This design comes from an exercise in tuning for small area on the open sky130 flow, not from production work. The RTL was checked by simulation tests, not by an equivalence proof against the original design. Not every run is shown, and edits may drop behaviour that the tests do not exercise. The flow treats the clock pin as an ideal source, which a real chip does not have. No activity file was given, so power comes from the tool's default toggle rates.

**Run 1: signal wires on met1**

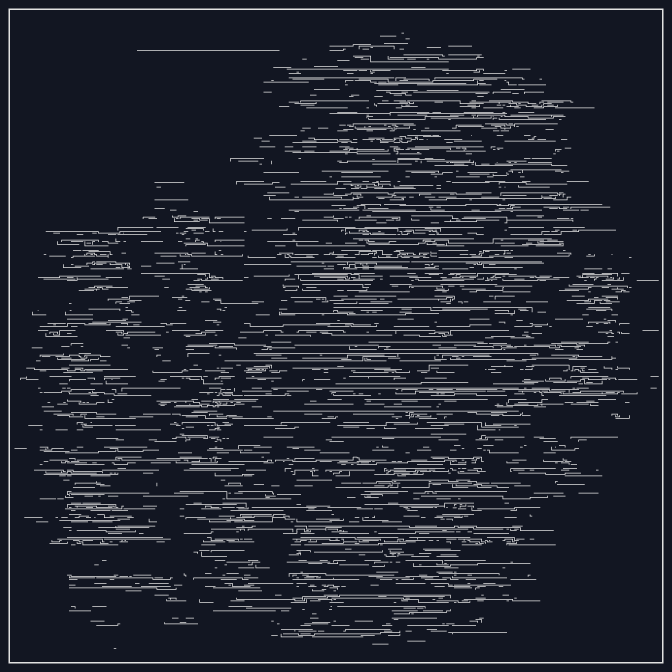
**Run 1: wires at chosen ports, followed through buffers**

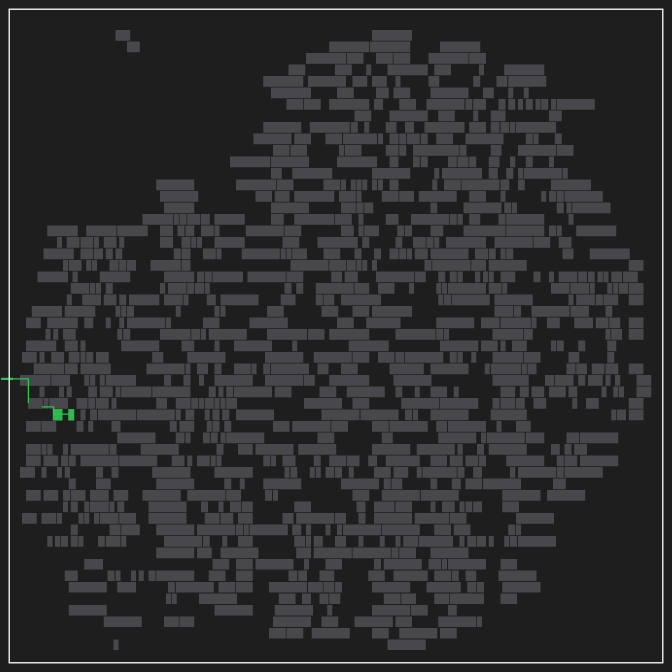
**Run 1: where the registers sit**

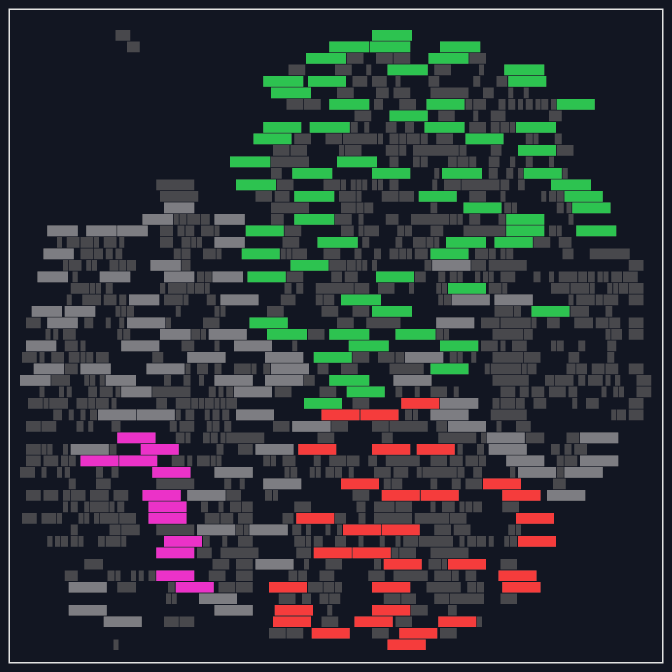
**Run 1: clock nets**

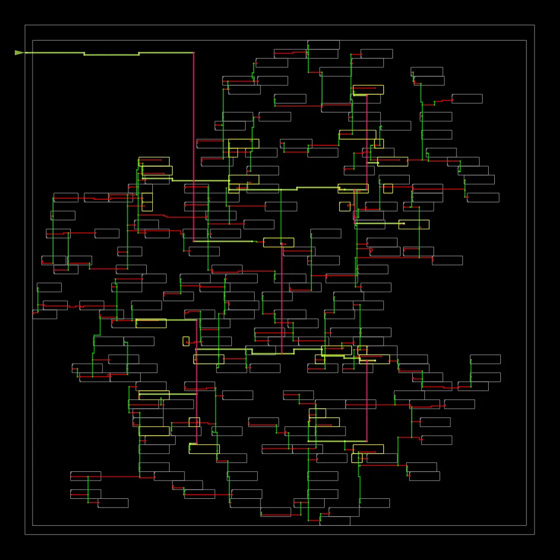
`design/flow/config.mk`:
```
export PLATFORM = sky130hd
export DESIGN_NAME = Simple_Processor
export DESIGN_NICKNAME = Simple_Processor
export VERILOG_FILES = /design/flow/design.v
export SDC_FILE = /design/flow/constraint.sdc
export NUM_CORES = 4
export LEC_CHECK = 0
export CAP_MARGIN = 20
export CORE_MARGIN = 2
export CORE_UTILIZATION = 40
export SLEW_MARGIN = 20
```
`design/flow/constraint.sdc`:
```
create_clock -name core_clock -period 10.0 [get_ports {clk}]
set_input_delay 2.0000 -clock core_clock [delete_from_list [all_inputs] [get_ports {clk}]]
set_output_delay 2.0000 -clock core_clock [all_outputs]
set_load 0.01 [all_outputs]
```
`design/flow/design.v`:
```
`timescale 1ns / 1ps
module fulladder( input logic a, b, cin, output logic s, cout );
    assign s = a ^ b ^ cin;
    assign cout = (a&b) | (a&cin) | (b&cin);
endmodule
`timescale 1ns / 1ps
module mux2( input logic s, input logic [3:0] in1, in0, output logic [3:0] y );
    assign y = s ? in1 : in0;
endmodule
`timescale 1ns / 1ps
module ALU( input logic [3:0] a, b, input logic [1:0] s, output logic [3:0] Res );
    logic [3:0] op1, op2, op3, op4, cout1, cout2, cout3;
    fulladder additionop1( a[0], b[0], 0, op2[0], cout2[0] );
    fulladder additionop2( a[1], b[1], cout2[0], op2[1], cout2[1] );
    fulladder additionop3( a[2], b[2], cout2[1], op2[2], cout2[2] );
    fulladder additionop4( a[3], b[3], cout2[2], op2[3], cout2[3] );
    fulladder subtraction1( a[0], ~b[0], 1, op3[0], cout3[0] );
    fulladder subtraction2( a[1], ~b[1], cout3[0], op3[1], cout3[1] );
    fulladder subtraction3( a[2], ~b[2], cout3[1], op3[2], cout3[2] );
    fulladder subtraction4( a[3], ~b[3], cout3[2], op3[3], cout3[3] );
    always_comb
        begin
            case( s )
            0: Res = 0;
            1: Res = op2;
            2: Res = op3;
            3: Res = 0;
            endcase
        end
endmodule
`timescale 1ns / 1ps
module RF(input logic clk, wr_en, rst, input logic [2:0] rda1, rda2, wra, input logic [3:0] wrd, output logic [3:0] rdd1 ,rdd2);
    logic [3:0] registerData [7:0];
    logic loadCounter;
    always_ff @( posedge clk or posedge rst )
    begin
        if ( rst )
        begin
          registerData[0]  <= 0;
          registerData[1]  <= 0;
          registerData[2]  <= 0;
          registerData[3]  <= 0;
          registerData[4]  <= 0;
          registerData[5]  <= 0;
          registerData[6]  <= 0;
          registerData[7]  <= 0;
          loadCounter <= 0;
          rdd1 <= 0;
          rdd2 <= 0;
        end
        else
        begin
            if ( wr_en )
                registerData[wra] <= wrd;
            rdd1 <= registerData[rda1];
            rdd2 <= registerData[rda2]; 
        end
    end
endmodule
`timescale 1ns / 1ps
module Data_memory(input logic D_rd, D_wr, clk, reset, input logic [3:0] D_addr, W_data, output logic [3:0] R_data); 
    logic [3:0] data [15:0];
    always_ff @( posedge clk or posedge reset )
    begin
        if ( reset )
        begin
          data[0]  <= 4'h0;
          data[1]  <= 4'h1;
          data[2]  <= 4'h2;
          data[3]  <= 4'h3;
          data[4]  <= 4'h4;
          data[5]  <= 4'h5;
          data[6]  <= 4'h6;
          data[7]  <= 4'h7;
          data[8]  <= 4'h8;
          data[9]  <= 4'h9;
          data[10] <= 4'hA;
          data[11] <= 4'hB;
          data[12] <= 4'hC;
          data[13] <= 4'hD;
          data[14] <= 4'hE;
          data[15] <= 4'hF;
          R_data <= 0;
        end
        else
        begin
            if ( D_wr )
                data[D_addr] <= W_data;
            else if ( D_rd )
                R_data <= data[D_addr];
        end
    end
endmodule
`timescale 1ns / 1ps
module PC(input logic clk, leftBtnDebounce, rst, output logic [2:0] q);
    always_ff @( posedge clk, posedge rst )
    if ( rst )
    begin
        q <= 0;
    end      
    else if ( leftBtnDebounce )
    begin
        q <= q + 1;
    end
endmodule
`timescale 1ns / 1ps
module IR(input logic clk, leftBtnBounce, rst, switchEn, input logic[11:0] d1, d0, output logic [11:0] q);
    always_ff @(posedge clk or posedge rst) 
      if (rst)
        begin
        q <= 0; 
        end
      else
         begin
         if (leftBtnBounce)
         begin
         case( switchEn )
            1: q <= d1;
            0: q <= d0;
        endcase
         end
      end
endmodule
`timescale 1ns / 1ps
module Instruction_Memory( input logic [2:0] rda, output logic [11:0] rdd);
        always_comb
        case ( rda )
        0: rdd = 12'b000_00_001_0010;  
        1: rdd = 12'b000_00_000_0110;  
        2: rdd = 12'b101_010_000_001;  
        3: rdd = 12'b101_011_001_010;  
        4: rdd = 12'b110_100_000_011;  
        5: rdd = 12'b001_00_001_0101;  
        6: rdd = 12'b000_00_110_0101;  
        7: rdd = 12'b101_111_001_110;  
        endcase
endmodule 
`timescale 1ns / 1ps
module Controller(input logic switchEn, clk, reset, leftBtnDebounce, rightBtnDebounce, input logic [11:0] instructions, 
output logic D_rd, D_wr, isExternal,
output logic [1:0] ALUSel, output logic wr_en, output logic [3:0] D_addr, 
output logic [2:0] RF_addr1, RF_addr2, 
RF_waddr ); 
    logic loadCounter;
    always_ff @( posedge clk, posedge reset )
    if ( reset )
    begin
        ALUSel <= 0;
        D_rd <= 0;
        D_wr <= 0;
        isExternal <= 0; 
        wr_en <= 0; 
        D_addr <= 0;
        RF_addr1 <= 0;
        RF_addr2 <= 0;
        RF_waddr <= 0;
        loadCounter <= 0;   
    end
    else 
    begin
        if( (leftBtnDebounce & ~switchEn) | (rightBtnDebounce & switchEn) )
        begin           
            case( instructions[11:9] )
            3'b000:
            begin               
                ALUSel <= 0;
                D_rd <= 1;
                D_wr <= 0;
                isExternal <= 1; 
                wr_en <= 1;
                D_addr <= instructions[3:0];
                RF_waddr <= instructions[6:4];
                case ( loadCounter )
                0:
                begin
                RF_addr1 <= instructions[6:4];
                loadCounter <= 1;
                end
                1:
                begin
                RF_addr2 <= instructions[6:4];
                loadCounter <= 0;
                end
                endcase                 
            end
            3'b001:
            begin                
                ALUSel <= 0;
                D_rd <= 0;
                D_wr <= 1;
                isExternal <= 0; 
                wr_en <= 0; 
                D_addr <= instructions[3:0];
                RF_addr1 <= instructions[6:4];
                loadCounter <= 1;
            end
            3'b101:
            begin
                ALUSel <= 2'b01;
                D_rd <= 0;
                D_wr <= 0;
                isExternal <= 0; 
                wr_en <= 1;
                RF_addr1 <= instructions[2:0];
                RF_addr2 <= instructions[5:3];
                RF_waddr <= instructions[8:6];
            end    
            3'b110:
            begin
                ALUSel <= 2'b10;
                D_rd <= 0;
                D_wr <= 0;
                isExternal <= 0; 
                wr_en <= 1;
                RF_addr1 <= instructions[2:0];
                RF_addr2 <= instructions[5:3];
                RF_waddr <= instructions[8:6]; 
            end
            endcase 
         end
    end
endmodule 
`timescale 1ns / 1ps
module Control_Unit( input logic clk, reset, leftBtnDebounce, rightBtnDebounce, switchEn, input logic [11:0] switch, output logic [3:0] D_addr, 
output logic D_rd, D_wr, output logic [2:0] RF_addr1, RF_addr2, 
RF_waddr, output logic [1:0] ALUSel, output logic isExternal, output logic wr_en);
    logic [2:0] PC_out;
    logic loadCounter, IR_ld;
    logic [11:0] IM_ins, instructions;
    logic [2:0] PC_index;  
    assign IR_ld = 1;
    PC pc( clk, leftBtnDebounce, reset, PC_index );        
    Instruction_Memory ROM( PC_index, IM_ins );
    IR ins_reg( clk, IR_ld , reset, switchEn, switch, IM_ins, instructions );
    Controller controller( switchEn, clk, reset, leftBtnDebounce, rightBtnDebounce, instructions,
    D_rd, D_wr, isExternal, ALUSel, wr_en, D_addr, RF_addr1, RF_addr2, RF_waddr );
endmodule
`timescale 1ns / 1ps
module SevenSegmentDisplay(
    input clk, rst,
    input [3:0] in3, in2, in1, in0,
    output [6:0]seg, output logic dp,
    output [3:0] an
    );
    localparam N = 6;
    logic [N-1:0] count;
    always@ (posedge clk or posedge rst)
        if (rst)
            count <= {N{1'b0}};
        else
            count <= count + 1;
    logic [4:0]digit_val;
    logic [3:0]digit_en;
    always@ (*)
     begin
     digit_en = 4'b1111;
     digit_val = in0;
      case(count[N-1:N-2])
       2'b00 :   
        begin
         digit_val = {1'b0, in0};
         digit_en = 4'b1110;
        end
       2'b01:   
        begin
         digit_val = {1'b0, in1};
         digit_en = 4'b1101;
        end
       2'b10:   
        begin
         digit_val = {1'b0, in2};
         digit_en = 4'b1011;
        end
       2'b11:   
        begin
         digit_val = {1'b0, in3};
         digit_en = 4'b0111;
        end
      endcase
     end
    logic [6:0] sseg_LEDs; 
    always @(*)
     begin 
      sseg_LEDs = 7'b1111111;  
      case( digit_val)
       5'd0 : sseg_LEDs = 7'b1000000;  
       5'd1 : sseg_LEDs = 7'b1111001;  
       5'd2 : sseg_LEDs = 7'b0100100;  
       5'd3 : sseg_LEDs = 7'b0110000;  
       5'd4 : sseg_LEDs = 7'b0011001;  
       5'd5 : sseg_LEDs = 7'b0010010;  
       5'd6 : sseg_LEDs = 7'b0000010;  
       5'd7 : sseg_LEDs = 7'b1111000;  
       5'd8 : sseg_LEDs = 7'b0000000;  
       5'd9 : sseg_LEDs = 7'b0010000;  
       5'd10: sseg_LEDs = 7'b0001000;  
       5'd11: sseg_LEDs = 7'b0000011;  
       5'd12: sseg_LEDs = 7'b1000110;  
       5'd13: sseg_LEDs = 7'b0100001;  
       5'd14: sseg_LEDs = 7'b0000110;  
       5'd15: sseg_LEDs = 7'b0001110;  
       5'd16: sseg_LEDs = 7'b0110111;  
       default : sseg_LEDs = 7'b0111111;  
      endcase
    end
    assign an = digit_en;
    assign seg = sseg_LEDs; 
    assign dp = 1'b1;  
endmodule
module debouncer(input logic clk, input logic rst, input logic btnL,output logic pulse);
    logic [7:0] timer;
    typedef enum logic [1:0]{S0,S1,S2,S3} states;
    states state, nextState;
    logic gotInput;
    always_ff@(posedge clk or posedge rst)
        if (rst)
            state <= S0;
        else
            state <= nextState;
    always_ff@(posedge clk)
        begin    
            if(gotInput)
                timer <= 8'd200;
            else
                timer <= timer - 1;
        end
    always_comb
        case(state)
            S0: if(btnL) 
                begin  
                    nextState = S1;    
                    gotInput = 1;
                end
                else begin nextState = S0; gotInput = 0; end
            S1: begin nextState = S2; gotInput = 0; end
            S2: begin nextState = S3; gotInput = 0; end
            S3: begin if(timer == 0) nextState = S0; else nextState = S3; gotInput = 0; end
            default: begin nextState = S0; gotInput = 0; end
            endcase
    assign pulse = ( state == S1 );
endmodule
module datapathmodule( input logic [3:0] EXTDATA, input logic [2:0] AddrSrc1, AddrSrc2, AddrDest, input logic isExternal, clk, pushButn, rst, input logic [1:0] ALUSel, output [6:0]seg, output logic dp,
    output [3:0] an, output logic [3:0] rdd1);
    logic [3:0] data, rdd2, Res;
    logic pulse; 
    mux2 writeDataSelect( isExternal, EXTDATA, Res, data );
    debouncer bounce( clk, rst, pushButn, pulse );
    RF registerfile( clk, pulse, rst, AddrSrc1, AddrSrc2, AddrDest, data, rdd1, rdd2 );
    ALU aluxd( rdd1, rdd2, ALUSel, Res ); 
    SevenSegmentDisplay display( clk, rst, rdd1, rdd2, 0, Res, seg, dp, an );    
endmodule
`timescale 1ns / 1ps
module Simple_Processor(input logic clk, reset, leftBtn, rightBtn, switchEn, input logic [11:0] switch, output logic [6:0] seg, output logic dp, output logic [3:0] an);
    logic [3:0] D_addr, DataMemRead, rdd1;
    logic [2:0] RF_addr1, RF_addr2, RF_waddr;
    logic [1:0] ALUSel; 
    logic D_rd, D_wr, isExternal, wr_en, leftBtnDebounce, rightBtnDebounce;
    debouncer intstruc_mem_bounce( clk, reset, leftBtn, leftBtnDebounce );
    debouncer switch_bounce( clk, reset, rightBtn, rightBtnDebounce );
    Control_Unit controlUnit( clk, reset, leftBtnDebounce, rightBtnDebounce, switchEn, switch, D_addr, D_rd,D_wr,RF_addr1, RF_addr2, RF_waddr, ALUSel, isExternal, wr_en );    
    Data_memory dataMemory( D_rd, D_wr, clk, reset, D_addr, rdd1 , DataMemRead );                                                                                            
    datapathmodule datapath( DataMemRead, RF_addr1, RF_addr2, RF_waddr, isExternal, clk, wr_en, reset, ALUSel, seg, dp, an, rdd1);
endmodule
```
`design/flow/run.sh`:
```
#!/bin/bash
# synth_recipe.tcl (not shown) runs the flow's synth.tcl, then flattens the netlist and writes it again
# the make line also repeats each setting of config.mk as NAME=value (left out here)
make -C /OpenROAD-flow-scripts/flow DESIGN_CONFIG=/design/flow/config.mk WORK_HOME=/design/flow/orfs CLKGATE_MAP_FILE= SYNTH_SCRIPT=/design/flow/synth_recipe.tcl finish
```
==> impl_metrics.json, run 1 <==
{
  "clk_latency_ns": 0.44,
  "tap_cells": 280,
  "setup_viol": 0,
  "final_common_cell": "dfrtp_1",
  "largest_class": "flip-flops and latches",
  "fin_util_pct": 46.11,
  "maxPowerGroup": "registers",
  "cts-root-buf": "clkbuf_16",
  "cts_setup_buffers": 0,
  "p_seq_mw": 0.832,
  "drv_cap": 0,
  "cts_resized": 0,
  "synth_area_leaders": "dfrtp_1 34%, mux2_2 11%, dfstp_2 9.3%",
  "num_io_pins": 29,
  "drtPass1Iterations": 5,
  "fin_area_mm2": 0.01013,
  "syn_nets": 896,
  "dpl.cell_count": 1124,
  "hold_path_end": "datapath.bounce.timer[0]$_SDFF_PP0_",
  "die_h_um": 154.3,
  "rr_endpoint": "datapath.registerfile.registerData[3][3]$_DFFE_PP0P_",
  "clkCellAreaFrac_pct": 5.820,
  "wl_per_cell_um": 17.04,
  "crit_chain": "inv_1, ha_1, fa_1, inv_1, fa_1, xor3_1, nor4b_1, o31ai_2, or3_1, o211ai_1, clkdlybuf4s50_1",
  "antenna_found_initial": 0,
  "worstSetupPathType": "flip-flop to primary output",
  "crit_buf_inv": 3,
  "synth_fa_ha_area_share_pct": 3.797,
  "synth_cell_type_count": 67,
  "cts_inserted_buffers": 17,
  "cp-endpoint": "seg[1]",
  "worst_slack_ns": 3.857,
  "num_rows": 54,
  "met2_usage_pct": 28.12,
  "p_comb_mw": 0.219,
  "synth.most_common_cell": "dfrtp_1",
  "diodes": 0,
  "hold_buffers": 0,
  "clkSlewWorstSetupHoldPaths_ns": 0.07,
  "m1WireLength_um": 9520,
  "timing.rr.start": "datapath.registerfile.rdd1[0]$_DFF_PP0_",
  "p_per_area_mw_per_mm2": 169.4,
  "place_ws_ns": 4.039,
  "syn_area_mm2": 0.009030,
  "fillers": 2021,
  "synth_edf_count": 0,
  "grt_pass1_wl_um": 33150,
  "remaining_drc_errors": 0,
  "drv_slew": 0,
  "cp_max_fo": 12,
  "cp.arrival_ns": 4.14,
  "drtIter0Drc": 514,
  "ant_nets": 0,
  "worstPathRequired_ns": 8.00,
  "crit_slowest_cell": "dfrtp_1",
  "htreeDepth": 4,
  "synth_mux_area_share_pct": 17.32,
  "wl_met2_um": 9234,
  "grt_max_degree": 79,
  "top_register": "dataMemory.data",
  "die_x_um": 154.3,
  "outcome": "complete, no violations",
  "cts_tree": "built",
  "final_cell_mix": "122 x dfrtp_1, 93 x nand2_1, 89 x mux2_2, 69 x nor2_1, 56 x o21ai_0",
  "seq_share_pct": 43.20,
  "leakage_nw": 4.277,
  "sw_frac_of_total_pct": 27.77,
  "finClkSkew_ns": 0.008660,
  "reg.largest.list": "dataMemory.data: 64 flops, datapath.registerfile.registerData: 32 flops, controlUnit.ins_reg.q: 12 flops",
  "initial_utilization_pct": 41.12,
  "inv_count": 34,
  "fp.coreArea_mm2": 0.02196,
  "p_total_mw": 1.715,
  "multiInputGateArea_mm2": 0.004359,
  "whs_path_depth": 1,
  "grt_pass1_vias": 6140,
  "final.period_utilization_pct": 61.43,
  "tns_ns": 0,
  "async_flop_share_pct": 86.52,
  "grt_overflow": 0,
  "port_buffers": 27,
  "synthFlopType": "dfrtp_1",
  "internal_power_mw": 1.239,
  "top_layer_used": "met4",
  "die_area_mm2": 0.02379,
  "register_area_mm2": 0.004374,
  "cts_buffer_depth": 2,
  "pwr-share-seq_pct": 48.5,
  "cp_top_family": "buffers and inverters",
  "crit_cells": 11,
  "synth-simple-area-share_pct": 14.27,
  "timing.final.crit_period_ns": 6.143,
  "reg2regPathDepth": 9,
  "p_clk_share_pct": 38.7,
  "area_growth_pct": 12.14,
  "multi_input_area_share_pct": 43.05,
  "cts.sinks": 178,
  "tightest_slew_ns": 1.003,
  "hold_viol_final": 0,
  "layout.nonclk_buf_share_pct": 3.163,
  "synth-xor-area-share_pct": 2.757
}
Back to the opening pictures, 'signal wires on met1':
The layer holds 48% of the routed length. The longest straight run is 67.2 um.
drt total wl: 19710 um
M1 GR Usage: 25.17%
vias: 6244

Back to the opening pictures, 'wires at chosen ports, followed through buffers':
Green marks `leftBtn`, bits 1, direction input, end cells 2, buffers 1, wire 18.9 um.

Back to the opening pictures, 'where the registers sit':
Magenta marks `controlUnit.ins_reg.q`, sequential cells 12, where south-west. Green marks `dataMemory.data`, sequential cells 64. Red marks `datapath.registerfile.registerData`, sequential cells 32.

Back to the opening pictures, 'clock nets':
CLK BUF: 19
Clock net power: 0.664 mW
sequential cell count: 178

**Run 1: wiring by layer**

Bar = 50 um.
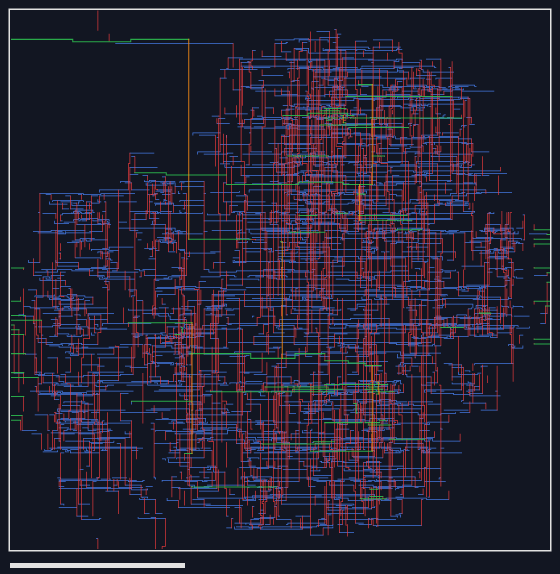

==> inputs of run 2 (changes only) <==
==> design/flow/design.v (replaced) <==
`timescale 1ns / 1ps
module debouncer(input logic clk, input logic rst, input logic btn, output logic pulse);
    logic b;
    logic [7:0] t;
    logic last;
    assign last = (t & 8'hf5) == 8'h00;
    assign pulse = b & ((t & 8'h7b) == 8'h00);
    always_ff @(posedge clk)
        b <= ~rst & (b ? ~last : btn);
    always_ff @(posedge clk)
        t <= b ? {t[6:0], t[7] ^ t[2]} : 8'h04;
endmodule
module Simple_Processor(input logic clk, reset, leftBtn, rightBtn, switchEn, input logic [11:0] switch, output logic [6:0] seg, output logic dp, output logic [3:0] an);
    logic pL, pR, pW;
    logic [2:0] PC;
    logic [11:0] IR, rom;
    logic w;
    logic [1:0] e;
    logic lc;
    logic [3:0] D_addr;
    logic [2:0] a1, a2, wa;
    logic [3:0] dm [15:0];
    logic [3:0] R_data;
    logic [3:0] rf [7:0];
    logic [3:0] rdd1, rdd2, Res, wd;
    logic [5:0] count;
    logic ld, st, exec;
    debouncer dbL(clk, reset, leftBtn, pL);
    debouncer dbR(clk, reset, rightBtn, pR);
    debouncer dbW(clk, reset, w, pW);
    localparam logic [95:0] ROMV = {12'hBCE, 12'h065, 12'h215, 12'hD03,
                                    12'hACA, 12'hA81, 12'h006, 12'h012};
    assign rom = ROMV[PC*12 +: 12];
    always_ff @(posedge clk)
        if (reset) PC <= 3'd0;
        else if (pL) PC <= PC + 3'd1;
    always_ff @(posedge clk)
        IR <= switchEn ? switch : rom;
    assign exec = switchEn ? pR : pL;
    assign ld = w & (e == 2'b00);
    assign st = (e == 2'b11);
    always_ff @(posedge clk)
        if (reset) begin
            w <= 1'b0; e <= 2'b00; lc <= 1'b0; a1 <= 3'd0; a2 <= 3'd0;
        end else if (exec)
            case (IR[11:9])
                3'b000: begin
                    w <= 1'b1; e <= 2'b00; lc <= ~lc;
                    if (lc) a2 <= IR[6:4]; else a1 <= IR[6:4];
                end
                3'b001: begin
                    w <= 1'b0; e <= 2'b11; lc <= 1'b1; a1 <= IR[6:4];
                end
                3'b101: begin
                    w <= 1'b1; e <= 2'b01; a1 <= IR[2:0]; a2 <= IR[5:3];
                end
                3'b110: begin
                    w <= 1'b1; e <= 2'b10; a1 <= IR[2:0]; a2 <= IR[5:3];
                end
                default: ;
            endcase
    always_ff @(posedge clk)
        if (exec && IR[11:10] == 2'b00) D_addr <= IR[3:0];
    always_ff @(posedge clk)
        if (exec)
            case (IR[11:9])
                3'b000: wa <= IR[6:4];
                3'b101, 3'b110: wa <= IR[8:6];
                default: ;
            endcase
    logic [3:0] rwd;
    assign wd = ld ? R_data : Res;
    assign rwd = wd & {4{~reset}};
    always_ff @(posedge clk)
        for (int i = 0; i < 16; i++)
            if (reset | (st & (D_addr == i)))
                dm[i] <= (rdd1 & {4{~reset}}) | (4'(i) & {4{reset}});
    always_ff @(posedge clk)
        for (int i = 0; i < 8; i++)
            if (reset | (pW & (wa == i)))
                rf[i] <= rwd;
    always_ff @(posedge clk)
        if (reset | ld) R_data <= dm[D_addr] & {4{~reset}};
    always_ff @(posedge clk) begin
        rdd1 <= rf[a1];
        rdd2 <= rf[a2];
    end
    always_comb
        case (e)
            2'b01: Res = rdd1 + rdd2;
            2'b10: Res = rdd1 - rdd2;
            default: Res = 4'd0;
        endcase
    always_ff @(posedge clk)
        if (reset) count <= 6'd0;
        else count <= count + 6'd1;
    logic [3:0] dv;
    always_comb
        case (count[5:4])
            2'b00: begin dv = Res;  an = 4'b1110; end
            2'b01: begin dv = 4'd0; an = 4'b1101; end
            2'b10: begin dv = rdd2; an = 4'b1011; end
            default: begin dv = rdd1; an = 4'b0111; end
        endcase
    always_comb
        case (dv)
            4'd0 : seg = 7'b1000000;
            4'd1 : seg = 7'b1111001;
            4'd2 : seg = 7'b0100100;
            4'd3 : seg = 7'b0110000;
            4'd4 : seg = 7'b0011001;
            4'd5 : seg = 7'b0010010;
            4'd6 : seg = 7'b0000010;
            4'd7 : seg = 7'b1111000;
            4'd8 : seg = 7'b0000000;
            4'd9 : seg = 7'b0010000;
            4'd10: seg = 7'b0001000;
            4'd11: seg = 7'b0000011;
            4'd12: seg = 7'b1000110;
            4'd13: seg = 7'b0100001;
            4'd14: seg = 7'b0000110;
            default: seg = 7'b0001110;
        endcase
    assign dp = 1'b1;
endmodule
--- a/design/flow/config.mk
+++ b/design/flow/config.mk
@@ -7,5 +7,7 @@
 export LEC_CHECK = 0
+export ABC_AREA = 1
 export CAP_MARGIN = 20
 export CORE_MARGIN = 2
-export CORE_UTILIZATION = 40
+export CORE_UTILIZATION = 60
+export CTS_BUF_LIST = sky130_fd_sc_hd__clkbuf_8
 export SLEW_MARGIN = 20
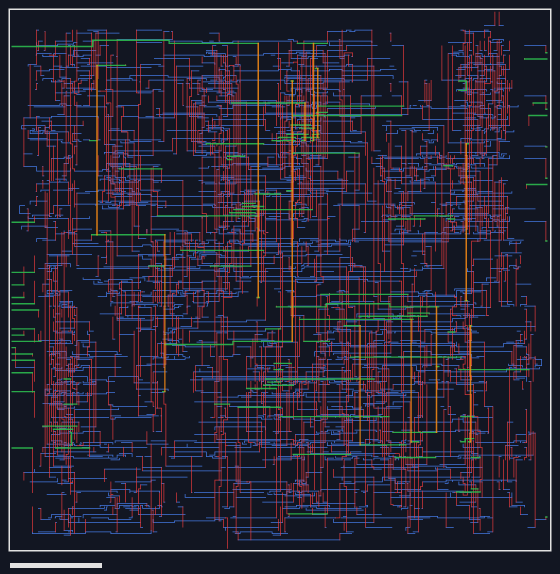
**Above:** run 2 (wiring by layer).
Bar = 20 um.
Orange marks metal 4, wire length 365 um. Red marks metal 2, wire length 7420 um. Green marks metal 3, wire length 758 um. Blue marks metal 1, wire length 7060 um.
WL/cell: 14.97 um
drt total wl: 15600 um
vias: 5629
GR Util All Layers: 24.49%

==> run 2 against run 1 <==
Against the previous run:
- die area down 42%
- critical path depth rose by 3
- clock power decreased by 25%
- worst setup slack better by 0.62 ns
- final cell count is 9.9% lower
- routed wire length fell by 21%
- total power down 12%
==> impl_metrics.json, run 2 <==
{
  "cp_max_fo": 5,
  "synth_edf_count": 107,
  "multiInputGateArea_mm2": 0.002574,
  "synth_cell_type_count": 43,
  "register_area_mm2": 0.004534,
  "synth-simple-area-share_pct": 19.74,
  "seq_share_pct": 53.36,
  "initial_utilization_pct": 61.02,
  "dpl.cell_count": 1010,
  "outcome": "complete, no violations",
  "inv_count": 128,
  "sw_frac_of_total_pct": 24.94,
  "rr_endpoint": "rf[1][3]$_DFFE_PP_",
  "htreeDepth": 4,
  "cts.sinks": 173,
  "cts_setup_buffers": 0,
  "maxPowerGroup": "registers",
  "num_rows": 41,
  "setup_viol": 0,
  "remaining_drc_errors": 0,
  "grt_pass1_vias": 5285,
  "tightest_slew_ns": 1.065,
  "largest_class": "flip-flops and latches",
  "p_clk_share_pct": 32.8,
  "synth_fa_ha_area_share_pct": 3.524,
  "cts_tree": "built",
  "syn_area_mm2": 0.007669,
  "fin_util_pct": 67.61,
  "place_ws_ns": 4.974,
  "cts-root-buf": "clkbuf_8",
  "die_area_mm2": 0.01370,
  "met2_usage_pct": 40.73,
  "worstPathRequired_ns": 8.00,
  "fin_area_mm2": 0.008497,
  "async_flop_share_pct": 0,
  "drtPass1Iterations": 5,
  "clk_latency_ns": 0.45,
  "port_buffers": 27,
  "hold_viol_final": 0,
  "worst_slack_ns": 4.475,
  "leakage_nw": 3.561,
  "tns_ns": 0,
  "cp.arrival_ns": 3.52,
  "clkSlewWorstSetupHoldPaths_ns": 0.08,
  "reg2regPathDepth": 11,
  "syn_nets": 864,
  "top_register": "dm",
  "drtIter0Drc": 405,
  "die_x_um": 117.1,
  "whs_path_depth": 2,
  "num_io_pins": 29,
  "p_comb_mw": 0.172,
  "grt_overflow": 0,
  "p_total_mw": 1.511,
  "layout.nonclk_buf_share_pct": 3.357,
  "final.period_utilization_pct": 55.25,
  "cp-endpoint": "seg[3]",
  "internal_power_mw": 1.134,
  "p_per_area_mw_per_mm2": 177.9,
  "die_h_um": 117.1
}
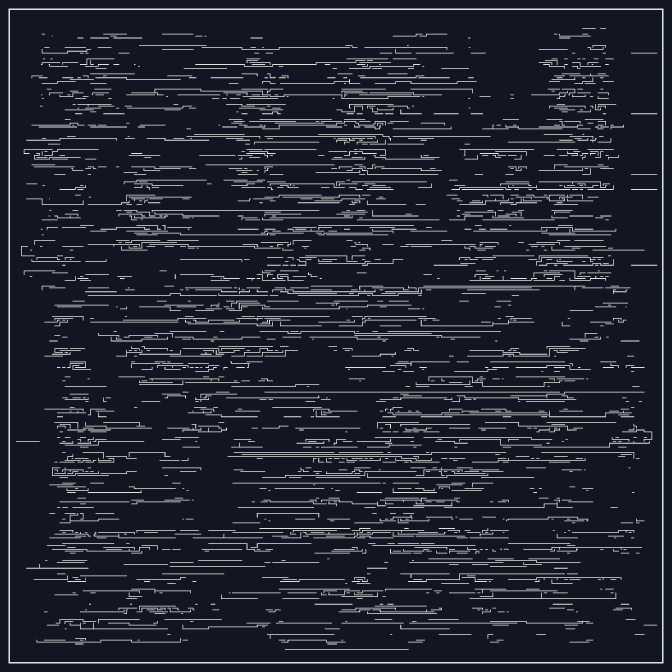
**Above:** run 2 (signal wires on met1).
M1 GR Usage: 31.59%

**Run 2: clock nets**

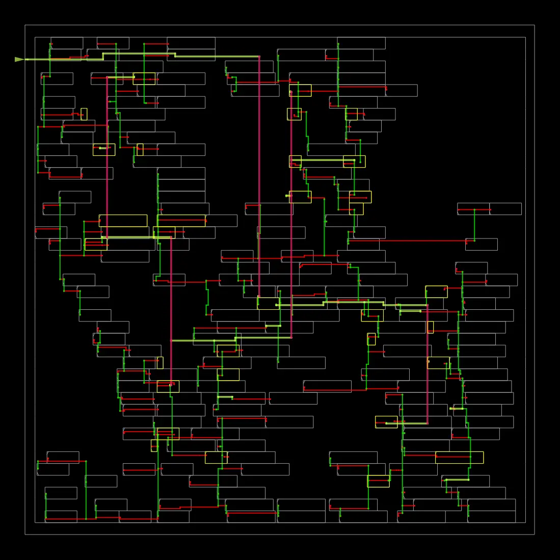

==> inputs of run 3 (changes only) <==
--- a/design/flow/config.mk
+++ b/design/flow/config.mk
@@ -11,3 +11,3 @@
 export CORE_UTILIZATION = 60
-export CTS_BUF_LIST = sky130_fd_sc_hd__clkbuf_8
+export CTS_BUF_LIST = sky130_fd_sc_hd__clkbuf_4 sky130_fd_sc_hd__clkbuf_8
 export SLEW_MARGIN = 20
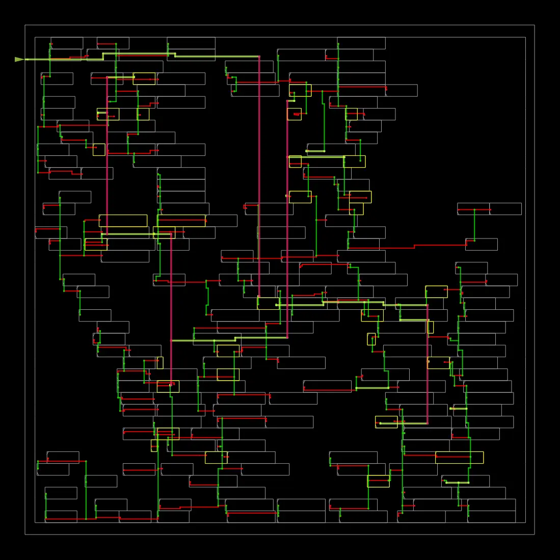
**Above:** run 3 (clock nets).
skew final: 0.01082 ns
Clock net power: 0.502 mW
sequential cell count: 173
clock sinks: 173
Num CTS Buffers: 17

==> run 3 against run 2 <==
Against the previous run:
- still clean on timing, DRC and antenna
- via count rose by 0.11%
- clock skew barely moved
- non-clock buffer count did not move
- maximum frequency barely moved
- utilization rose by 0.060 points
- routed wire length rose by 0.30%
- clock-buffer cell count rose by 2
- sequential power barely moved
- critical endpoint unchanged
==> impl_metrics.json, run 3 <==
{
  "outcome": "complete, no violations",
  "fin_nets": 895,
  "synth_top_family_by_area": "simple AND/OR/NAND/NOR gates",
  "nClkBuffers": 21,
  "yosysSeqAreaShare_pct": 59.13,
  "cts_tree": "built",
  "antenna_found_initial": 0,
  "grt_use_total_pct": 24.51,
  "multi_input_area_share_pct": 30.26,
  "largest_class": "flip-flops and latches",
  "wl_um": 15650,
  "clkCellAreaFrac_pct": 4.885,
  "stdcell_count": 1042,
  "power.net_switching_mw": 0.3759,
  "die_area_mm2": 0.01370,
  "fin_util_pct": 67.67,
  "met3_wirelength_um": 903,
  "synth-xor-area-share_pct": 0.2284,
  "met1_usage_pct": 31.61,
  "synth-simple-area-share_pct": 19.74,
  "crit_top_cell": "inv_1",
  "synth_area_leaders": "edfxtp_1 42%, dfxtp_1 17%, nand2_1 10%",
  "place_ws_ns": 4.974,
  "dp_hpwl_um": 11490,
  "p_clk_share_pct": 33.0,
  "leakage_nw": 3.560,
  "synth_top_area_share_pct": 41.90,
  "cp_top_family": "adder cells",
  "grt_max_degree": 33,
  "grt.met3_usage_pct": 4.428,
  "grt_pass1_vias": 5294,
  "sw_frac_of_total_pct": 24.77,
  "whs_path_depth": 2,
  "tightest_slew_ns": 1.080,
  "remaining_drc_errors": 0,
  "crit_buf_inv": 4,
  "clkSlewWorstSetupHoldPaths_ns": 0.08,
  "hold_buffers": 0,
  "tap_cells": 172,
  "syn_area_mm2": 0.007669,
  "wl_met2_um": 7333,
  "drtIter0Drc": 522,
  "max_freq_mhz": 181.2,
  "slew_headroom_pct": 27.03,
  "busiest_layer": "met2",
  "initial_utilization_pct": 61.02,
  "met2_usage_pct": 40.77,
  "cts_resized": 0,
  "hold_viol_final": 0,
  "drive_gt1_share_pct": 5.632,
  "pwr-share-seq_pct": 55.6,
  "diodes": 0,
  "synth_compound_area_share_pct": 9.724,
  "synthFlopType": "edfxtp_1",
  "p_comb_mw": 0.172,
  "final_cell_mix": "207 x nand2_1, 123 x inv_1, 107 x edfxtp_1, 68 x nor2_1, 66 x dfxtp_1",
  "p_seq_mw": 0.844,
  "cp-end-kind": "primary output",
  "num-multi-input-gates": 508,
  "top_register": "dm",
  "reg2regPathDepth": 11,
  "internal_power_mw": 1.142,
  "synth_area_per_cell_um2": 9.284,
  "grt_overflow": 0,
  "num_io_pins": 29,
  "dpl-instance-area_mm2": 0.008082,
  "syn_nets": 864,
  "cts_setup_buffers": 0,
  "wl_per_cell_um": 15.01,
  "die_x_um": 117.1,
  "synth_cell_type_count": 43,
  "area_growth_pct": 10.90,
  "num_vias": 5635,
  "grt_pass1_wl_um": 25290,
  "avgViaCountPerCell": 5.408,
  "seq_share_pct": 53.32,
  "cp-start-kind": "flip-flop",
  "crit_chain": "inv_1, ha_1, inv_1, o21ai_0, fa_1, nor3_1, nor3_2, inv_1, ha_1, nand2_1, o21ai_0, nand3_1, nand2_1, clkdlybuf4s50_1",
  "worstSetupPathType": "flip-flop to primary output",
  "setup_viol": 0,
  "clk_latency_ns": 0.45,
  "ant_nets": 0,
  "p_comb_share_pct": 11.3,
  "hold_path.class": "flip-flop to flip-flop",
  "multiInputGateArea_mm2": 0.002574,
  "largest_reg_flops": 64,
  "p_per_area_mw_per_mm2": 178.5,
  "layout.nonclk_buf_share_pct": 3.354,
  "cts_buffer_depth": 2,
  "synth_mux_area_share_pct": 0,
  "synthCells": 826,
  "synth.largest_area_cell": "edfxtp_1",
  "tns_ns": 0,
  "worstSetupStartpoint": "rdd2[0]$_DFF_P_",
  "rr_endpoint": "rf[1][3]$_DFFE_PP_",
  "timing.rr.start": "rdd2[0]$_DFF_P_",
  "cp_max_fo": 5,
  "synth-warning-count": 4,
  "reg2reg_slack_ns": 7.43,
  "worst_slack_ns": 4.481,
  "crit_slowest_cell": "clkdlybuf4s50_1",
  "reg.largest.list": "dm: 64 flops, rf: 32 flops, IR: 12 flops",
  "final_common_cell": "nand2_1",
  "min-delay-start": "dbR.t[3]$_SDFF_PN0_",
  "hold_path_end": "dbR.t[4]$_SDFF_PN0_",
  "top_layer_used": "met4",
  "inv_count": 128,
  "htreeDepth": 4,
  "place_congestion": 0.9341,
  "synth-seq-cells": 173,
  "worstPathRequired_ns": 8.00,
  "ir_drop_uv": 130.3,
  "maxPowerGroup": "registers",
  "fillers": 999,
  "synth_edf_count": 107,
  "dpl.cell_count": 1010,
  "cp-endpoint": "seg[3]",
  "cts-root-buf": "clkbuf_8",
  "drv_slew": 0,
  "rsz0062_at_grt": "false",
  "cp_slowest_stage_delay_ns": 0.52,
  "final.period_utilization_pct": 55.19,
  "synth.most_common_cell": "nand2_1",
  "timing.hold.ws_ns": 0.4289,
  "drv_cap": 0,
  "timing.final.crit_period_ns": 5.519,
  "drtPass1Iterations": 5,
  "register_area_mm2": 0.004534,
  "buffers": 29,
  "yosys-top-cells-count": "207 x nand2_1, 123 x inv_1, 107 x edfxtp_1",
  "fp.coreArea_mm2": 0.01257,
  "crit_cells": 14,
  "async_flop_share_pct": 0,
  "fin_area_mm2": 0.008504,
  "m1WireLength_um": 7025,
  "p_total_mw": 1.518,
  "cp.arrival_ns": 3.52,
  "die_h_um": 117.1,
  "num_rows": 41,
  "port_buffers": 27,
  "synth_fa_ha_area_share_pct": 3.524
}
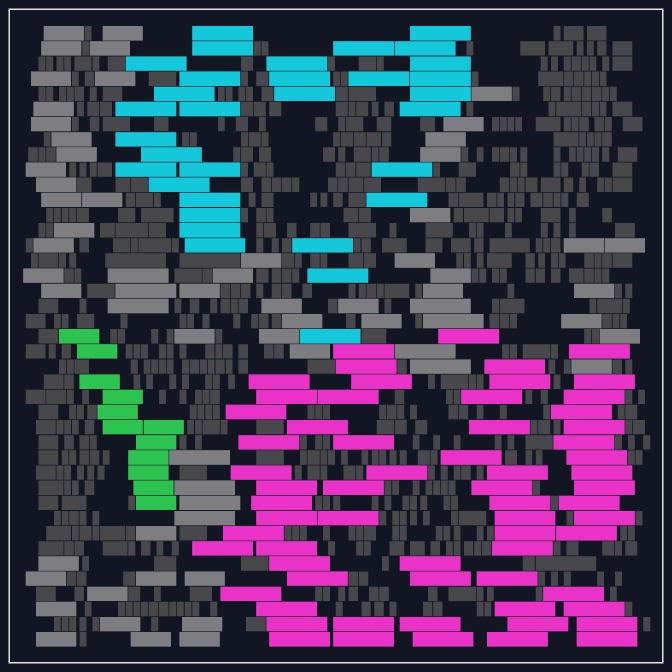
**Above:** run 3 (where the registers sit).
Magenta marks `dm`, sequential cells 64. Cyan marks `rf`, sequential cells 32. Green marks `IR`, sequential cells 12.
Another 65 sequential cells are not coloured.

**Run 3: wiring by layer**

Bar = 20 um.
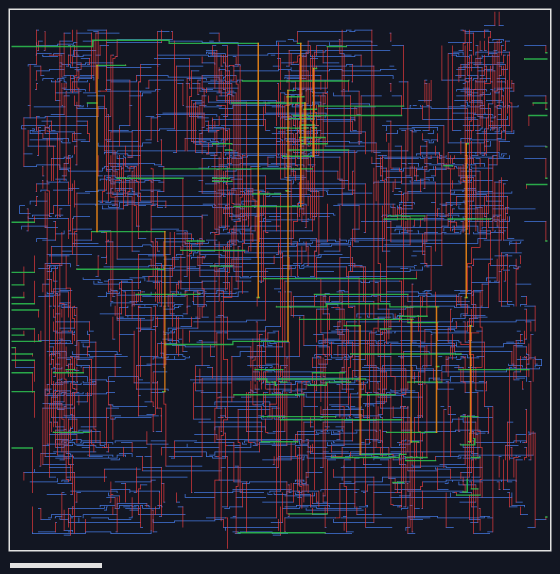

==> inputs of run 4 (changes only) <==
--- a/design/flow/config.mk
+++ b/design/flow/config.mk
@@ -10,4 +10,3 @@
 export CORE_MARGIN = 2
-export CORE_UTILIZATION = 60
-export CTS_BUF_LIST = sky130_fd_sc_hd__clkbuf_4 sky130_fd_sc_hd__clkbuf_8
+export CORE_UTILIZATION = 40
 export SLEW_MARGIN = 20
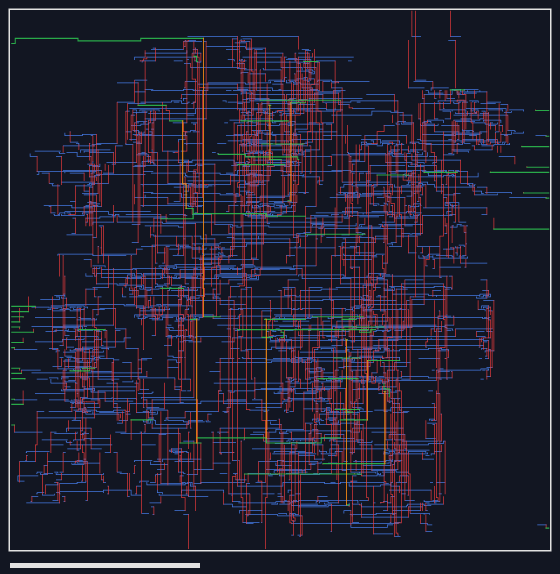
**Above:** run 4 (wiring by layer).
Bar = 50 um.
Blue marks metal 1, wire length 7710 um. Orange marks metal 4, wire length 280 um. Red marks metal 2, wire length 7210 um. Green marks metal 3, wire length 588 um.
WL/cell: 14.31 um
vias: 5558
GR Util All Layers: 16.51%
drt total wl: 15790 um

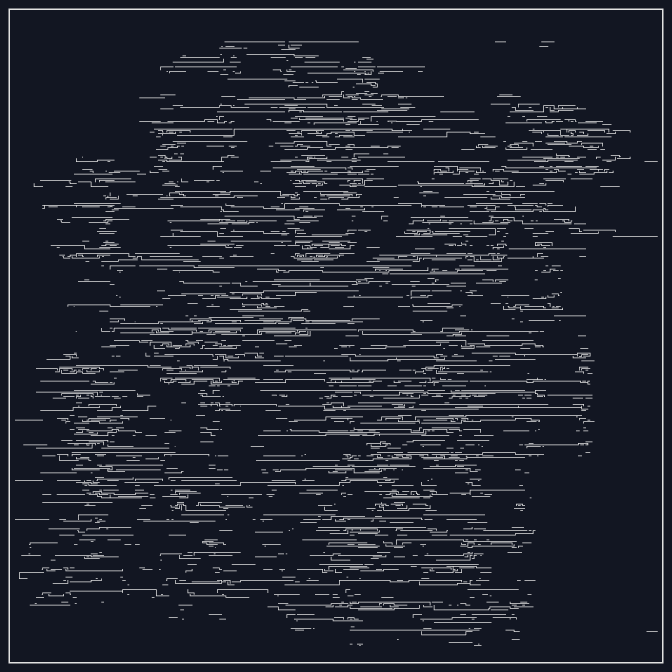
**Above:** run 4 (signal wires on met1).
The layer carries 7710 um of wire. The longest straight run is 46.5 um. The layer holds 49% of the routed length. 846 nets have wire on it.
M1 GR Usage: 22.32%

==> run 4 against run 3 <==
Against the previous run:
- clock skew shrank 0.0024 ns
- critical path depth is the same
- still clean
- highest routed layer unchanged
- sequential power is essentially flat
- global-route usage shrank 8.0 points
- maximum frequency grew 0.68%
- combinational power is essentially flat
- synthesized area is the same
- via count shrank 1.4%
- largest power group unchanged
- sequential cell count is the same
==> impl_metrics.json, run 4 <==
{
  "min-delay-start": "dbR.t[5]$_SDFF_PN0_",
  "timing.final.crit_period_ns": 5.482,
  "place_ws_ns": 4.957,
  "dpl-instance-area_mm2": 0.008144,
  "synth_top_area_share_pct": 41.90,
  "cp_top_family": "adder cells",
  "inv_count": 128,
  "final_common_cell": "nand2_1",
  "worstSetupPathType": "flip-flop to primary output",
  "fin_nets": 895,
  "drv_slew": 0,
  "timing.rr.start": "rdd2[0]$_DFF_P_",
  "die_h_um": 142.5,
  "drive_gt1_share_pct": 5.747,
  "register_area_mm2": 0.004534,
  "max_freq_mhz": 182.4,
  "synth_compound_area_share_pct": 9.724,
  "stdcell_count": 1104,
  "layout.nonclk_buf_share_pct": 3.255,
  "grt.met3_usage_pct": 3.735,
  "initial_utilization_pct": 40.86,
  "slew_headroom_pct": 27.99,
  "cts_setup_buffers": 0,
  "synth-xor-area-share_pct": 0.2284,
  "async_flop_share_pct": 0,
  "synth_area_per_cell_um2": 9.284,
  "cts_buffer_depth": 2,
  "outcome": "complete, no violations",
  "cts-root-buf": "clkbuf_16",
  "synth_area_leaders": "edfxtp_1 42%, dfxtp_1 17%, nand2_1 10%",
  "multiInputGateArea_mm2": 0.002559,
  "cp_slowest_stage_delay_ns": 0.52,
  "internal_power_mw": 1.261,
  "cts_resized": 0,
  "cp.arrival_ns": 3.48,
  "tap_cells": 234,
  "worst_slack_ns": 4.518,
  "largest_class": "flip-flops and latches",
  "cts_tree": "built",
  "timing.hold.ws_ns": 0.4264,
  "wl_met2_um": 7213,
  "leakage_nw": 3.655,
  "fillers": 1792,
  "fin_area_mm2": 0.008763,
  "ir_drop_uv": 114.5,
  "crit_cells": 14,
  "diodes": 0,
  "synth-seq-cells": 173,
  "synth_edf_count": 107,
  "die_area_mm2": 0.02029,
  "finClkSkew_ns": 0.008440,
  "hold_path.class": "flip-flop to flip-flop",
  "hold_buffers": 0,
  "cp-end-kind": "primary output",
  "cp-endpoint": "seg[3]",
  "pwr-share-seq_pct": 50.4,
  "synthCells": 826,
  "synth_cell_type_count": 43,
  "rr_endpoint": "rf[5][3]$_DFFE_PP_",
  "port_buffers": 27,
  "worstPathRequired_ns": 8.00,
  "clk_latency_ns": 0.43,
  "hold_viol_final": 0,
  "num-multi-input-gates": 508,
  "dpl.cell_count": 1072,
  "dp_hpwl_um": 11570,
  "num_rows": 50,
  "p_total_mw": 1.676,
  "rsz0062_at_grt": "false",
  "clkSlewWorstSetupHoldPaths_ns": 0.07,
  "setup_viol": 0,
  "final_cell_mix": "207 x nand2_1, 123 x inv_1, 107 x edfxtp_1, 68 x nor2_1, 66 x dfxtp_1",
  "reg.largest.list": "dm: 64 flops, rf: 32 flops, IR: 12 flops",
  "p_clk_share_pct": 39.4,
  "htreeDepth": 4,
  "multi_input_area_share_pct": 29.20,
  "sw_frac_of_total_pct": 24.80,
  "yosysSeqAreaShare_pct": 59.13,
  "largest_reg_flops": 64,
  "avgViaCountPerCell": 5.034,
  "maxPowerGroup": "registers",
  "seq_share_pct": 51.74,
  "syn_area_mm2": 0.007669,
  "hold_path_end": "dbR.t[6]$_SDFF_PN0_",
  "antenna_found_initial": 0,
  "num_io_pins": 29,
  "syn_nets": 864,
  "synth.largest_area_cell": "edfxtp_1",
  "cts_inserted_buffers": 17,
  "p_clk_mw": 0.660,
  "tightest_slew_ns": 1.066,
  "seq_cells": 173,
  "clkCellAreaFrac_pct": 6.982,
  "synth_top_family_by_area": "simple AND/OR/NAND/NOR gates",
  "cts.sinks": 173
}
**Run 4: clock nets**

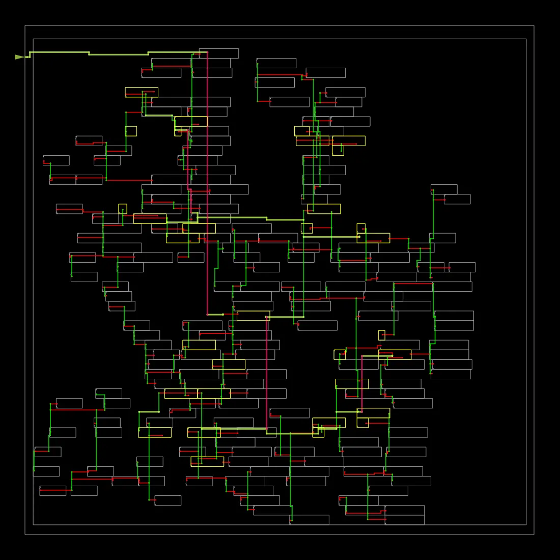

==> inputs of run 5 (changes only) <==
==> design/flow/flow/run.sh (new file) <==
#!/bin/bash
# Own layout flow: the standard synthesis, then the combinational logic
# (not the registers, which keep their cells and names) is mapped again with
# an area-oriented ABC script, then the standard layout steps run on that
# netlist, with the smallest buffer on the ports. Each tool's output is kept
# in a log file of its own in the work folder.
set -euo pipefail
W=$PWD
F=$W/flow
R=$W/orfs/results/${FLOW_PLATFORM:-sky130hd}/Simple_Processor/base
LIB=$FLOW_HOME/platforms/sky130hd/lib/sky130_fd_sc_hd__tt_025C_1v80.lib
YOSYS=${YOSYS_EXE:-$(command -v yosys || echo /OpenROAD-flow-scripts/tools/install/yosys/bin/yosys)}

bash standard.sh synth > $W/flow_synth.log 2>&1

# cells the platform does not allow
DU=""
for c in $(sed -n '/DONT_USE_CELLS += /,/^$/p' $FLOW_HOME/platforms/sky130hd/config.mk | tr -d '\\' | grep -o 'sky130[a-z0-9_]*'); do
  DU="$DU -dont_use $c"
done

cp $R/1_2_yosys.v $W/standard_1_2_yosys.v
cat > $W/remap.ys <<Y
read_liberty -ignore_miss_func $LIB
delete sky130_fd_sc_hd__df* sky130_fd_sc_hd__edf* sky130_fd_sc_hd__sdf* sky130_fd_sc_hd__sedf* sky130_fd_sc_hd__dlx* sky130_fd_sc_hd__dlr* sky130_fd_sc_hd__lpflow_inputisolatch_1
read_liberty -lib -ignore_redef $LIB
read_verilog $W/standard_1_2_yosys.v
hierarchy -top $FLOW_TOP
flatten
opt -purge
read_liberty -lib -ignore_redef $LIB
abc -script $F/remap.abc -liberty $LIB $DU
opt_clean -purge
setundef -zero
splitnets
opt_clean -purge
hilomap -singleton -hicell sky130_fd_sc_hd__conb_1 HI -locell sky130_fd_sc_hd__conb_1 LO
insbuf -buf sky130_fd_sc_hd__buf_4 A X
check -assert -mapped
stat -liberty $LIB
write_verilog -noattr -nohex -nodec $W/remapped.v
Y
$YOSYS -s $W/remap.ys > $W/flow_remap.log 2>&1
cp $W/remapped.v $R/1_2_yosys.v
touch $R/1_2_yosys.v

bash standard.sh finish "BUFFER_PORTS_ARGS=-buffer_cell sky130_fd_sc_hd__buf_1" > $W/flow_finish.log 2>&1
==> design/flow/flow/remap.abc (new file) <==
strash; &get -n; &dch; &nf -R 1000 -p; &put; strash; &get -n; &dch; &nf -R 1000 -p; &put; strash; &get -n; &dch; &nf -R 1000 -p; &put
==> design/flow/standard.sh (new file) <==
#!/bin/bash
# synth_recipe.tcl (not shown) runs the flow's synth.tcl, then flattens the netlist and writes it again
# the make line also repeats each setting of config.mk as NAME=value (left out here)
make -C /OpenROAD-flow-scripts/flow DESIGN_CONFIG=/design/flow/config.mk WORK_HOME=/design/flow/orfs CLKGATE_MAP_FILE= SYNTH_SCRIPT=/design/flow/synth_recipe.tcl "${@:-finish}"
--- a/design/flow/config.mk
+++ b/design/flow/config.mk
@@ -10,3 +10,4 @@
 export CORE_MARGIN = 2
-export CORE_UTILIZATION = 40
+export CORE_UTILIZATION = 60
+export CTS_BUF_LIST = sky130_fd_sc_hd__clkbuf_8
 export SLEW_MARGIN = 20
removed: design/flow/run.sh
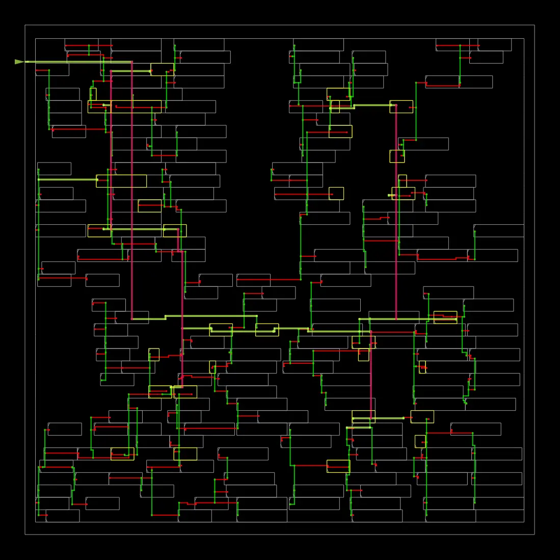
**Above:** run 5 (clock nets).
Clock net power: 0.470 mW
CLK BUF: 20
skew final: 0.01035 ns
later-pin clock latency in the skew report: 0.45 ns

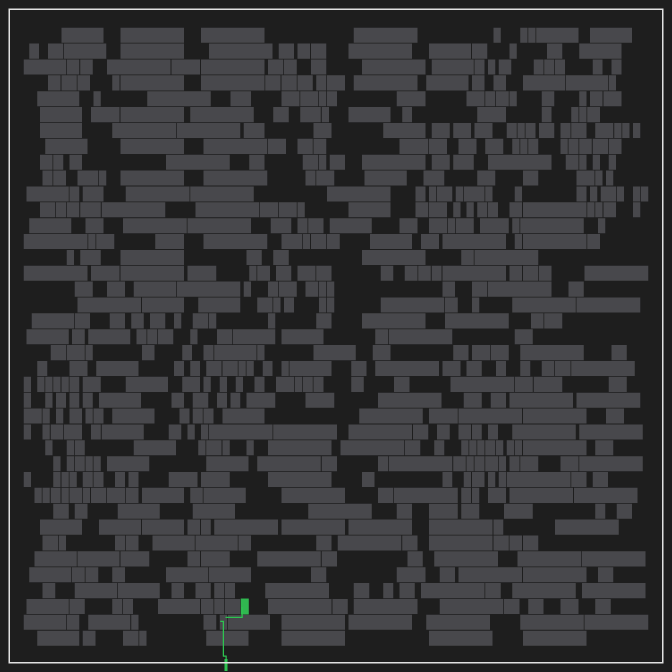
**Above:** run 5 (wires at chosen ports, followed through buffers).
Green marks `leftBtn`, bits 1, direction input, end cells 1, buffers 1, wire 12.0 um.

==> run 5 against run 4 <==
Against the previous run:
- still clean on timing, DRC and antenna
- first-iteration DRC count is 31% higher
- critical path depth is 1 lower
- utilization is 20 points higher
- register-to-register slack worse by 0.75 ns
- final cell count is 31% lower
- largest power group unchanged
==> impl_metrics.json, run 5 <==
{
  "drv_cap": 0,
  "die_h_um": 111.8,
  "grt.met3_usage_pct": 5.171,
  "buffers": 28,
  "max_freq_mhz": 185.2,
  "cts_resized": 0,
  "crit_cells": 13,
  "register_area_mm2": 0.004534,
  "reg.largest.list": "dm: 64 flops, rf: 32 flops, IR: 12 flops",
  "layout.nonclk_buf_share_pct": 1.456,
  "top_register": "dm",
  "drtIter0Drc": 491,
  "min-delay-start": "dbL.t[6]$_SDFF_PN0_",
  "maxPowerGroup": "registers",
  "clkCellAreaFrac_pct": 5.196,
  "final_cell_mix": "107 x edfxtp_1, 66 x dfxtp_1, 44 x nor2_1, 34 x nand2_1, 32 x a22oi_1",
  "cp_top_family": "compound AO/OA/AOI/OAI gates",
  "ir_drop_uv": 185.2,
  "synthCells": 566,
  "internal_power_mw": 1.144,
  "synth_area_per_cell_um2": 12.31,
  "crit_slowest_cell": "dfxtp_1",
  "top_layer_used": "met4",
  "timing.final.crit_period_ns": 5.400,
  "worstSetupStartpoint": "e[0]$_SDFFE_PP0P_",
  "area_growth_pct": 8.492,
  "p_seq_mw": 0.879,
  "cts.sinks": 173,
  "hold_path.class": "flip-flop to flip-flop",
  "leakage_nw": 2.696,
  "fin_util_pct": 66.50,
  "timing.hold.ws_ns": 0.4538,
  "met3_wirelength_um": 792,
  "crit_chain": "nand2b_1, nand2_1, xor2_1, maj3_1, maj3_1, xnor2_1, nand2_1, o21ai_0, o21ai_0, o221ai_1, o21ai_0, nand2_1, buf_1",
  "stdcell_count": 757,
  "tightest_slew_ns": 1.050,
  "cp-endpoint": "seg[3]",
  "whs_path_depth": 1,
  "met1_usage_pct": 32.47,
  "antenna_found_initial": 0,
  "fin_area_mm2": 0.007561,
  "rr_endpoint": "a1[1]$_SDFFE_PP0P_",
  "seq_share_pct": 59.97,
  "hold_buffers": 0,
  "largest_reg_flops": 64,
  "grt_use_total_pct": 24.33,
  "rsz0062_at_grt": "false",
  "sw_frac_of_total_pct": 25.12,
  "final_common_cell": "edfxtp_1",
  "num-multi-input-gates": 371,
  "hold_viol_final": 0,
  "drive_gt1_share_pct": 5.049,
  "final.period_utilization_pct": 54.00,
  "remaining_drc_errors": 0,
  "wl_per_cell_um": 19.11,
  "reg2reg_slack_ns": 6.50,
  "place_ws_ns": 5.067,
  "p_comb_mw": 0.179,
  "seq_cells": 173,
  "outcome": "complete, no violations",
  "wl_met2_um": 6916,
  "wl_um": 14470,
  "tap_cells": 143,
  "p_clk_share_pct": 30.7,
  "busiest_layer": "met2",
  "setup_viol": 0,
  "p_per_area_mw_per_mm2": 202.0,
  "multi_input_area_share_pct": 30.51,
  "timing.rr.start": "dbL.t[6]$_SDFF_PN0_",
  "cp.arrival_ns": 3.40,
  "die_area_mm2": 0.01249,
  "p_comb_share_pct": 11.7,
  "grt_pass1_wl_um": 23280,
  "worstSetupPathType": "flip-flop to primary output",
  "clkSlewWorstSetupHoldPaths_ns": 0.08,
  "slew_headroom_pct": 29.97,
  "hold_path_end": "dbL.t[7]$_SDFF_PN0_",
  "cts_setup_buffers": 0,
  "fin_nets": 618,
  "power.net_switching_mw": 0.3837,
  "drtPass1Iterations": 5,
  "worst_slack_ns": 4.600,
  "p_total_mw": 1.527,
  "num_io_pins": 29,
  "cp-start-kind": "flip-flop",
  "dp_hpwl_um": 10380,
  "cts_buffer_depth": 2,
  "crit_buf_inv": 1,
  "grt_overflow": 0,
  "inv_count": 10,
  "drv_slew": 0,
  "initial_utilization_pct": 61.30,
  "grt_pass1_vias": 4478,
  "largest_class": "flip-flops and latches",
  "num_vias": 4694,
  "syn_area_mm2": 0.006969,
  "die_x_um": 111.8,
  "cts_inserted_buffers": 17,
  "cp_slowest_stage_delay_ns": 0.40,
  "m1WireLength_um": 6371,
  "num_rows": 39,
  "reg2regPathDepth": 8,
  "cts_tree": "built",
  "avgViaCountPerCell": 6.201,
  "tns_ns": 0,
  "dpl.cell_count": 725,
  "ant_nets": 0,
  "fp.coreArea_mm2": 0.01137,
  "cp-end-kind": "primary output",
  "htreeDepth": 4,
  "dpl-instance-area_mm2": 0.007168,
  "place_congestion": 0.9289,
  "grt_max_degree": 64,
  "syn_nets": 583,
  "pwr-share-seq_pct": 57.5,
  "cp_max_fo": 8,
  "synth-warning-count": 4,
  "met2_usage_pct": 39.23,
  "multiInputGateArea_mm2": 0.002307,
  "cts-root-buf": "clkbuf_8",
  "diodes": 0,
  "fillers": 882,
  "worstPathRequired_ns": 8.00,
  "port_buffers": 27
}
**Run 5: signal wires on met1**

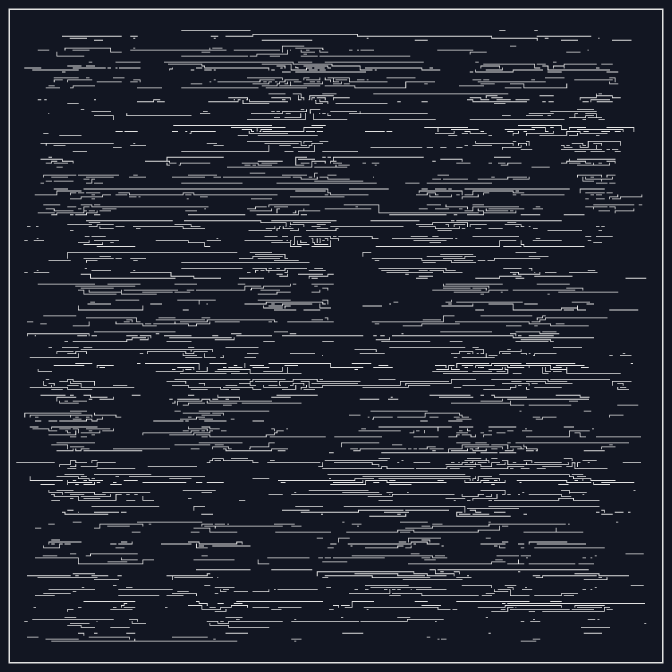

==> inputs of run 6 (changes only) <==
--- a/design/flow/flow/run.sh
+++ b/design/flow/flow/run.sh
@@ -46,2 +46,4 @@
 
-bash standard.sh finish "BUFFER_PORTS_ARGS=-buffer_cell sky130_fd_sc_hd__buf_1" > $W/flow_finish.log 2>&1
+# layout settings for the standard steps (make variables)
+source $F/params.sh
+bash standard.sh finish "${FINISH_ARGS[@]}" > $W/flow_finish.log 2>&1
==> design/flow/flow/params.sh (new file) <==
FINISH_ARGS=(
  "BUFFER_PORTS_ARGS=-buffer_cell sky130_fd_sc_hd__buf_1"
  "CTS_ARGS=-sink_clustering_enable -repair_clock_nets -dont_use_dummy_load -buf_list sky130_fd_sc_hd__clkbuf_8"
)
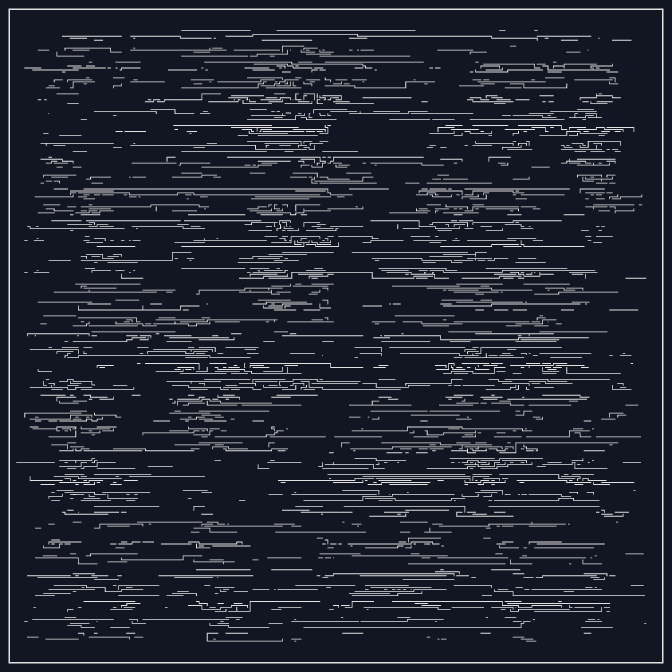
**Above:** run 6 (signal wires on met1).
The wires run mostly horizontal. The layer carries 6410 um of wire. 577 nets have wire on it. The longest straight run is 41.9 um. The layer holds 44% of the routed length.
M1 GR Usage: 32.04%
vias: 4669
drt total wl: 14420 um

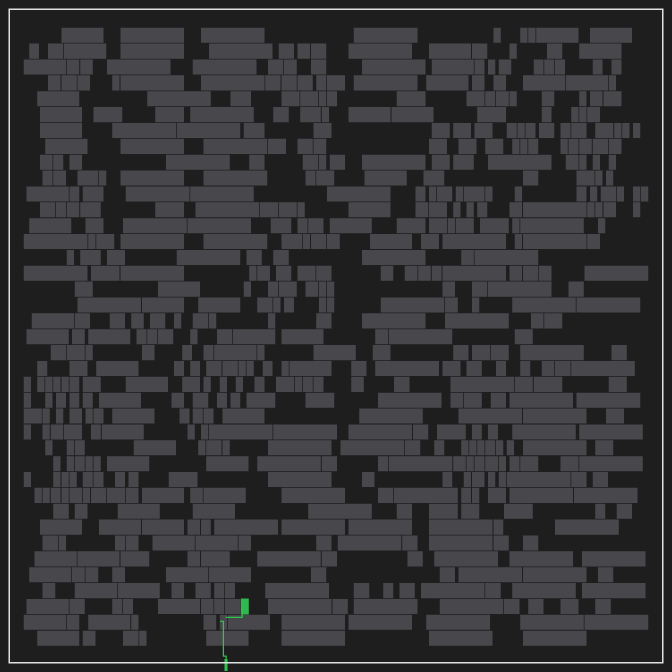
**Above:** run 6 (wires at chosen ports, followed through buffers).
Green marks `leftBtn`, bits 1, direction input, end cells 1, buffers 1, wire 12.0 um.
port bufs: 27
io pins: 29

==> run 6 against run 5 <==
Against the previous run:
- still clean on timing, DRC and antenna
- synthesized cell count did not move
- routed wire length fell by 0.31%
- register-to-register slack barely moved
- combinational power barely moved
- critical path depth did not move
- clock skew rose by 0.019 ns
- design area fell by 2.1%
- via count fell by 0.53%
- die area did not move
- utilization fell by 1.4 points
==> impl_metrics.json, run 6 <==
{
  "syn_area_mm2": 0.006969,
  "p_comb_mw": 0.180,
  "cts_resized": 0,
  "met3_wirelength_um": 768,
  "pwr-share-seq_pct": 62.7,
  "whs_path_depth": 1,
  "grt_max_degree": 64,
  "drtIter0Drc": 509,
  "cp_slowest_stage_delay_ns": 0.40,
  "maxPowerGroup": "registers",
  "reg.largest.list": "dm: 64 flops, rf: 32 flops, IR: 12 flops",
  "tns_ns": 0,
  "met2_usage_pct": 38.75,
  "worstSetupPathType": "flip-flop to primary output",
  "hold_buffers": 0,
  "tap_cells": 143,
  "drtPass1Iterations": 6,
  "diodes": 0,
  "tightest_slew_ns": 1.067,
  "crit_chain": "nand2b_1, nand2_1, xor2_1, maj3_1, maj3_1, xnor2_1, nand2_1, o21ai_0, o21ai_0, o221ai_1, o21ai_0, nand2_1, buf_1",
  "p_comb_share_pct": 12.8,
  "worstSetupStartpoint": "e[0]$_SDFFE_PP0P_",
  "place_ws_ns": 5.067,
  "initial_utilization_pct": 61.30,
  "hold_viol_final": 0,
  "crit_cells": 13,
  "die_area_mm2": 0.01249,
  "die_h_um": 111.8,
  "power.net_switching_mw": 0.3490,
  "fin_area_mm2": 0.007402,
  "top_register": "dm",
  "ant_nets": 0,
  "cts-root-buf": "clkbuf_8",
  "leakage_nw": 2.600,
  "cp-start-kind": "flip-flop",
  "hold_path.class": "flip-flop to flip-flop",
  "rsz0062_at_grt": "false",
  "internal_power_mw": 1.054,
  "remaining_drc_errors": 0,
  "multi_input_area_share_pct": 31.17,
  "cts_setup_buffers": 0,
  "clkCellAreaFrac_pct": 3.161,
  "finClkSkew_ns": 0.02894,
  "crit_slowest_cell": "dfxtp_1",
  "wl_per_cell_um": 19.44,
  "timing.final.crit_period_ns": 5.397,
  "dp_hpwl_um": 10380,
  "fin_util_pct": 65.10,
  "seq_share_pct": 61.26,
  "worst_slack_ns": 4.603,
  "setup_viol": 0,
  "top_layer_used": "met4",
  "wl_met2_um": 6887,
  "grt_pass1_wl_um": 23070,
  "fillers": 898,
  "p_clk_share_pct": 24.6,
  "clk_latency_ns": 0.44,
  "place_congestion": 0.9289,
  "final_cell_mix": "107 x edfxtp_1, 66 x dfxtp_1, 44 x nor2_1, 34 x nand2_1, 32 x a22oi_1",
  "max_freq_mhz": 185.3,
  "cp_max_fo": 8,
  "p_clk_mw": 0.345,
  "grt_overflow": 0,
  "final.period_utilization_pct": 53.97,
  "slew_headroom_pct": 28.85,
  "reg2regPathDepth": 8,
  "ir_drop_uv": 150.9,
  "clkSlewWorstSetupHoldPaths_ns": 0.07,
  "crit_buf_inv": 1,
  "cts_inserted_buffers": 17,
  "largest_class": "flip-flops and latches",
  "outcome": "complete, no violations"
}
**Run 6: wiring by layer**

Bar = 20 um.
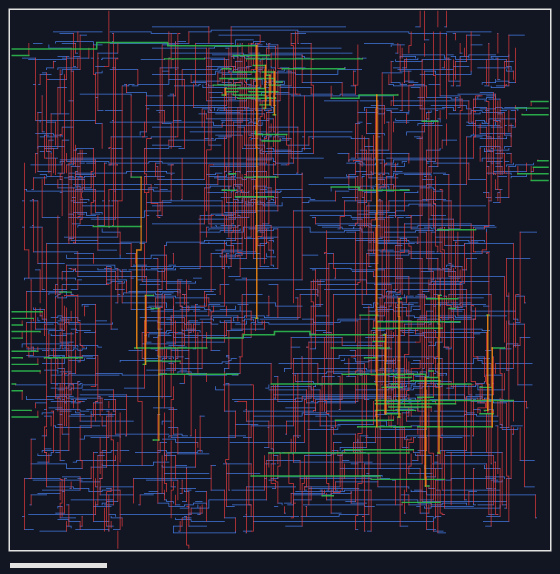

==> inputs of run 7 (changes only) <==
--- a/design/flow/design.v
+++ b/design/flow/design.v
@@ -2,5 +2,7 @@
 module debouncer(input logic clk, input logic rst, input logic btn, output logic pulse);
+    localparam logic [7:0] POL = 8'haa;
     logic b;
-    logic [7:0] t;
+    logic [7:0] u, t;
     logic last;
+    assign t = u ^ POL;
     assign last = (t & 8'hf5) == 8'h00;
@@ -10,3 +12,3 @@
     always_ff @(posedge clk)
-        t <= b ? {t[6:0], t[7] ^ t[2]} : 8'h04;
+        u <= (b ? {t[6:0], t[7] ^ t[2]} : 8'h04) ^ POL;
 endmodule
@@ -71,3 +73,3 @@
     logic [3:0] rwd;
-    assign wd = ld ? R_data : Res;
+    assign wd = Res | (R_data & {4{ld}});
     assign rwd = wd & {4{~reset}};
@@ -87,8 +89,5 @@
     end
-    always_comb
-        case (e)
-            2'b01: Res = rdd1 + rdd2;
-            2'b10: Res = rdd1 - rdd2;
-            default: Res = 4'd0;
-        endcase
+    logic [3:0] sum;
+    assign sum = rdd1 + (rdd2 ^ {4{e[1]}}) + {3'b000, e[1]};
+    assign Res = sum & {4{e[0] ^ e[1]}};
     always_ff @(posedge clk)
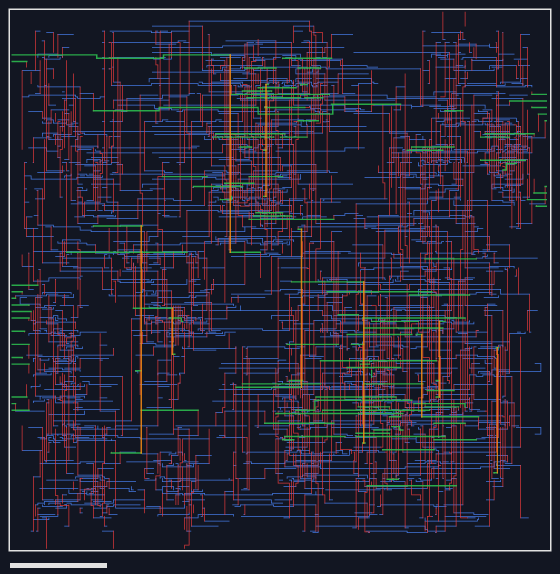
**Above:** run 7 (wiring by layer).
Bar = 20 um.
Orange marks metal 4, wire length 245 um. Red marks metal 2, wire length 6790 um. Green marks metal 3, wire length 952 um. Blue marks metal 1, wire length 6570 um.

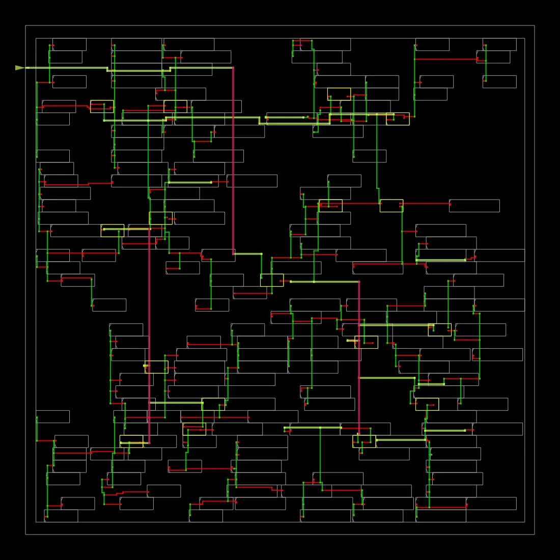
**Above:** run 7 (clock nets).
Clock net power: 0.349 mW
skew final: 0.02636 ns
CLK BUF: 17

==> run 7 against run 6 <==
Against the previous run:
- hold slack worse by 0.066 ns
- largest power group unchanged
- largest cell class unchanged
- register-to-register slack better by 0.44 ns
- non-clock buffer count unchanged
- die area down 0.28%
- clock power up 1%
- synthesized cell count up 0.53%
- still clean on timing, DRC and antenna
- final cell count up 0.40%
- critical endpoint unchanged
==> impl_metrics.json, run 7 <==
{
  "outcome": "complete, no violations",
  "p_comb_mw": 0.135,
  "crit_buf_inv": 2,
  "reg2reg_slack_ns": 6.95,
  "die_h_um": 111.6,
  "cp_max_fo": 18,
  "p_comb_share_pct": 10.0,
  "port_buffers": 27,
  "p_per_area_mw_per_mm2": 182.4,
  "clkCellAreaFrac_pct": 3.169,
  "p_seq_mw": 0.863,
  "largest_reg_flops": 64,
  "register_area_mm2": 0.004534,
  "avgViaCountPerCell": 6.322,
  "multi_input_area_share_pct": 30.88,
  "timing.final.crit_period_ns": 5.865,
  "clkSlewWorstSetupHoldPaths_ns": 0.07,
  "max_freq_mhz": 170.5,
  "initial_utilization_pct": 61.12,
  "synthCells": 569,
  "cp.arrival_ns": 3.86,
  "cts_setup_buffers": 0,
  "drtIter0Drc": 468,
  "fin_util_pct": 64.93,
  "wl_met2_um": 6793,
  "tns_ns": 0,
  "grt_pass1_wl_um": 23710,
  "grt_use_total_pct": 24.69,
  "num-multi-input-gates": 372,
  "dp_hpwl_um": 10370,
  "leakage_nw": 2.607,
  "clk_latency_ns": 0.45,
  "hold_path.class": "flip-flop to flip-flop",
  "cts_buffer_depth": 2,
  "fp.coreArea_mm2": 0.01137,
  "inv_count": 12,
  "final.period_utilization_pct": 58.65,
  "min-delay-start": "dbL.u[6]$_SDFF_PN0_",
  "crit_chain": "and2_0, nor3_1, a222oi_1, clkinv_1, or3_1, o221ai_1, buf_1",
  "wl_um": 14560,
  "antenna_found_initial": 0,
  "tap_cells": 143,
  "syn_area_mm2": 0.006949,
  "largest_class": "flip-flops and latches",
  "whs_path_depth": 1,
  "worstSetupStartpoint": "e[1]$_SDFFE_PP0P_",
  "m1WireLength_um": 6567,
  "stdcell_count": 745,
  "fillers": 878,
  "drtPass1Iterations": 5,
  "sw_frac_of_total_pct": 23.85,
  "place_congestion": 0.9336,
  "grt_overflow": 0,
  "reg2regPathDepth": 8,
  "layout.nonclk_buf_share_pct": 1.492,
  "pwr-share-seq_pct": 64.1,
  "setup_viol": 0,
  "diodes": 0,
  "cts-root-buf": "clkbuf_8",
  "final_cell_mix": "107 x edfxtp_1, 66 x dfxtp_1, 48 x nand2_1, 44 x nor2_1, 34 x a22oi_1",
  "timing.hold.ws_ns": 0.3864,
  "crit_cells": 7,
  "seq_cells": 173,
  "met2_usage_pct": 38.46,
  "crit_slowest_cell": "and2_0",
  "htreeDepth": 4,
  "drv_cap": 0,
  "hold_path_end": "dbL.u[7]$_DFF_P_",
  "synth_area_per_cell_um2": 12.21,
  "hold_buffers": 0,
  "maxPowerGroup": "registers",
  "area_growth_pct": 6.230,
  "grt_max_degree": 64,
  "remaining_drc_errors": 0,
  "syn_nets": 586,
  "final_common_cell": "edfxtp_1",
  "hold_viol_final": 0,
  "place_ws_ns": 4.675,
  "buffers": 28,
  "grt_pass1_vias": 4557,
  "cp-start-kind": "flip-flop",
  "timing.rr.start": "dbR.u[4]$_SDFF_PN0_",
  "cts_tree": "built",
  "p_total_mw": 1.347,
  "power.net_switching_mw": 0.3212,
  "fin_nets": 621,
  "wl_per_cell_um": 19.54,
  "die_x_um": 111.6,
  "slew_headroom_pct": 33.78,
  "cp-end-kind": "primary output",
  "worstSetupPathType": "flip-flop to primary output",
  "top_layer_used": "met4",
  "cts_inserted_buffers": 17,
  "drv_slew": 0,
  "met3_wirelength_um": 952,
  "internal_power_mw": 1.026,
  "tightest_slew_ns": 0.9927,
  "dpl-instance-area_mm2": 0.007148,
  "cts.sinks": 173,
  "rr_endpoint": "a1[2]$_SDFFE_PP0P_",
  "cp_slowest_stage_delay_ns": 0.84,
  "reg.largest.list": "dm: 64 flops, rf: 32 flops, IR: 12 flops",
  "cp-endpoint": "seg[3]",
  "multiInputGateArea_mm2": 0.002280,
  "worst_slack_ns": 4.135,
  "synth-warning-count": 4,
  "grt.met3_usage_pct": 5.389,
  "num_io_pins": 29,
  "die_area_mm2": 0.01246,
  "ant_nets": 0,
  "fin_area_mm2": 0.007382,
  "cp_top_family": "simple AND/OR/NAND/NOR gates",
  "drive_gt1_share_pct": 3.156,
  "p_clk_share_pct": 25.9,
  "cts_resized": 0,
  "num_rows": 39,
  "seq_share_pct": 61.42,
  "dpl.cell_count": 728,
  "top_register": "dm",
  "rsz0062_at_grt": "false",
  "worstPathRequired_ns": 8.00,
  "ir_drop_uv": 139.5,
  "num_vias": 4710,
  "busiest_layer": "met2",
  "met1_usage_pct": 34.55
}
**Run 7: wires at chosen ports, followed through buffers**

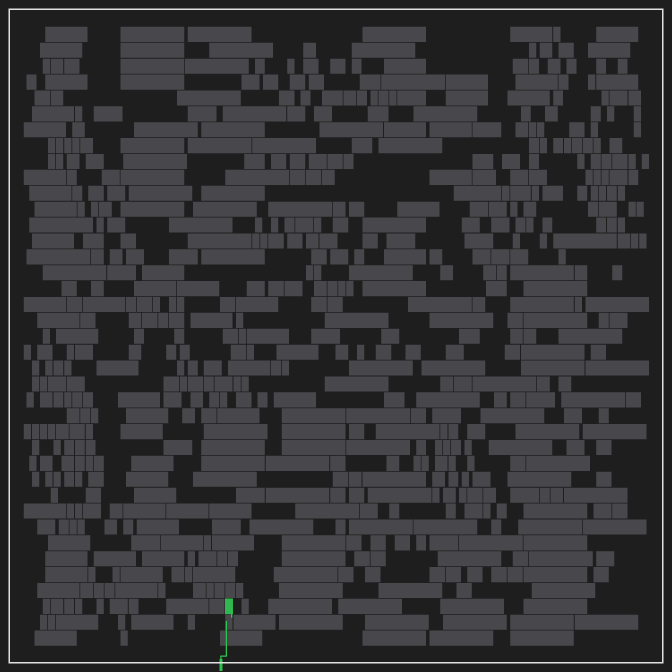

==> inputs of run 8 (changes only) <==
==> design/flow/flow/params.sh (replaced) <==
FINISH_ARGS=(
  "BUFFER_PORTS_ARGS=-buffer_cell sky130_fd_sc_hd__buf_1"
  "CTS_ARGS=-sink_clustering_enable -repair_clock_nets -dont_use_dummy_load -buf_list sky130_fd_sc_hd__clkbuf_8"
  "POST_CTS_TCL=$F/post_cts.tcl"
)
==> design/flow/flow/post_cts.tcl (new file) <==
proc my_clk_worst_slew {} {
  set w 0
  foreach p [get_pins -hierarchical */CLK] {
    set s [get_property $p slew_max]
    if {$s > $w} { set w $s }
  }
  return $w
}
proc my_level_cmp {a b} {
  set la [lindex [split [get_name $a] _] 1]
  set lb [lindex [split [get_name $b] _] 1]
  return [expr {$la - $lb}]
}
set my_limit 0.115
set my_sizes {sky130_fd_sc_hd__clkbuf_2 sky130_fd_sc_hd__clkbuf_4 sky130_fd_sc_hd__clkbuf_8}
estimate_parasitics -placement
puts "post_cts: worst clock-pin slew before [my_clk_worst_slew]"
# leaf buffers first, then the buffers nearer the root
set my_insts [lsort -decreasing -command my_level_cmp [get_cells clkbuf_*]]
foreach inst $my_insts {
  set orig [get_property $inst ref_name]
  set oi [lsearch $my_sizes $orig]
  if {$oi < 0} { continue }
  for {set i 0} {$i < $oi} {incr i} {
    set cand [lindex $my_sizes $i]
    replace_cell $inst $cand
    estimate_parasitics -placement
    if {[my_clk_worst_slew] <= $my_limit} {
      puts "post_cts: [get_name $inst] $orig -> $cand"
      break
    }
    replace_cell $inst $orig
    estimate_parasitics -placement
  }
}
puts "post_cts: worst clock-pin slew after [my_clk_worst_slew]"
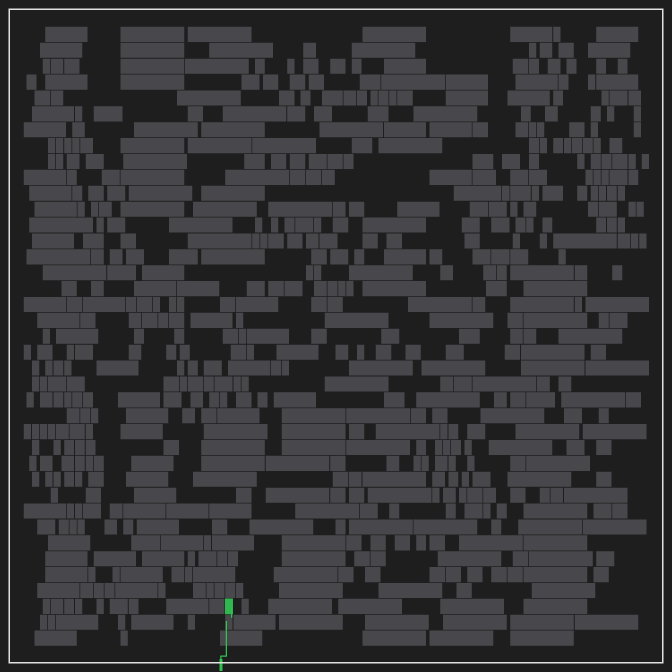
**Above:** run 8 (wires at chosen ports, followed through buffers).

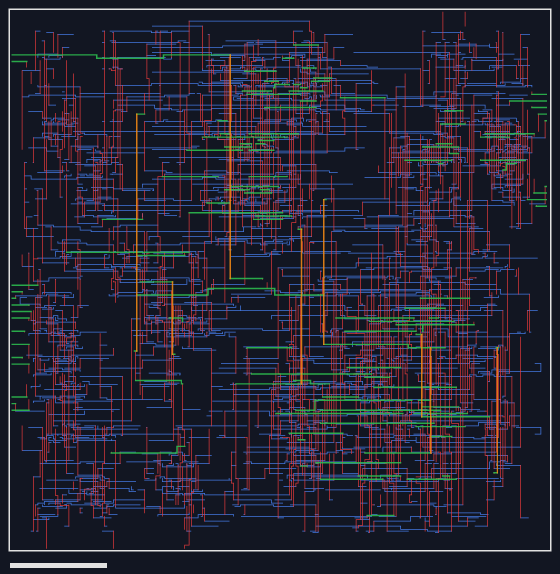
**Above:** run 8 (wiring by layer).
Bar = 20 um.
Orange marks metal 4, wire length 237 um. Red marks metal 2, wire length 6780 um. Green marks metal 3, wire length 966 um. Blue marks metal 1, wire length 6620 um.
drt total wl: 14610 um
vias: 4712
GR Util All Layers: 24.73%
WL/cell: 19.61 um

==> run 8 against run 7 <==
Against the previous run:
- still clean on timing, DRC and antenna
- die area unchanged
- via count hardly changed
- routed wire length rose by 0.33%
- worst setup slack got worse by 0.12 ns
- critical path type unchanged
==> impl_metrics.json, run 8 <==
{
  "seq_share_pct": 62.05,
  "whs_path_depth": 1,
  "drv_slew": 0,
  "outcome": "complete, no violations",
  "crit_cells": 7,
  "cp_slowest_stage_delay_ns": 0.82,
  "cts_tree": "built",
  "hold_viol_final": 0,
  "clkSlewWorstSetupHoldPaths_ns": 0.09,
  "hold_path.class": "flip-flop to flip-flop",
  "cp.arrival_ns": 3.98,
  "synthCells": 569,
  "register_area_mm2": 0.004534,
  "grt_pass1_vias": 4549,
  "p_seq_mw": 0.863,
  "met1_usage_pct": 34.55,
  "final.period_utilization_pct": 59.81,
  "largest_class": "flip-flops and latches",
  "busiest_layer": "met2",
  "num_io_pins": 29,
  "drive_gt1_share_pct": 3.156,
  "avgViaCountPerCell": 6.325,
  "reg2regPathDepth": 8,
  "maxPowerGroup": "registers",
  "reg2reg_slack_ns": 6.84,
  "leakage_nw": 2.576,
  "worstPathRequired_ns": 8.00,
  "max_freq_mhz": 167.2,
  "timing.final.crit_period_ns": 5.981,
  "syn_nets": 586,
  "met3_wirelength_um": 966,
  "internal_power_mw": 0.9734,
  "hold_path_end": "dbL.u[2]$_SDFF_PN1_",
  "slew_headroom_pct": 34.98,
  "power.net_switching_mw": 0.3142,
  "place_congestion": 0.9336,
  "cp_top_family": "simple AND/OR/NAND/NOR gates",
  "drtIter0Drc": 443,
  "synth-warning-count": 4,
  "ant_nets": 0,
  "die_h_um": 111.6,
  "place_ws_ns": 4.675,
  "fin_util_pct": 64.27,
  "antenna_found_initial": 0,
  "remaining_drc_errors": 0,
  "die_x_um": 111.6,
  "cp_max_fo": 18,
  "rr_endpoint": "a1[2]$_SDFFE_PP0P_",
  "clk_latency_ns": 0.56,
  "final_common_cell": "edfxtp_1",
  "die_area_mm2": 0.01246,
  "setup_viol": 0,
  "dpl.cell_count": 728,
  "tap_cells": 143,
  "p_clk_mw": 0.290,
  "diodes": 0,
  "sw_frac_of_total_pct": 24.40,
  "multiInputGateArea_mm2": 0.002280,
  "finClkSkew_ns": 0.03648,
  "inv_count": 12,
  "m1WireLength_um": 6621,
  "cp-start-kind": "flip-flop",
  "dp_hpwl_um": 10370,
  "crit_buf_inv": 2,
  "wl_met2_um": 6782,
  "synth_area_per_cell_um2": 12.21,
  "nClkBuffers": 17,
  "syn_area_mm2": 0.006949,
  "cp-endpoint": "seg[3]",
  "buffers": 28,
  "rsz0062_at_grt": "false",
  "drv_cap": 0,
  "met2_usage_pct": 38.46,
  "worst_slack_ns": 4.019,
  "largest_reg_flops": 64,
  "drtPass1Iterations": 5,
  "grt_max_degree": 64,
  "fin_area_mm2": 0.007307,
  "seq_cells": 173,
  "p_comb_mw": 0.135,
  "layout.nonclk_buf_share_pct": 1.507,
  "timing.hold.ws_ns": 0.3831,
  "cp-end-kind": "primary output",
  "p_comb_share_pct": 10.5,
  "p_per_area_mw_per_mm2": 176.2,
  "clkCellAreaFrac_pct": 2.175,
  "initial_utilization_pct": 61.12,
  "min-delay-start": "dbL.u[1]$_DFF_P_",
  "reg.largest.list": "dm: 64 flops, rf: 32 flops, IR: 12 flops",
  "p_clk_share_pct": 22.5,
  "crit_slowest_cell": "and2_0",
  "grt_pass1_wl_um": 23750,
  "multi_input_area_share_pct": 31.20,
  "port_buffers": 27,
  "num-multi-input-gates": 372,
  "tns_ns": 0,
  "top_register": "dm",
  "tightest_slew_ns": 0.9747,
  "pwr-share-seq_pct": 67.0,
  "p_total_mw": 1.288,
  "stdcell_count": 745,
  "timing.rr.start": "dbL.b$_DFF_P_",
  "worstSetupPathType": "flip-flop to primary output"
}
**Run 8: signal wires on met1**

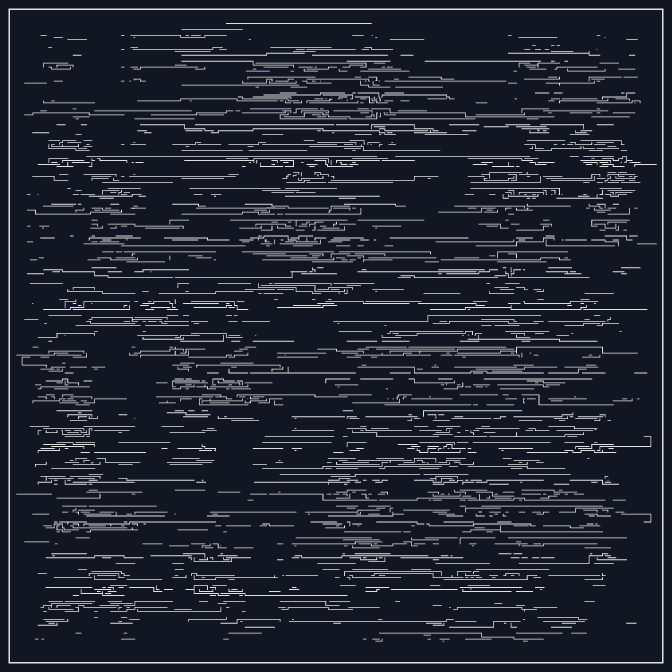

==> inputs of run 9 (changes only) <==
--- a/design/flow/design.v
+++ b/design/flow/design.v
@@ -7,4 +7,4 @@
     assign t = u ^ POL;
-    assign last = (t & 8'hf5) == 8'h00;
-    assign pulse = b & ((t & 8'h7b) == 8'h00);
+    assign last = (t & 8'hf5) == 8'h00;    
+    assign pulse = b & ((t & 8'hf3) == 8'h00);
     always_ff @(posedge clk)
--- a/design/flow/flow/run.sh
+++ b/design/flow/flow/run.sh
@@ -22,3 +22,7 @@
 cp $R/1_2_yosys.v $W/standard_1_2_yosys.v
-cat > $W/remap.ys <<Y
+
+# remap_one SCRIPT TAG: map the standard netlist's logic again with one ABC
+# script; writes $W/remapped_TAG.v and its log.
+remap_one() {
+  cat > $W/remap_$2.ys <<Y
 read_liberty -ignore_miss_func $LIB
@@ -31,3 +35,3 @@
 read_liberty -lib -ignore_redef $LIB
-abc -script $F/remap.abc -liberty $LIB $DU
+abc -script $1 -liberty $LIB $DU
 opt_clean -purge
@@ -37,10 +41,31 @@
 hilomap -singleton -hicell sky130_fd_sc_hd__conb_1 HI -locell sky130_fd_sc_hd__conb_1 LO
-insbuf -buf sky130_fd_sc_hd__buf_4 A X
+insbuf -buf sky130_fd_sc_hd__buf_1 A X
 check -assert -mapped
 stat -liberty $LIB
-write_verilog -noattr -nohex -nodec $W/remapped.v
+write_verilog -noattr -nohex -nodec $W/remapped_$2.v
 Y
-$YOSYS -s $W/remap.ys > $W/flow_remap.log 2>&1
-cp $W/remapped.v $R/1_2_yosys.v
-touch $R/1_2_yosys.v
+  $YOSYS -s $W/remap_$2.ys > $W/flow_remap_$2.log 2>&1
+}
+
+# try each script, keep the smallest netlist (the standard one if none works)
+best=""
+best_area=""
+for scr in $F/remap*.abc; do
+  tag=$(basename $scr .abc)
+  if remap_one $scr $tag; then
+    area=$(grep "Chip area" $W/flow_remap_$tag.log | tail -1 | awk '{print $NF}' || true)
+    echo "$tag $area" >> $W/flow_remap_summary.log
+    if [[ -n "$area" ]] && { [[ -z "$best_area" ]] || awk "BEGIN{exit !($area < $best_area)}"; }; then
+      best=$tag
+      best_area=$area
+    fi
+  else
+    echo "$tag failed" >> $W/flow_remap_summary.log
+  fi
+done
+echo "chosen: ${best:-standard}" >> $W/flow_remap_summary.log
+if [[ -n "$best" ]]; then
+  cp $W/remapped_$best.v $R/1_2_yosys.v
+  touch $R/1_2_yosys.v
+fi
 
==> design/flow/flow/remap1.abc (new file) <==
strash; &get -n; &dch; &nf -R 1000 -p; &put; strash; &get -n; &dch; &nf -R 1000 -p; &put; strash; &get -n; &dch; &nf -R 1000 -p; &put
==> design/flow/flow/remap2.abc (new file) <==
strash; &get -n; &dch; &nf -R 1000 -p; &put; strash; &get -n; &dch; &nf -R 1000 -p; &put; strash; &get -n; &dch; &nf -R 1000 -p; &put; strash; &get -n; &dch; &nf -R 1000 -p; &put
==> design/flow/flow/remap3.abc (new file) <==
strash; &get -n; &dch -f; &nf -R 1000 -p -F 10 -A 10; &put; strash; &get -n; &dch -f; &nf -R 1000 -p -F 10 -A 10; &put; strash; &get -n; &dch -f; &nf -R 1000 -p -F 10 -A 10; &put
==> design/flow/flow/remap4.abc (new file) <==
strash; dch; if -K 4; mfs2 -W 10; strash; &get -n; &dch; &nf -R 1000 -p; &put; strash; &get -n; &dch; &nf -R 1000 -p; &put
==> design/flow/flow/remap5.abc (new file) <==
&get -n; &st; &dc2; &dch -f; &nf -R 1000 -p; &put
--- a/design/flow/config.mk
+++ b/design/flow/config.mk
@@ -10,3 +10,3 @@
 export CORE_MARGIN = 2
-export CORE_UTILIZATION = 60
+export CORE_UTILIZATION = 75
 export CTS_BUF_LIST = sky130_fd_sc_hd__clkbuf_8
removed: design/flow/flow/remap.abc
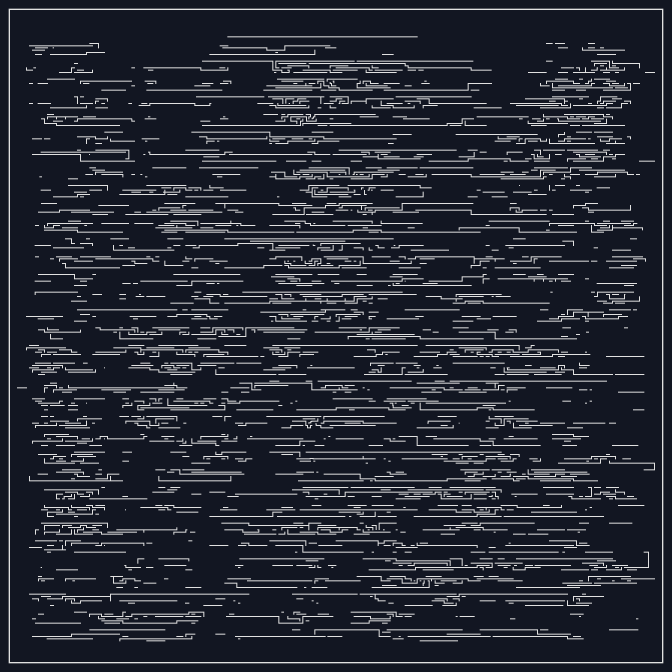
**Above:** run 9 (signal wires on met1).
M1 GR Usage: 42.90%
drt total wl: 14630 um
vias: 4931

==> run 9 against run 8 <==
Against the previous run:
- clock skew rose by 0.012 ns
- register-to-register slack improved by 0.53 ns
- final cell count fell by 3.4%
- utilization rose by 18 points
- synthesized area fell by 0.92%
==> impl_metrics.json, run 9 <==
{
  "remaining_drc_errors": 0,
  "hold_path.class": "flip-flop to flip-flop",
  "place_ws_ns": 4.892,
  "multi_input_area_share_pct": 31.31,
  "wl_per_cell_um": 20.32,
  "p_per_area_mw_per_mm2": 178.9,
  "wl_met2_um": 6998,
  "drv_cap": 0,
  "crit_slowest_cell": "and2_0",
  "busiest_layer": "met2",
  "min-delay-start": "dbR.u[3]$_DFF_P_",
  "p_comb_mw": 0.139,
  "timing.hold.ws_ns": 0.3895,
  "synth-warning-count": 4,
  "cp_max_fo": 17,
  "syn_nets": 596,
  "crit_cells": 10,
  "drtPass1Iterations": 6,
  "stdcell_count": 720,
  "cp-end-kind": "primary output",
  "diodes": 0,
  "final_cell_mix": "107 x edfxtp_1, 66 x dfxtp_1, 66 x nand2_1, 39 x nor2_1, 37 x a21oi_1",
  "top_register": "dm",
  "timing.final.crit_period_ns": 5.851,
  "antenna_found_initial": 0,
  "port_buffers": 27,
  "rsz0062_at_grt": "false",
  "synth_area_per_cell_um2": 11.89,
  "cts.sinks": 173,
  "p_seq_mw": 0.863,
  "layout.nonclk_buf_share_pct": 1.520,
  "seq_cells": 173,
  "nClkBuffers": 17,
  "crit_chain": "and2_0, nor2_1, nand2_1, nor2_1, a221oi_1, nand2_1, a21oi_1, nor2_1, o21ai_0, buf_1",
  "inv_count": 10,
  "finClkSkew_ns": 0.04896,
  "largest_reg_flops": 64,
  "crit_top_cell": "nor2_1",
  "grt_max_degree": 64,
  "tightest_slew_ns": 1.212,
  "final_common_cell": "edfxtp_1",
  "maxPowerGroup": "registers",
  "clk_latency_ns": 0.56,
  "worst_slack_ns": 4.149,
  "max_freq_mhz": 170.9,
  "ir_drop_uv": 134.1,
  "drv_slew": 0,
  "die_h_um": 99.82,
  "grt_overflow": 0,
  "num_rows": 34,
  "final.period_utilization_pct": 58.51,
  "met2_usage_pct": 50.36,
  "worstPathRequired_ns": 8.00,
  "fin_nets": 631,
  "drive_gt1_share_pct": 3.105,
  "avgViaCountPerCell": 6.849,
  "tap_cells": 108,
  "slew_headroom_pct": 18.47,
  "fillers": 505,
  "grt_use_total_pct": 31.54,
  "fin_util_pct": 82.28,
  "p_clk_mw": 0.294,
  "p_total_mw": 1.296,
  "internal_power_mw": 0.9731,
  "synthCells": 579,
  "whs_path_depth": 1,
  "fp.coreArea_mm2": 0.008806,
  "cp-start-kind": "flip-flop",
  "rr_endpoint": "R_data[0]$_DFFE_PP_",
  "dpl.cell_count": 703,
  "worstSetupPathType": "flip-flop to primary output",
  "fin_area_mm2": 0.007246,
  "worstSetupStartpoint": "e[1]$_SDFFE_PP0P_",
  "clkSlewWorstSetupHoldPaths_ns": 0.10,
  "top_layer_used": "met4",
  "die_x_um": 99.82,
  "outcome": "complete, no violations",
  "num_io_pins": 29,
  "reg2reg_slack_ns": 7.37,
  "hold_viol_final": 0,
  "met3_wirelength_um": 1519,
  "num-multi-input-gates": 384,
  "power.net_switching_mw": 0.3231,
  "clkCellAreaFrac_pct": 2.210,
  "multiInputGateArea_mm2": 0.002268,
  "largest_class": "flip-flops and latches",
  "cp-endpoint": "seg[3]",
  "pwr-share-seq_pct": 66.5,
  "p_comb_share_pct": 10.8,
  "grt.met3_usage_pct": 7.730,
  "grt_pass1_vias": 4686,
  "crit_buf_inv": 1,
  "m1WireLength_um": 5837,
  "setup_viol": 0,
  "hold_path_end": "dbR.u[4]$_SDFF_PN0_",
  "buffers": 28,
  "syn_area_mm2": 0.006885,
  "cp_slowest_stage_delay_ns": 0.88,
  "place_congestion": 0.9854,
  "cts_tree": "built",
  "reg2regPathDepth": 6,
  "sw_frac_of_total_pct": 24.92,
  "die_area_mm2": 0.009963,
  "cp.arrival_ns": 3.85,
  "grt_pass1_wl_um": 23730,
  "register_area_mm2": 0.004534,
  "drtIter0Drc": 573,
  "leakage_nw": 2.606,
  "p_clk_share_pct": 22.7,
  "dpl-instance-area_mm2": 0.007086,
  "area_growth_pct": 5.234,
  "seq_share_pct": 62.58,
  "timing.rr.start": "D_addr[3]$_DFFE_PP_",
  "cp_top_family": "simple AND/OR/NAND/NOR gates",
  "tns_ns": 0,
  "initial_utilization_pct": 78.19,
  "reg.largest.list": "dm: 64 flops, rf: 32 flops, IR: 12 flops",
  "dp_hpwl_um": 10290,
  "ant_nets": 0
}
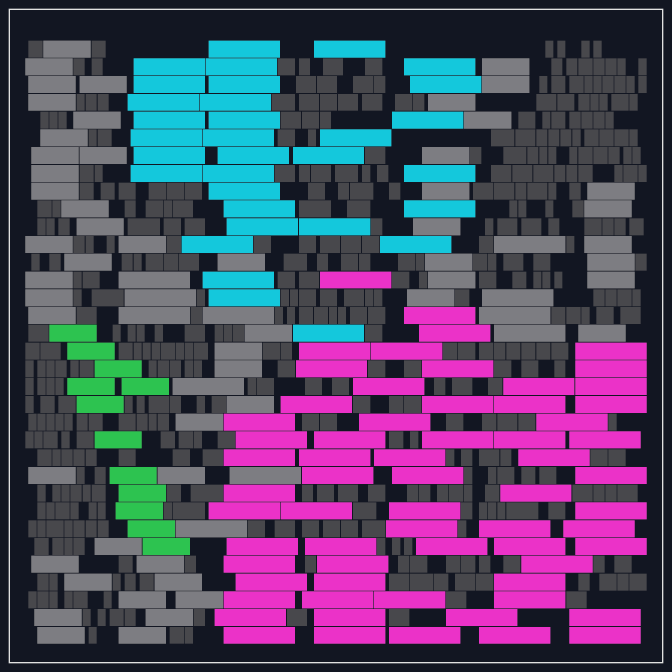
**Above:** run 9 (where the registers sit).
Green marks `IR`, sequential cells 12. Cyan marks `rf`, sequential cells 32. Magenta marks `dm`, sequential cells 64.
Another 65 sequential cells are not coloured.

**Run 9: clock nets**

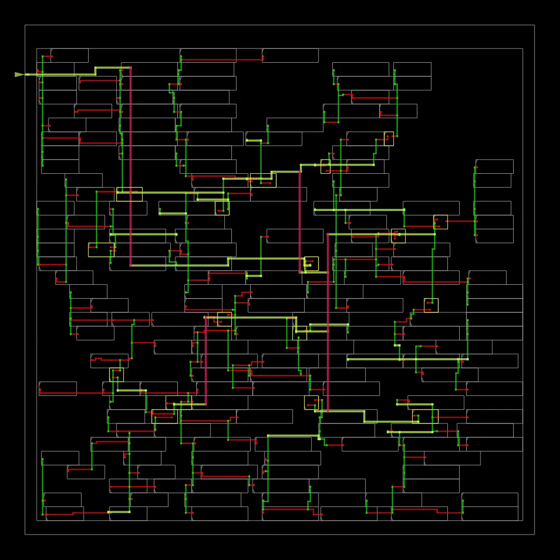

==> inputs of run 10 (changes only) <==
--- a/design/flow/config.mk
+++ b/design/flow/config.mk
@@ -10,3 +10,3 @@
 export CORE_MARGIN = 2
-export CORE_UTILIZATION = 75
+export CORE_UTILIZATION = 60
 export CTS_BUF_LIST = sky130_fd_sc_hd__clkbuf_8
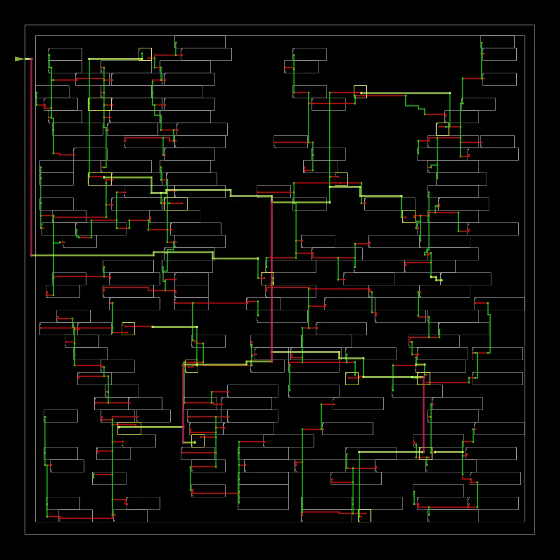
**Above:** run 10 (clock nets).
Clock net power: 0.291 mW
skew final: 0.03983 ns
later-pin clock latency in the skew report: 0.58 ns

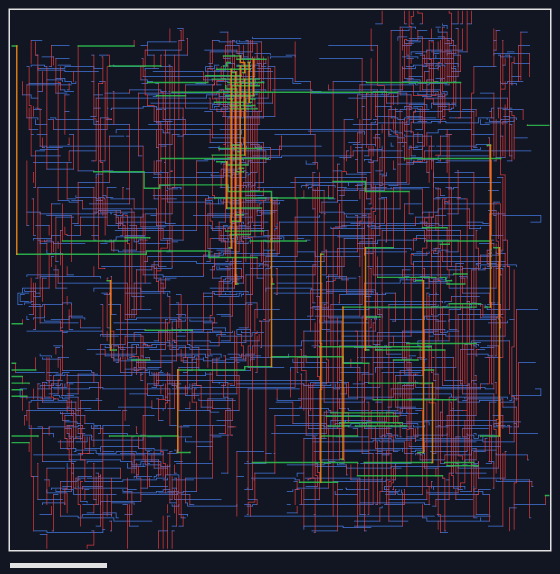
**Above:** run 10 (wiring by layer).
Bar = 20 um.
vias: 4722
WL/cell: 19.30 um
GR Util All Layers: 25.41%
drt total wl: 14570 um

==> run 10 against run 9 <==
Against the previous run:
- still clean on timing, DRC and antenna
- sequential cell count unchanged
- sequential power hardly changed
- global-route usage shrank 6.1 points
- worst setup slack improved by 0.15 ns
- design area grew 0.59%
- routed wire length fell by 0.38%
- maximum frequency increased by 2.6%
- critical path depth is the same
- sequential share of layout area fell by 0.37 points
- hold slack lost 0.027 ns
==> impl_metrics.json, run 10 <==
{
  "top_register": "dm",
  "synth_area_per_cell_um2": 11.89,
  "maxPowerGroup": "registers",
  "grt_max_degree": 64,
  "synthCells": 579,
  "dpl-instance-area_mm2": 0.007129,
  "setup_viol": 0,
  "cts.sinks": 173,
  "worstPathRequired_ns": 8.00,
  "crit_slowest_cell": "and2_0",
  "cp-end-kind": "primary output",
  "antenna_found_initial": 0,
  "drtPass1Iterations": 7,
  "tightest_slew_ns": 1.017,
  "synth-warning-count": 4,
  "p_clk_share_pct": 22.6,
  "top_layer_used": "met4",
  "tns_ns": 0,
  "diodes": 0,
  "inv_count": 10,
  "timing.rr.start": "dbR.b$_DFF_P_",
  "largest_class": "flip-flops and latches",
  "power.net_switching_mw": 0.3201,
  "final_common_cell": "edfxtp_1",
  "seq_cells": 173,
  "p_comb_share_pct": 10.6,
  "syn_nets": 596,
  "leakage_nw": 2.602,
  "drtIter0Drc": 485,
  "worstSetupPathType": "flip-flop to primary output",
  "cp-start-kind": "flip-flop",
  "cp-endpoint": "seg[3]",
  "grt_pass1_wl_um": 24120,
  "largest_reg_flops": 64,
  "max_freq_mhz": 175.4,
  "clkSlewWorstSetupHoldPaths_ns": 0.10,
  "reg2reg_slack_ns": 7.51,
  "sw_frac_of_total_pct": 24.84,
  "busiest_layer": "met2",
  "drv_slew": 0,
  "drv_cap": 0,
  "rr_endpoint": "a2[2]$_SDFFE_PP0P_",
  "reg.largest.list": "dm: 64 flops, rf: 32 flops, IR: 12 flops",
  "final_cell_mix": "107 x edfxtp_1, 66 x dfxtp_1, 66 x nand2_1, 39 x nor2_1, 37 x a21oi_1",
  "min-delay-start": "dbR.u[0]$_SDFF_PN0_",
  "timing.hold.ws_ns": 0.3622,
  "initial_utilization_pct": 60.82,
  "pwr-share-seq_pct": 66.8,
  "ir_drop_uv": 135.9,
  "final.period_utilization_pct": 57.01,
  "whs_path_depth": 1,
  "avgViaCountPerCell": 6.254,
  "syn_area_mm2": 0.006885,
  "num-multi-input-gates": 384,
  "wl_met2_um": 7002,
  "cp.arrival_ns": 3.70,
  "fp.coreArea_mm2": 0.01132,
  "register_area_mm2": 0.004534,
  "clkCellAreaFrac_pct": 2.094,
  "fin_util_pct": 64.38,
  "place_congestion": 0.9313,
  "timing.final.crit_period_ns": 5.701,
  "place_ws_ns": 4.913,
  "crit_cells": 10,
  "fillers": 872,
  "cp_slowest_stage_delay_ns": 0.84,
  "cp_top_family": "simple AND/OR/NAND/NOR gates",
  "multiInputGateArea_mm2": 0.002275,
  "fin_area_mm2": 0.007288,
  "hold_path.class": "flip-flop to flip-flop",
  "outcome": "complete, no violations",
  "seq_share_pct": 62.21,
  "layout.nonclk_buf_share_pct": 1.511,
  "grt_overflow": 0,
  "crit_buf_inv": 1,
  "grt.met3_usage_pct": 6.616,
  "p_comb_mw": 0.137,
  "buffers": 28,
  "die_x_um": 111.1,
  "worstSetupStartpoint": "e[1]$_SDFFE_PP0P_",
  "cp_max_fo": 17,
  "internal_power_mw": 0.9684,
  "nClkBuffers": 17,
  "rsz0062_at_grt": "false",
  "fin_nets": 631,
  "port_buffers": 27,
  "met2_usage_pct": 41.06,
  "crit_top_cell": "nor2_1",
  "drive_gt1_share_pct": 3.268,
  "ant_nets": 0,
  "p_per_area_mw_per_mm2": 176.8,
  "num_rows": 39,
  "hold_path_end": "dbR.u[1]$_DFF_P_",
  "p_total_mw": 1.289,
  "worst_slack_ns": 4.299
}
**Run 10: where the registers sit**

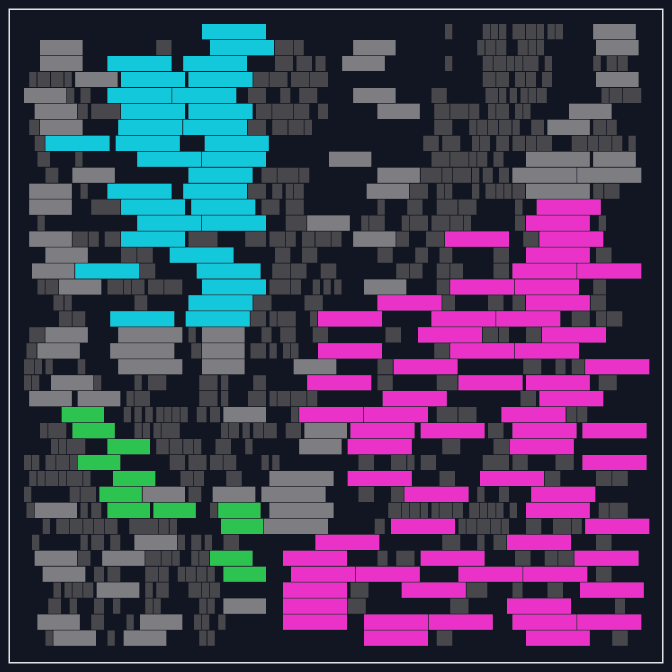

==> inputs of run 11 (changes only) <==
==> design/flow/flow/remap2.abc (replaced) <==
strash; &get -n; &dch -x; &nf -R 1000 -p -C 32; &put; strash; &get -n; &dch -x; &nf -R 1000 -p -C 32; &put; strash; &get -n; &dch -x; &nf -R 1000 -p -C 32; &put; strash; &get -n; &dch -x; &nf -R 1000 -p -C 32; &put; strash; &get -n; &dch -x; &nf -R 1000 -p -C 32; &put
==> design/flow/flow/remap3.abc (replaced) <==
strash; &get -n; &dch; &nf -R 1000 -p -C 32; &put; strash; &get -n; &dch; &nf -R 1000 -p -C 32; &put; strash; &get -n; &dch; &nf -R 1000 -p -C 32; &put; strash; &get -n; &dch; &nf -R 1000 -p -C 32; &put; strash; &get -n; &dch; &nf -R 1000 -p -C 32; &put
==> design/flow/flow/remap4.abc (replaced) <==
strash; &get -n; &dch -x; &nf -R 1000 -p -C 32; &put; strash; &get -n; &dch -x; &nf -R 1000 -p -C 32; &put; strash; &get -n; &dch -x; &nf -R 1000 -p -C 32; &put
==> design/flow/flow/remap5.abc (replaced) <==
strash; &get -n; &dch -x; &nf -R 1000 -p -C 32; &put; strash; &get -n; &dch -x; &nf -R 1000 -p -C 32; &put; strash; &get -n; &dc2; &put; strash; &get -n; &dch -x; &nf -R 1000 -p -C 32; &put; strash; &get -n; &dch -x; &nf -R 1000 -p -C 32; &put; strash; &get -n; &dch -x; &nf -R 1000 -p -C 32; &put
==> design/flow/flow/remap6.abc (new file) <==
strash; &get -n; &dc2; &put; strash; &get -n; &dch -x; &nf -R 1000 -p -C 32; &put; strash; &get -n; &dch -x; &nf -R 1000 -p -C 32; &put; strash; &get -n; &dch -x; &nf -R 1000 -p -C 32; &put; strash; &get -n; &dch -x; &nf -R 1000 -p -C 32; &put; strash; &get -n; &dch -x; &nf -R 1000 -p -C 32; &put
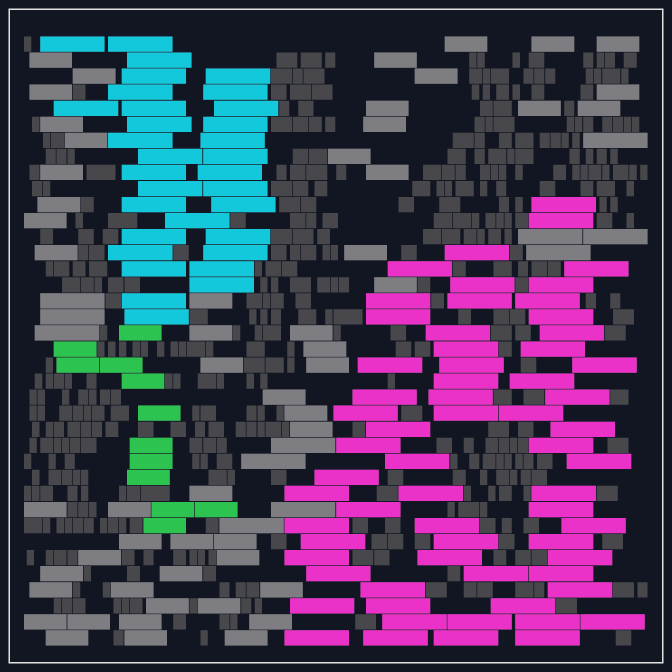
**Above:** run 11 (where the registers sit).
Green marks `IR`, sequential cells 12. Magenta marks `dm`, sequential cells 64. Cyan marks `rf`, sequential cells 32, where north-west.
Another 65 sequential cells are not coloured.

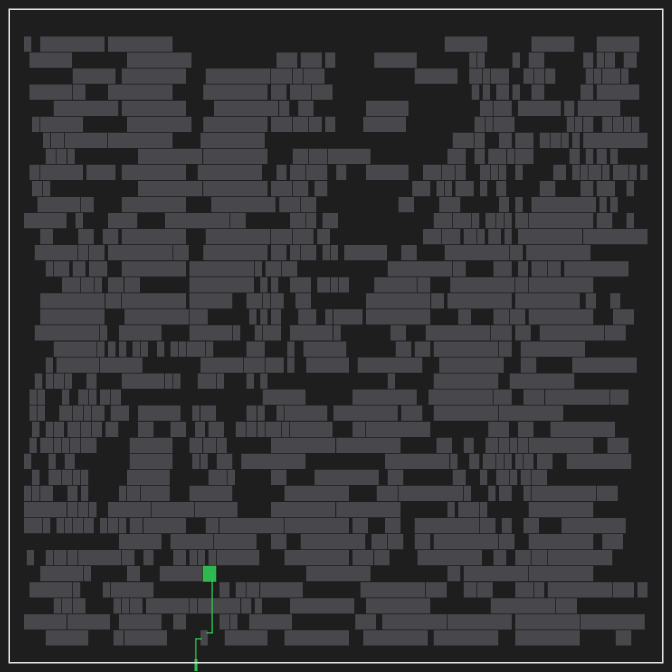
**Above:** run 11 (wires at chosen ports, followed through buffers).
Green marks `leftBtn`, bits 1, direction input, end cells 1, buffers 1, wire 15.6 um.

==> run 11 against run 10 <==
Against the previous run:
- still clean on timing, DRC and antenna
- sequential share of layout area rose by 0.72 points
- synthesized cell count decreased by 2.9%
- register-to-register slack lost 0.77 ns
- die area down 1.1%
- utilization rose by 1.5 points
- final cell count shrank 2.5%
- clock skew shrank 0.0043 ns
- maximum frequency fell by 1.7%
- non-clock buffer count increased by 1
- worst setup slack worse by 0.096 ns
- clock power hardly changed
- combinational power barely moved
- critical endpoint is now seg[1]
==> impl_metrics.json, run 11 <==
{
  "outcome": "complete, no violations",
  "initial_utilization_pct": 62.22,
  "fin_util_pct": 65.88,
  "wl_per_cell_um": 19.43,
  "timing.final.crit_period_ns": 5.797,
  "cp-start-kind": "flip-flop",
  "grt_overflow": 0,
  "cp-end-kind": "primary output",
  "dpl.cell_count": 719,
  "dp_hpwl_um": 10260,
  "die_h_um": 110.5,
  "leakage_nw": 2.554,
  "num-multi-input-gates": 372,
  "maxPowerGroup": "registers",
  "max_freq_mhz": 172.5,
  "register_area_mm2": 0.004534,
  "worst_slack_ns": 4.203,
  "cp-endpoint": "seg[1]",
  "buffers": 29,
  "top_register": "dm",
  "synth_area_per_cell_um2": 12.11,
  "reg.largest.list": "dm: 64 flops, rf: 32 flops, IR: 12 flops",
  "port_buffers": 27,
  "wl_um": 14300,
  "p_clk_mw": 0.289,
  "drv_cap": 0,
  "antenna_found_initial": 0,
  "p_per_area_mw_per_mm2": 179.6,
  "internal_power_mw": 0.9742,
  "fin_nets": 615,
  "avgViaCountPerCell": 6.431,
  "cp_max_fo": 17,
  "finClkSkew_ns": 0.03554,
  "seq_cells": 173,
  "area_growth_pct": 5.885,
  "die_area_mm2": 0.01221,
  "seq_share_pct": 62.94,
  "tap_cells": 140,
  "met1_usage_pct": 33.83,
  "drtIter0Drc": 650,
  "die_x_um": 110.5,
  "whs_path_depth": 1,
  "worstSetupStartpoint": "e[1]$_SDFFE_PP0P_",
  "tightest_slew_ns": 0.9700,
  "busiest_layer": "met2",
  "num_rows": 38,
  "drive_gt1_share_pct": 3.356,
  "drv_slew": 0,
  "place_congestion": 0.9468,
  "timing.hold.ws_ns": 0.3896,
  "worstPathRequired_ns": 8.00,
  "rr_endpoint": "a1[0]$_SDFFE_PP0P_",
  "fp.coreArea_mm2": 0.01094,
  "grt_max_degree": 64,
  "hold_path.class": "flip-flop to flip-flop",
  "multiInputGateArea_mm2": 0.002206,
  "remaining_drc_errors": 0,
  "timing.rr.start": "dbL.u[6]$_SDFF_PN0_",
  "setup_viol": 0,
  "dpl-instance-area_mm2": 0.007052,
  "num_vias": 4733,
  "crit_chain": "and2_0, nor2_1, nand2_1, nor2_1, a221oi_1, nand2b_1, a21oi_1, nor2b_1, a21oi_1, buf_1",
  "crit_slowest_cell": "and2_0",
  "num_io_pins": 29,
  "p_comb_mw": 0.137,
  "multi_input_area_share_pct": 30.62,
  "grt_use_total_pct": 24.09,
  "met3_wirelength_um": 899,
  "top_layer_used": "met4",
  "cp_slowest_stage_delay_ns": 0.81,
  "reg2regPathDepth": 9,
  "syn_nets": 579,
  "m1WireLength_um": 6484,
  "min-delay-start": "dbR.u[3]$_DFF_P_",
  "fin_area_mm2": 0.007204,
  "syn_area_mm2": 0.006804,
  "wl_met2_um": 6560,
  "pwr-share-seq_pct": 67.1,
  "crit_buf_inv": 1,
  "ir_drop_uv": 126.8,
  "rsz0062_at_grt": "false",
  "diodes": 0,
  "worstSetupPathType": "flip-flop to primary output",
  "drtPass1Iterations": 7,
  "cp.arrival_ns": 3.80,
  "clk_latency_ns": 0.43,
  "inv_count": 5,
  "p_clk_share_pct": 22.4,
  "met2_usage_pct": 36.77,
  "cp_top_family": "simple AND/OR/NAND/NOR gates",
  "power.net_switching_mw": 0.3200,
  "clkSlewWorstSetupHoldPaths_ns": 0.11,
  "cts_tree": "built",
  "fillers": 855,
  "grt_pass1_wl_um": 22940,
  "reg2reg_slack_ns": 6.74,
  "ant_nets": 0,
  "crit_cells": 10,
  "nClkBuffers": 17,
  "final_common_cell": "edfxtp_1",
  "p_total_mw": 1.294,
  "clkCellAreaFrac_pct": 2.119,
  "largest_reg_flops": 64,
  "largest_class": "flip-flops and latches",
  "p_seq_mw": 0.868,
  "hold_viol_final": 0,
  "grt.met3_usage_pct": 5.982,
  "cts.sinks": 173,
  "final.period_utilization_pct": 57.97,
  "grt_pass1_vias": 4365,
  "final_cell_mix": "107 x edfxtp_1, 68 x nand2_1, 66 x dfxtp_1, 47 x nor2_1, 30 x a222oi_1",
  "stdcell_count": 736,
  "synthCells": 562,
  "tns_ns": 0,
  "p_comb_share_pct": 10.6,
  "sw_frac_of_total_pct": 24.73,
  "slew_headroom_pct": 34.65,
  "synth-warning-count": 4,
  "place_ws_ns": 4.732,
  "hold_path_end": "dbR.u[4]$_SDFF_PN0_",
  "layout.nonclk_buf_share_pct": 1.633
}

==> notes/layouts.md <==
Pictures saved along the way, in no particular order.

Wiring by layer.
Bar = 20 um.
shot_01.png
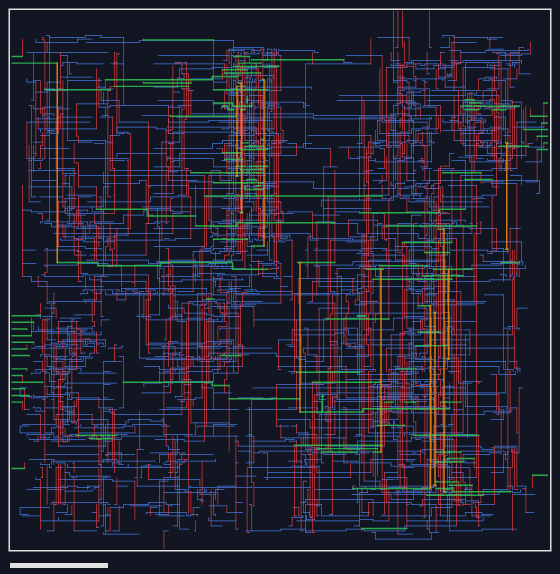
shot_02.png
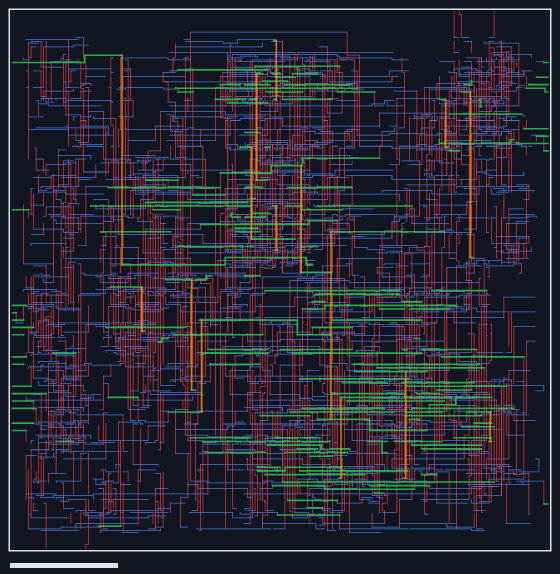
- largest die: shot_01.png
- shot_01.png = run 11
- shot_02.png = run 9

Key to shot_01.png:
Green marks metal 3, wire length 900 um. Red marks metal 2, wire length 6560 um. Orange marks metal 4, wire length 354 um. Blue marks metal 1, wire length 6480 um.


==> layout pictures side by side <==
Wires at chosen ports, followed through buffers.
panel A
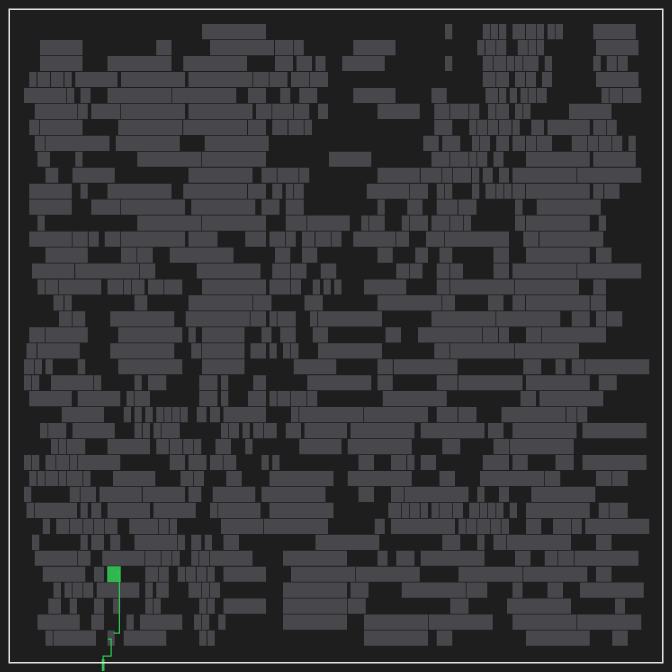
panel B
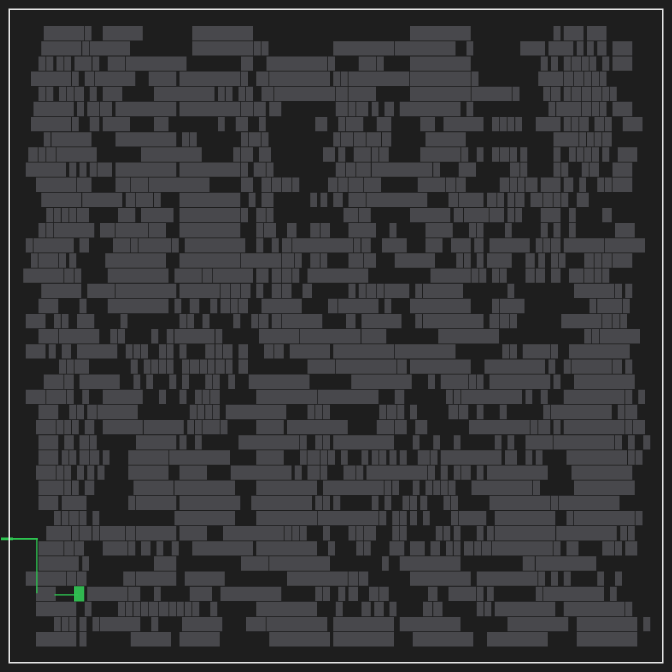
panel C
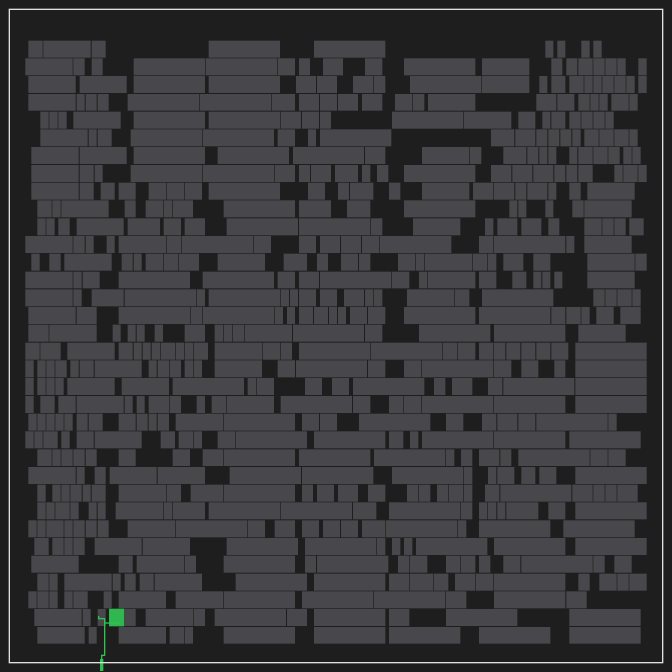
panel D
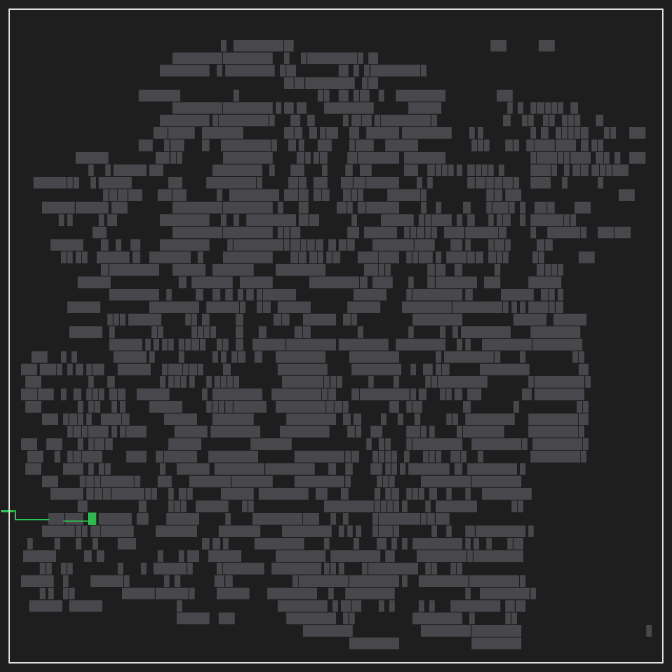
run 3 -> panel B
run 9 -> panel C
run 4 -> panel D
run 10 -> panel A

==> separate check: timing with driven ports <==
No port has a modelled driver above. Below, the same layouts with a new extraction and two added sets of constraints. Step 1 assumes that a clkbuf_16 drives the clock port and a buf_2 every other input. Step 2 moves the port delays by t, midway between the first and last clock arrival at a register: inputs arrive t later, outputs are due t later. That takes back most of the time a late clock gives input paths. Three values: ideal, step 1, step 2; two values: the first two.
| run | shift t [ns] | setup slack, ns | hold slack, ns | worst setup path after step 2 |
|---|---|---|---|---|
| run 1 | 0.475 | 3.857 / 3.817 / 4.292 | 0.446 / 0.446 / 0.446 | register to output |
| run 2 | 0.483 | 4.475 / 4.439 / 4.923 | 0.428 / 0.428 / 0.428 | register to output |
| run 3 | 0.481 | 4.481 / 4.444 / 4.926 | 0.429 / 0.429 / 0.429 | register to output |
| run 4 | 0.466 | 4.518 / 4.475 / 4.941 | 0.426 / 0.426 / 0.426 | register to output |
| run 5 | 0.476 | 4.600 / 4.563 / 5.039 | 0.454 / 0.454 / 0.454 | register to output |
| run 6 | 0.468 | 4.603 / 4.563 / 5.031 | 0.452 / 0.452 / 0.452 | register to output |
| run 7 | 0.476 | 4.135 / 4.100 / 4.576 | 0.386 / 0.386 / 0.386 | register to output |
| run 8 | 0.574 | 4.019 / 3.985 / 4.559 | 0.383 / 0.383 / 0.383 | register to output |
| run 9 | 0.570 | 4.149 / 4.115 / 4.685 | 0.389 / 0.389 / 0.389 | register to output |
| run 10 | 0.587 | 4.299 / 4.268 / 4.855 | 0.362 / 0.362 / 0.362 | register to output |
| run 11 | 0.446 | 4.203 / 4.167 / 4.613 | 0.390 / 0.390 / 0.390 | register to output |
After both steps setup and hold are still met in every run listed.
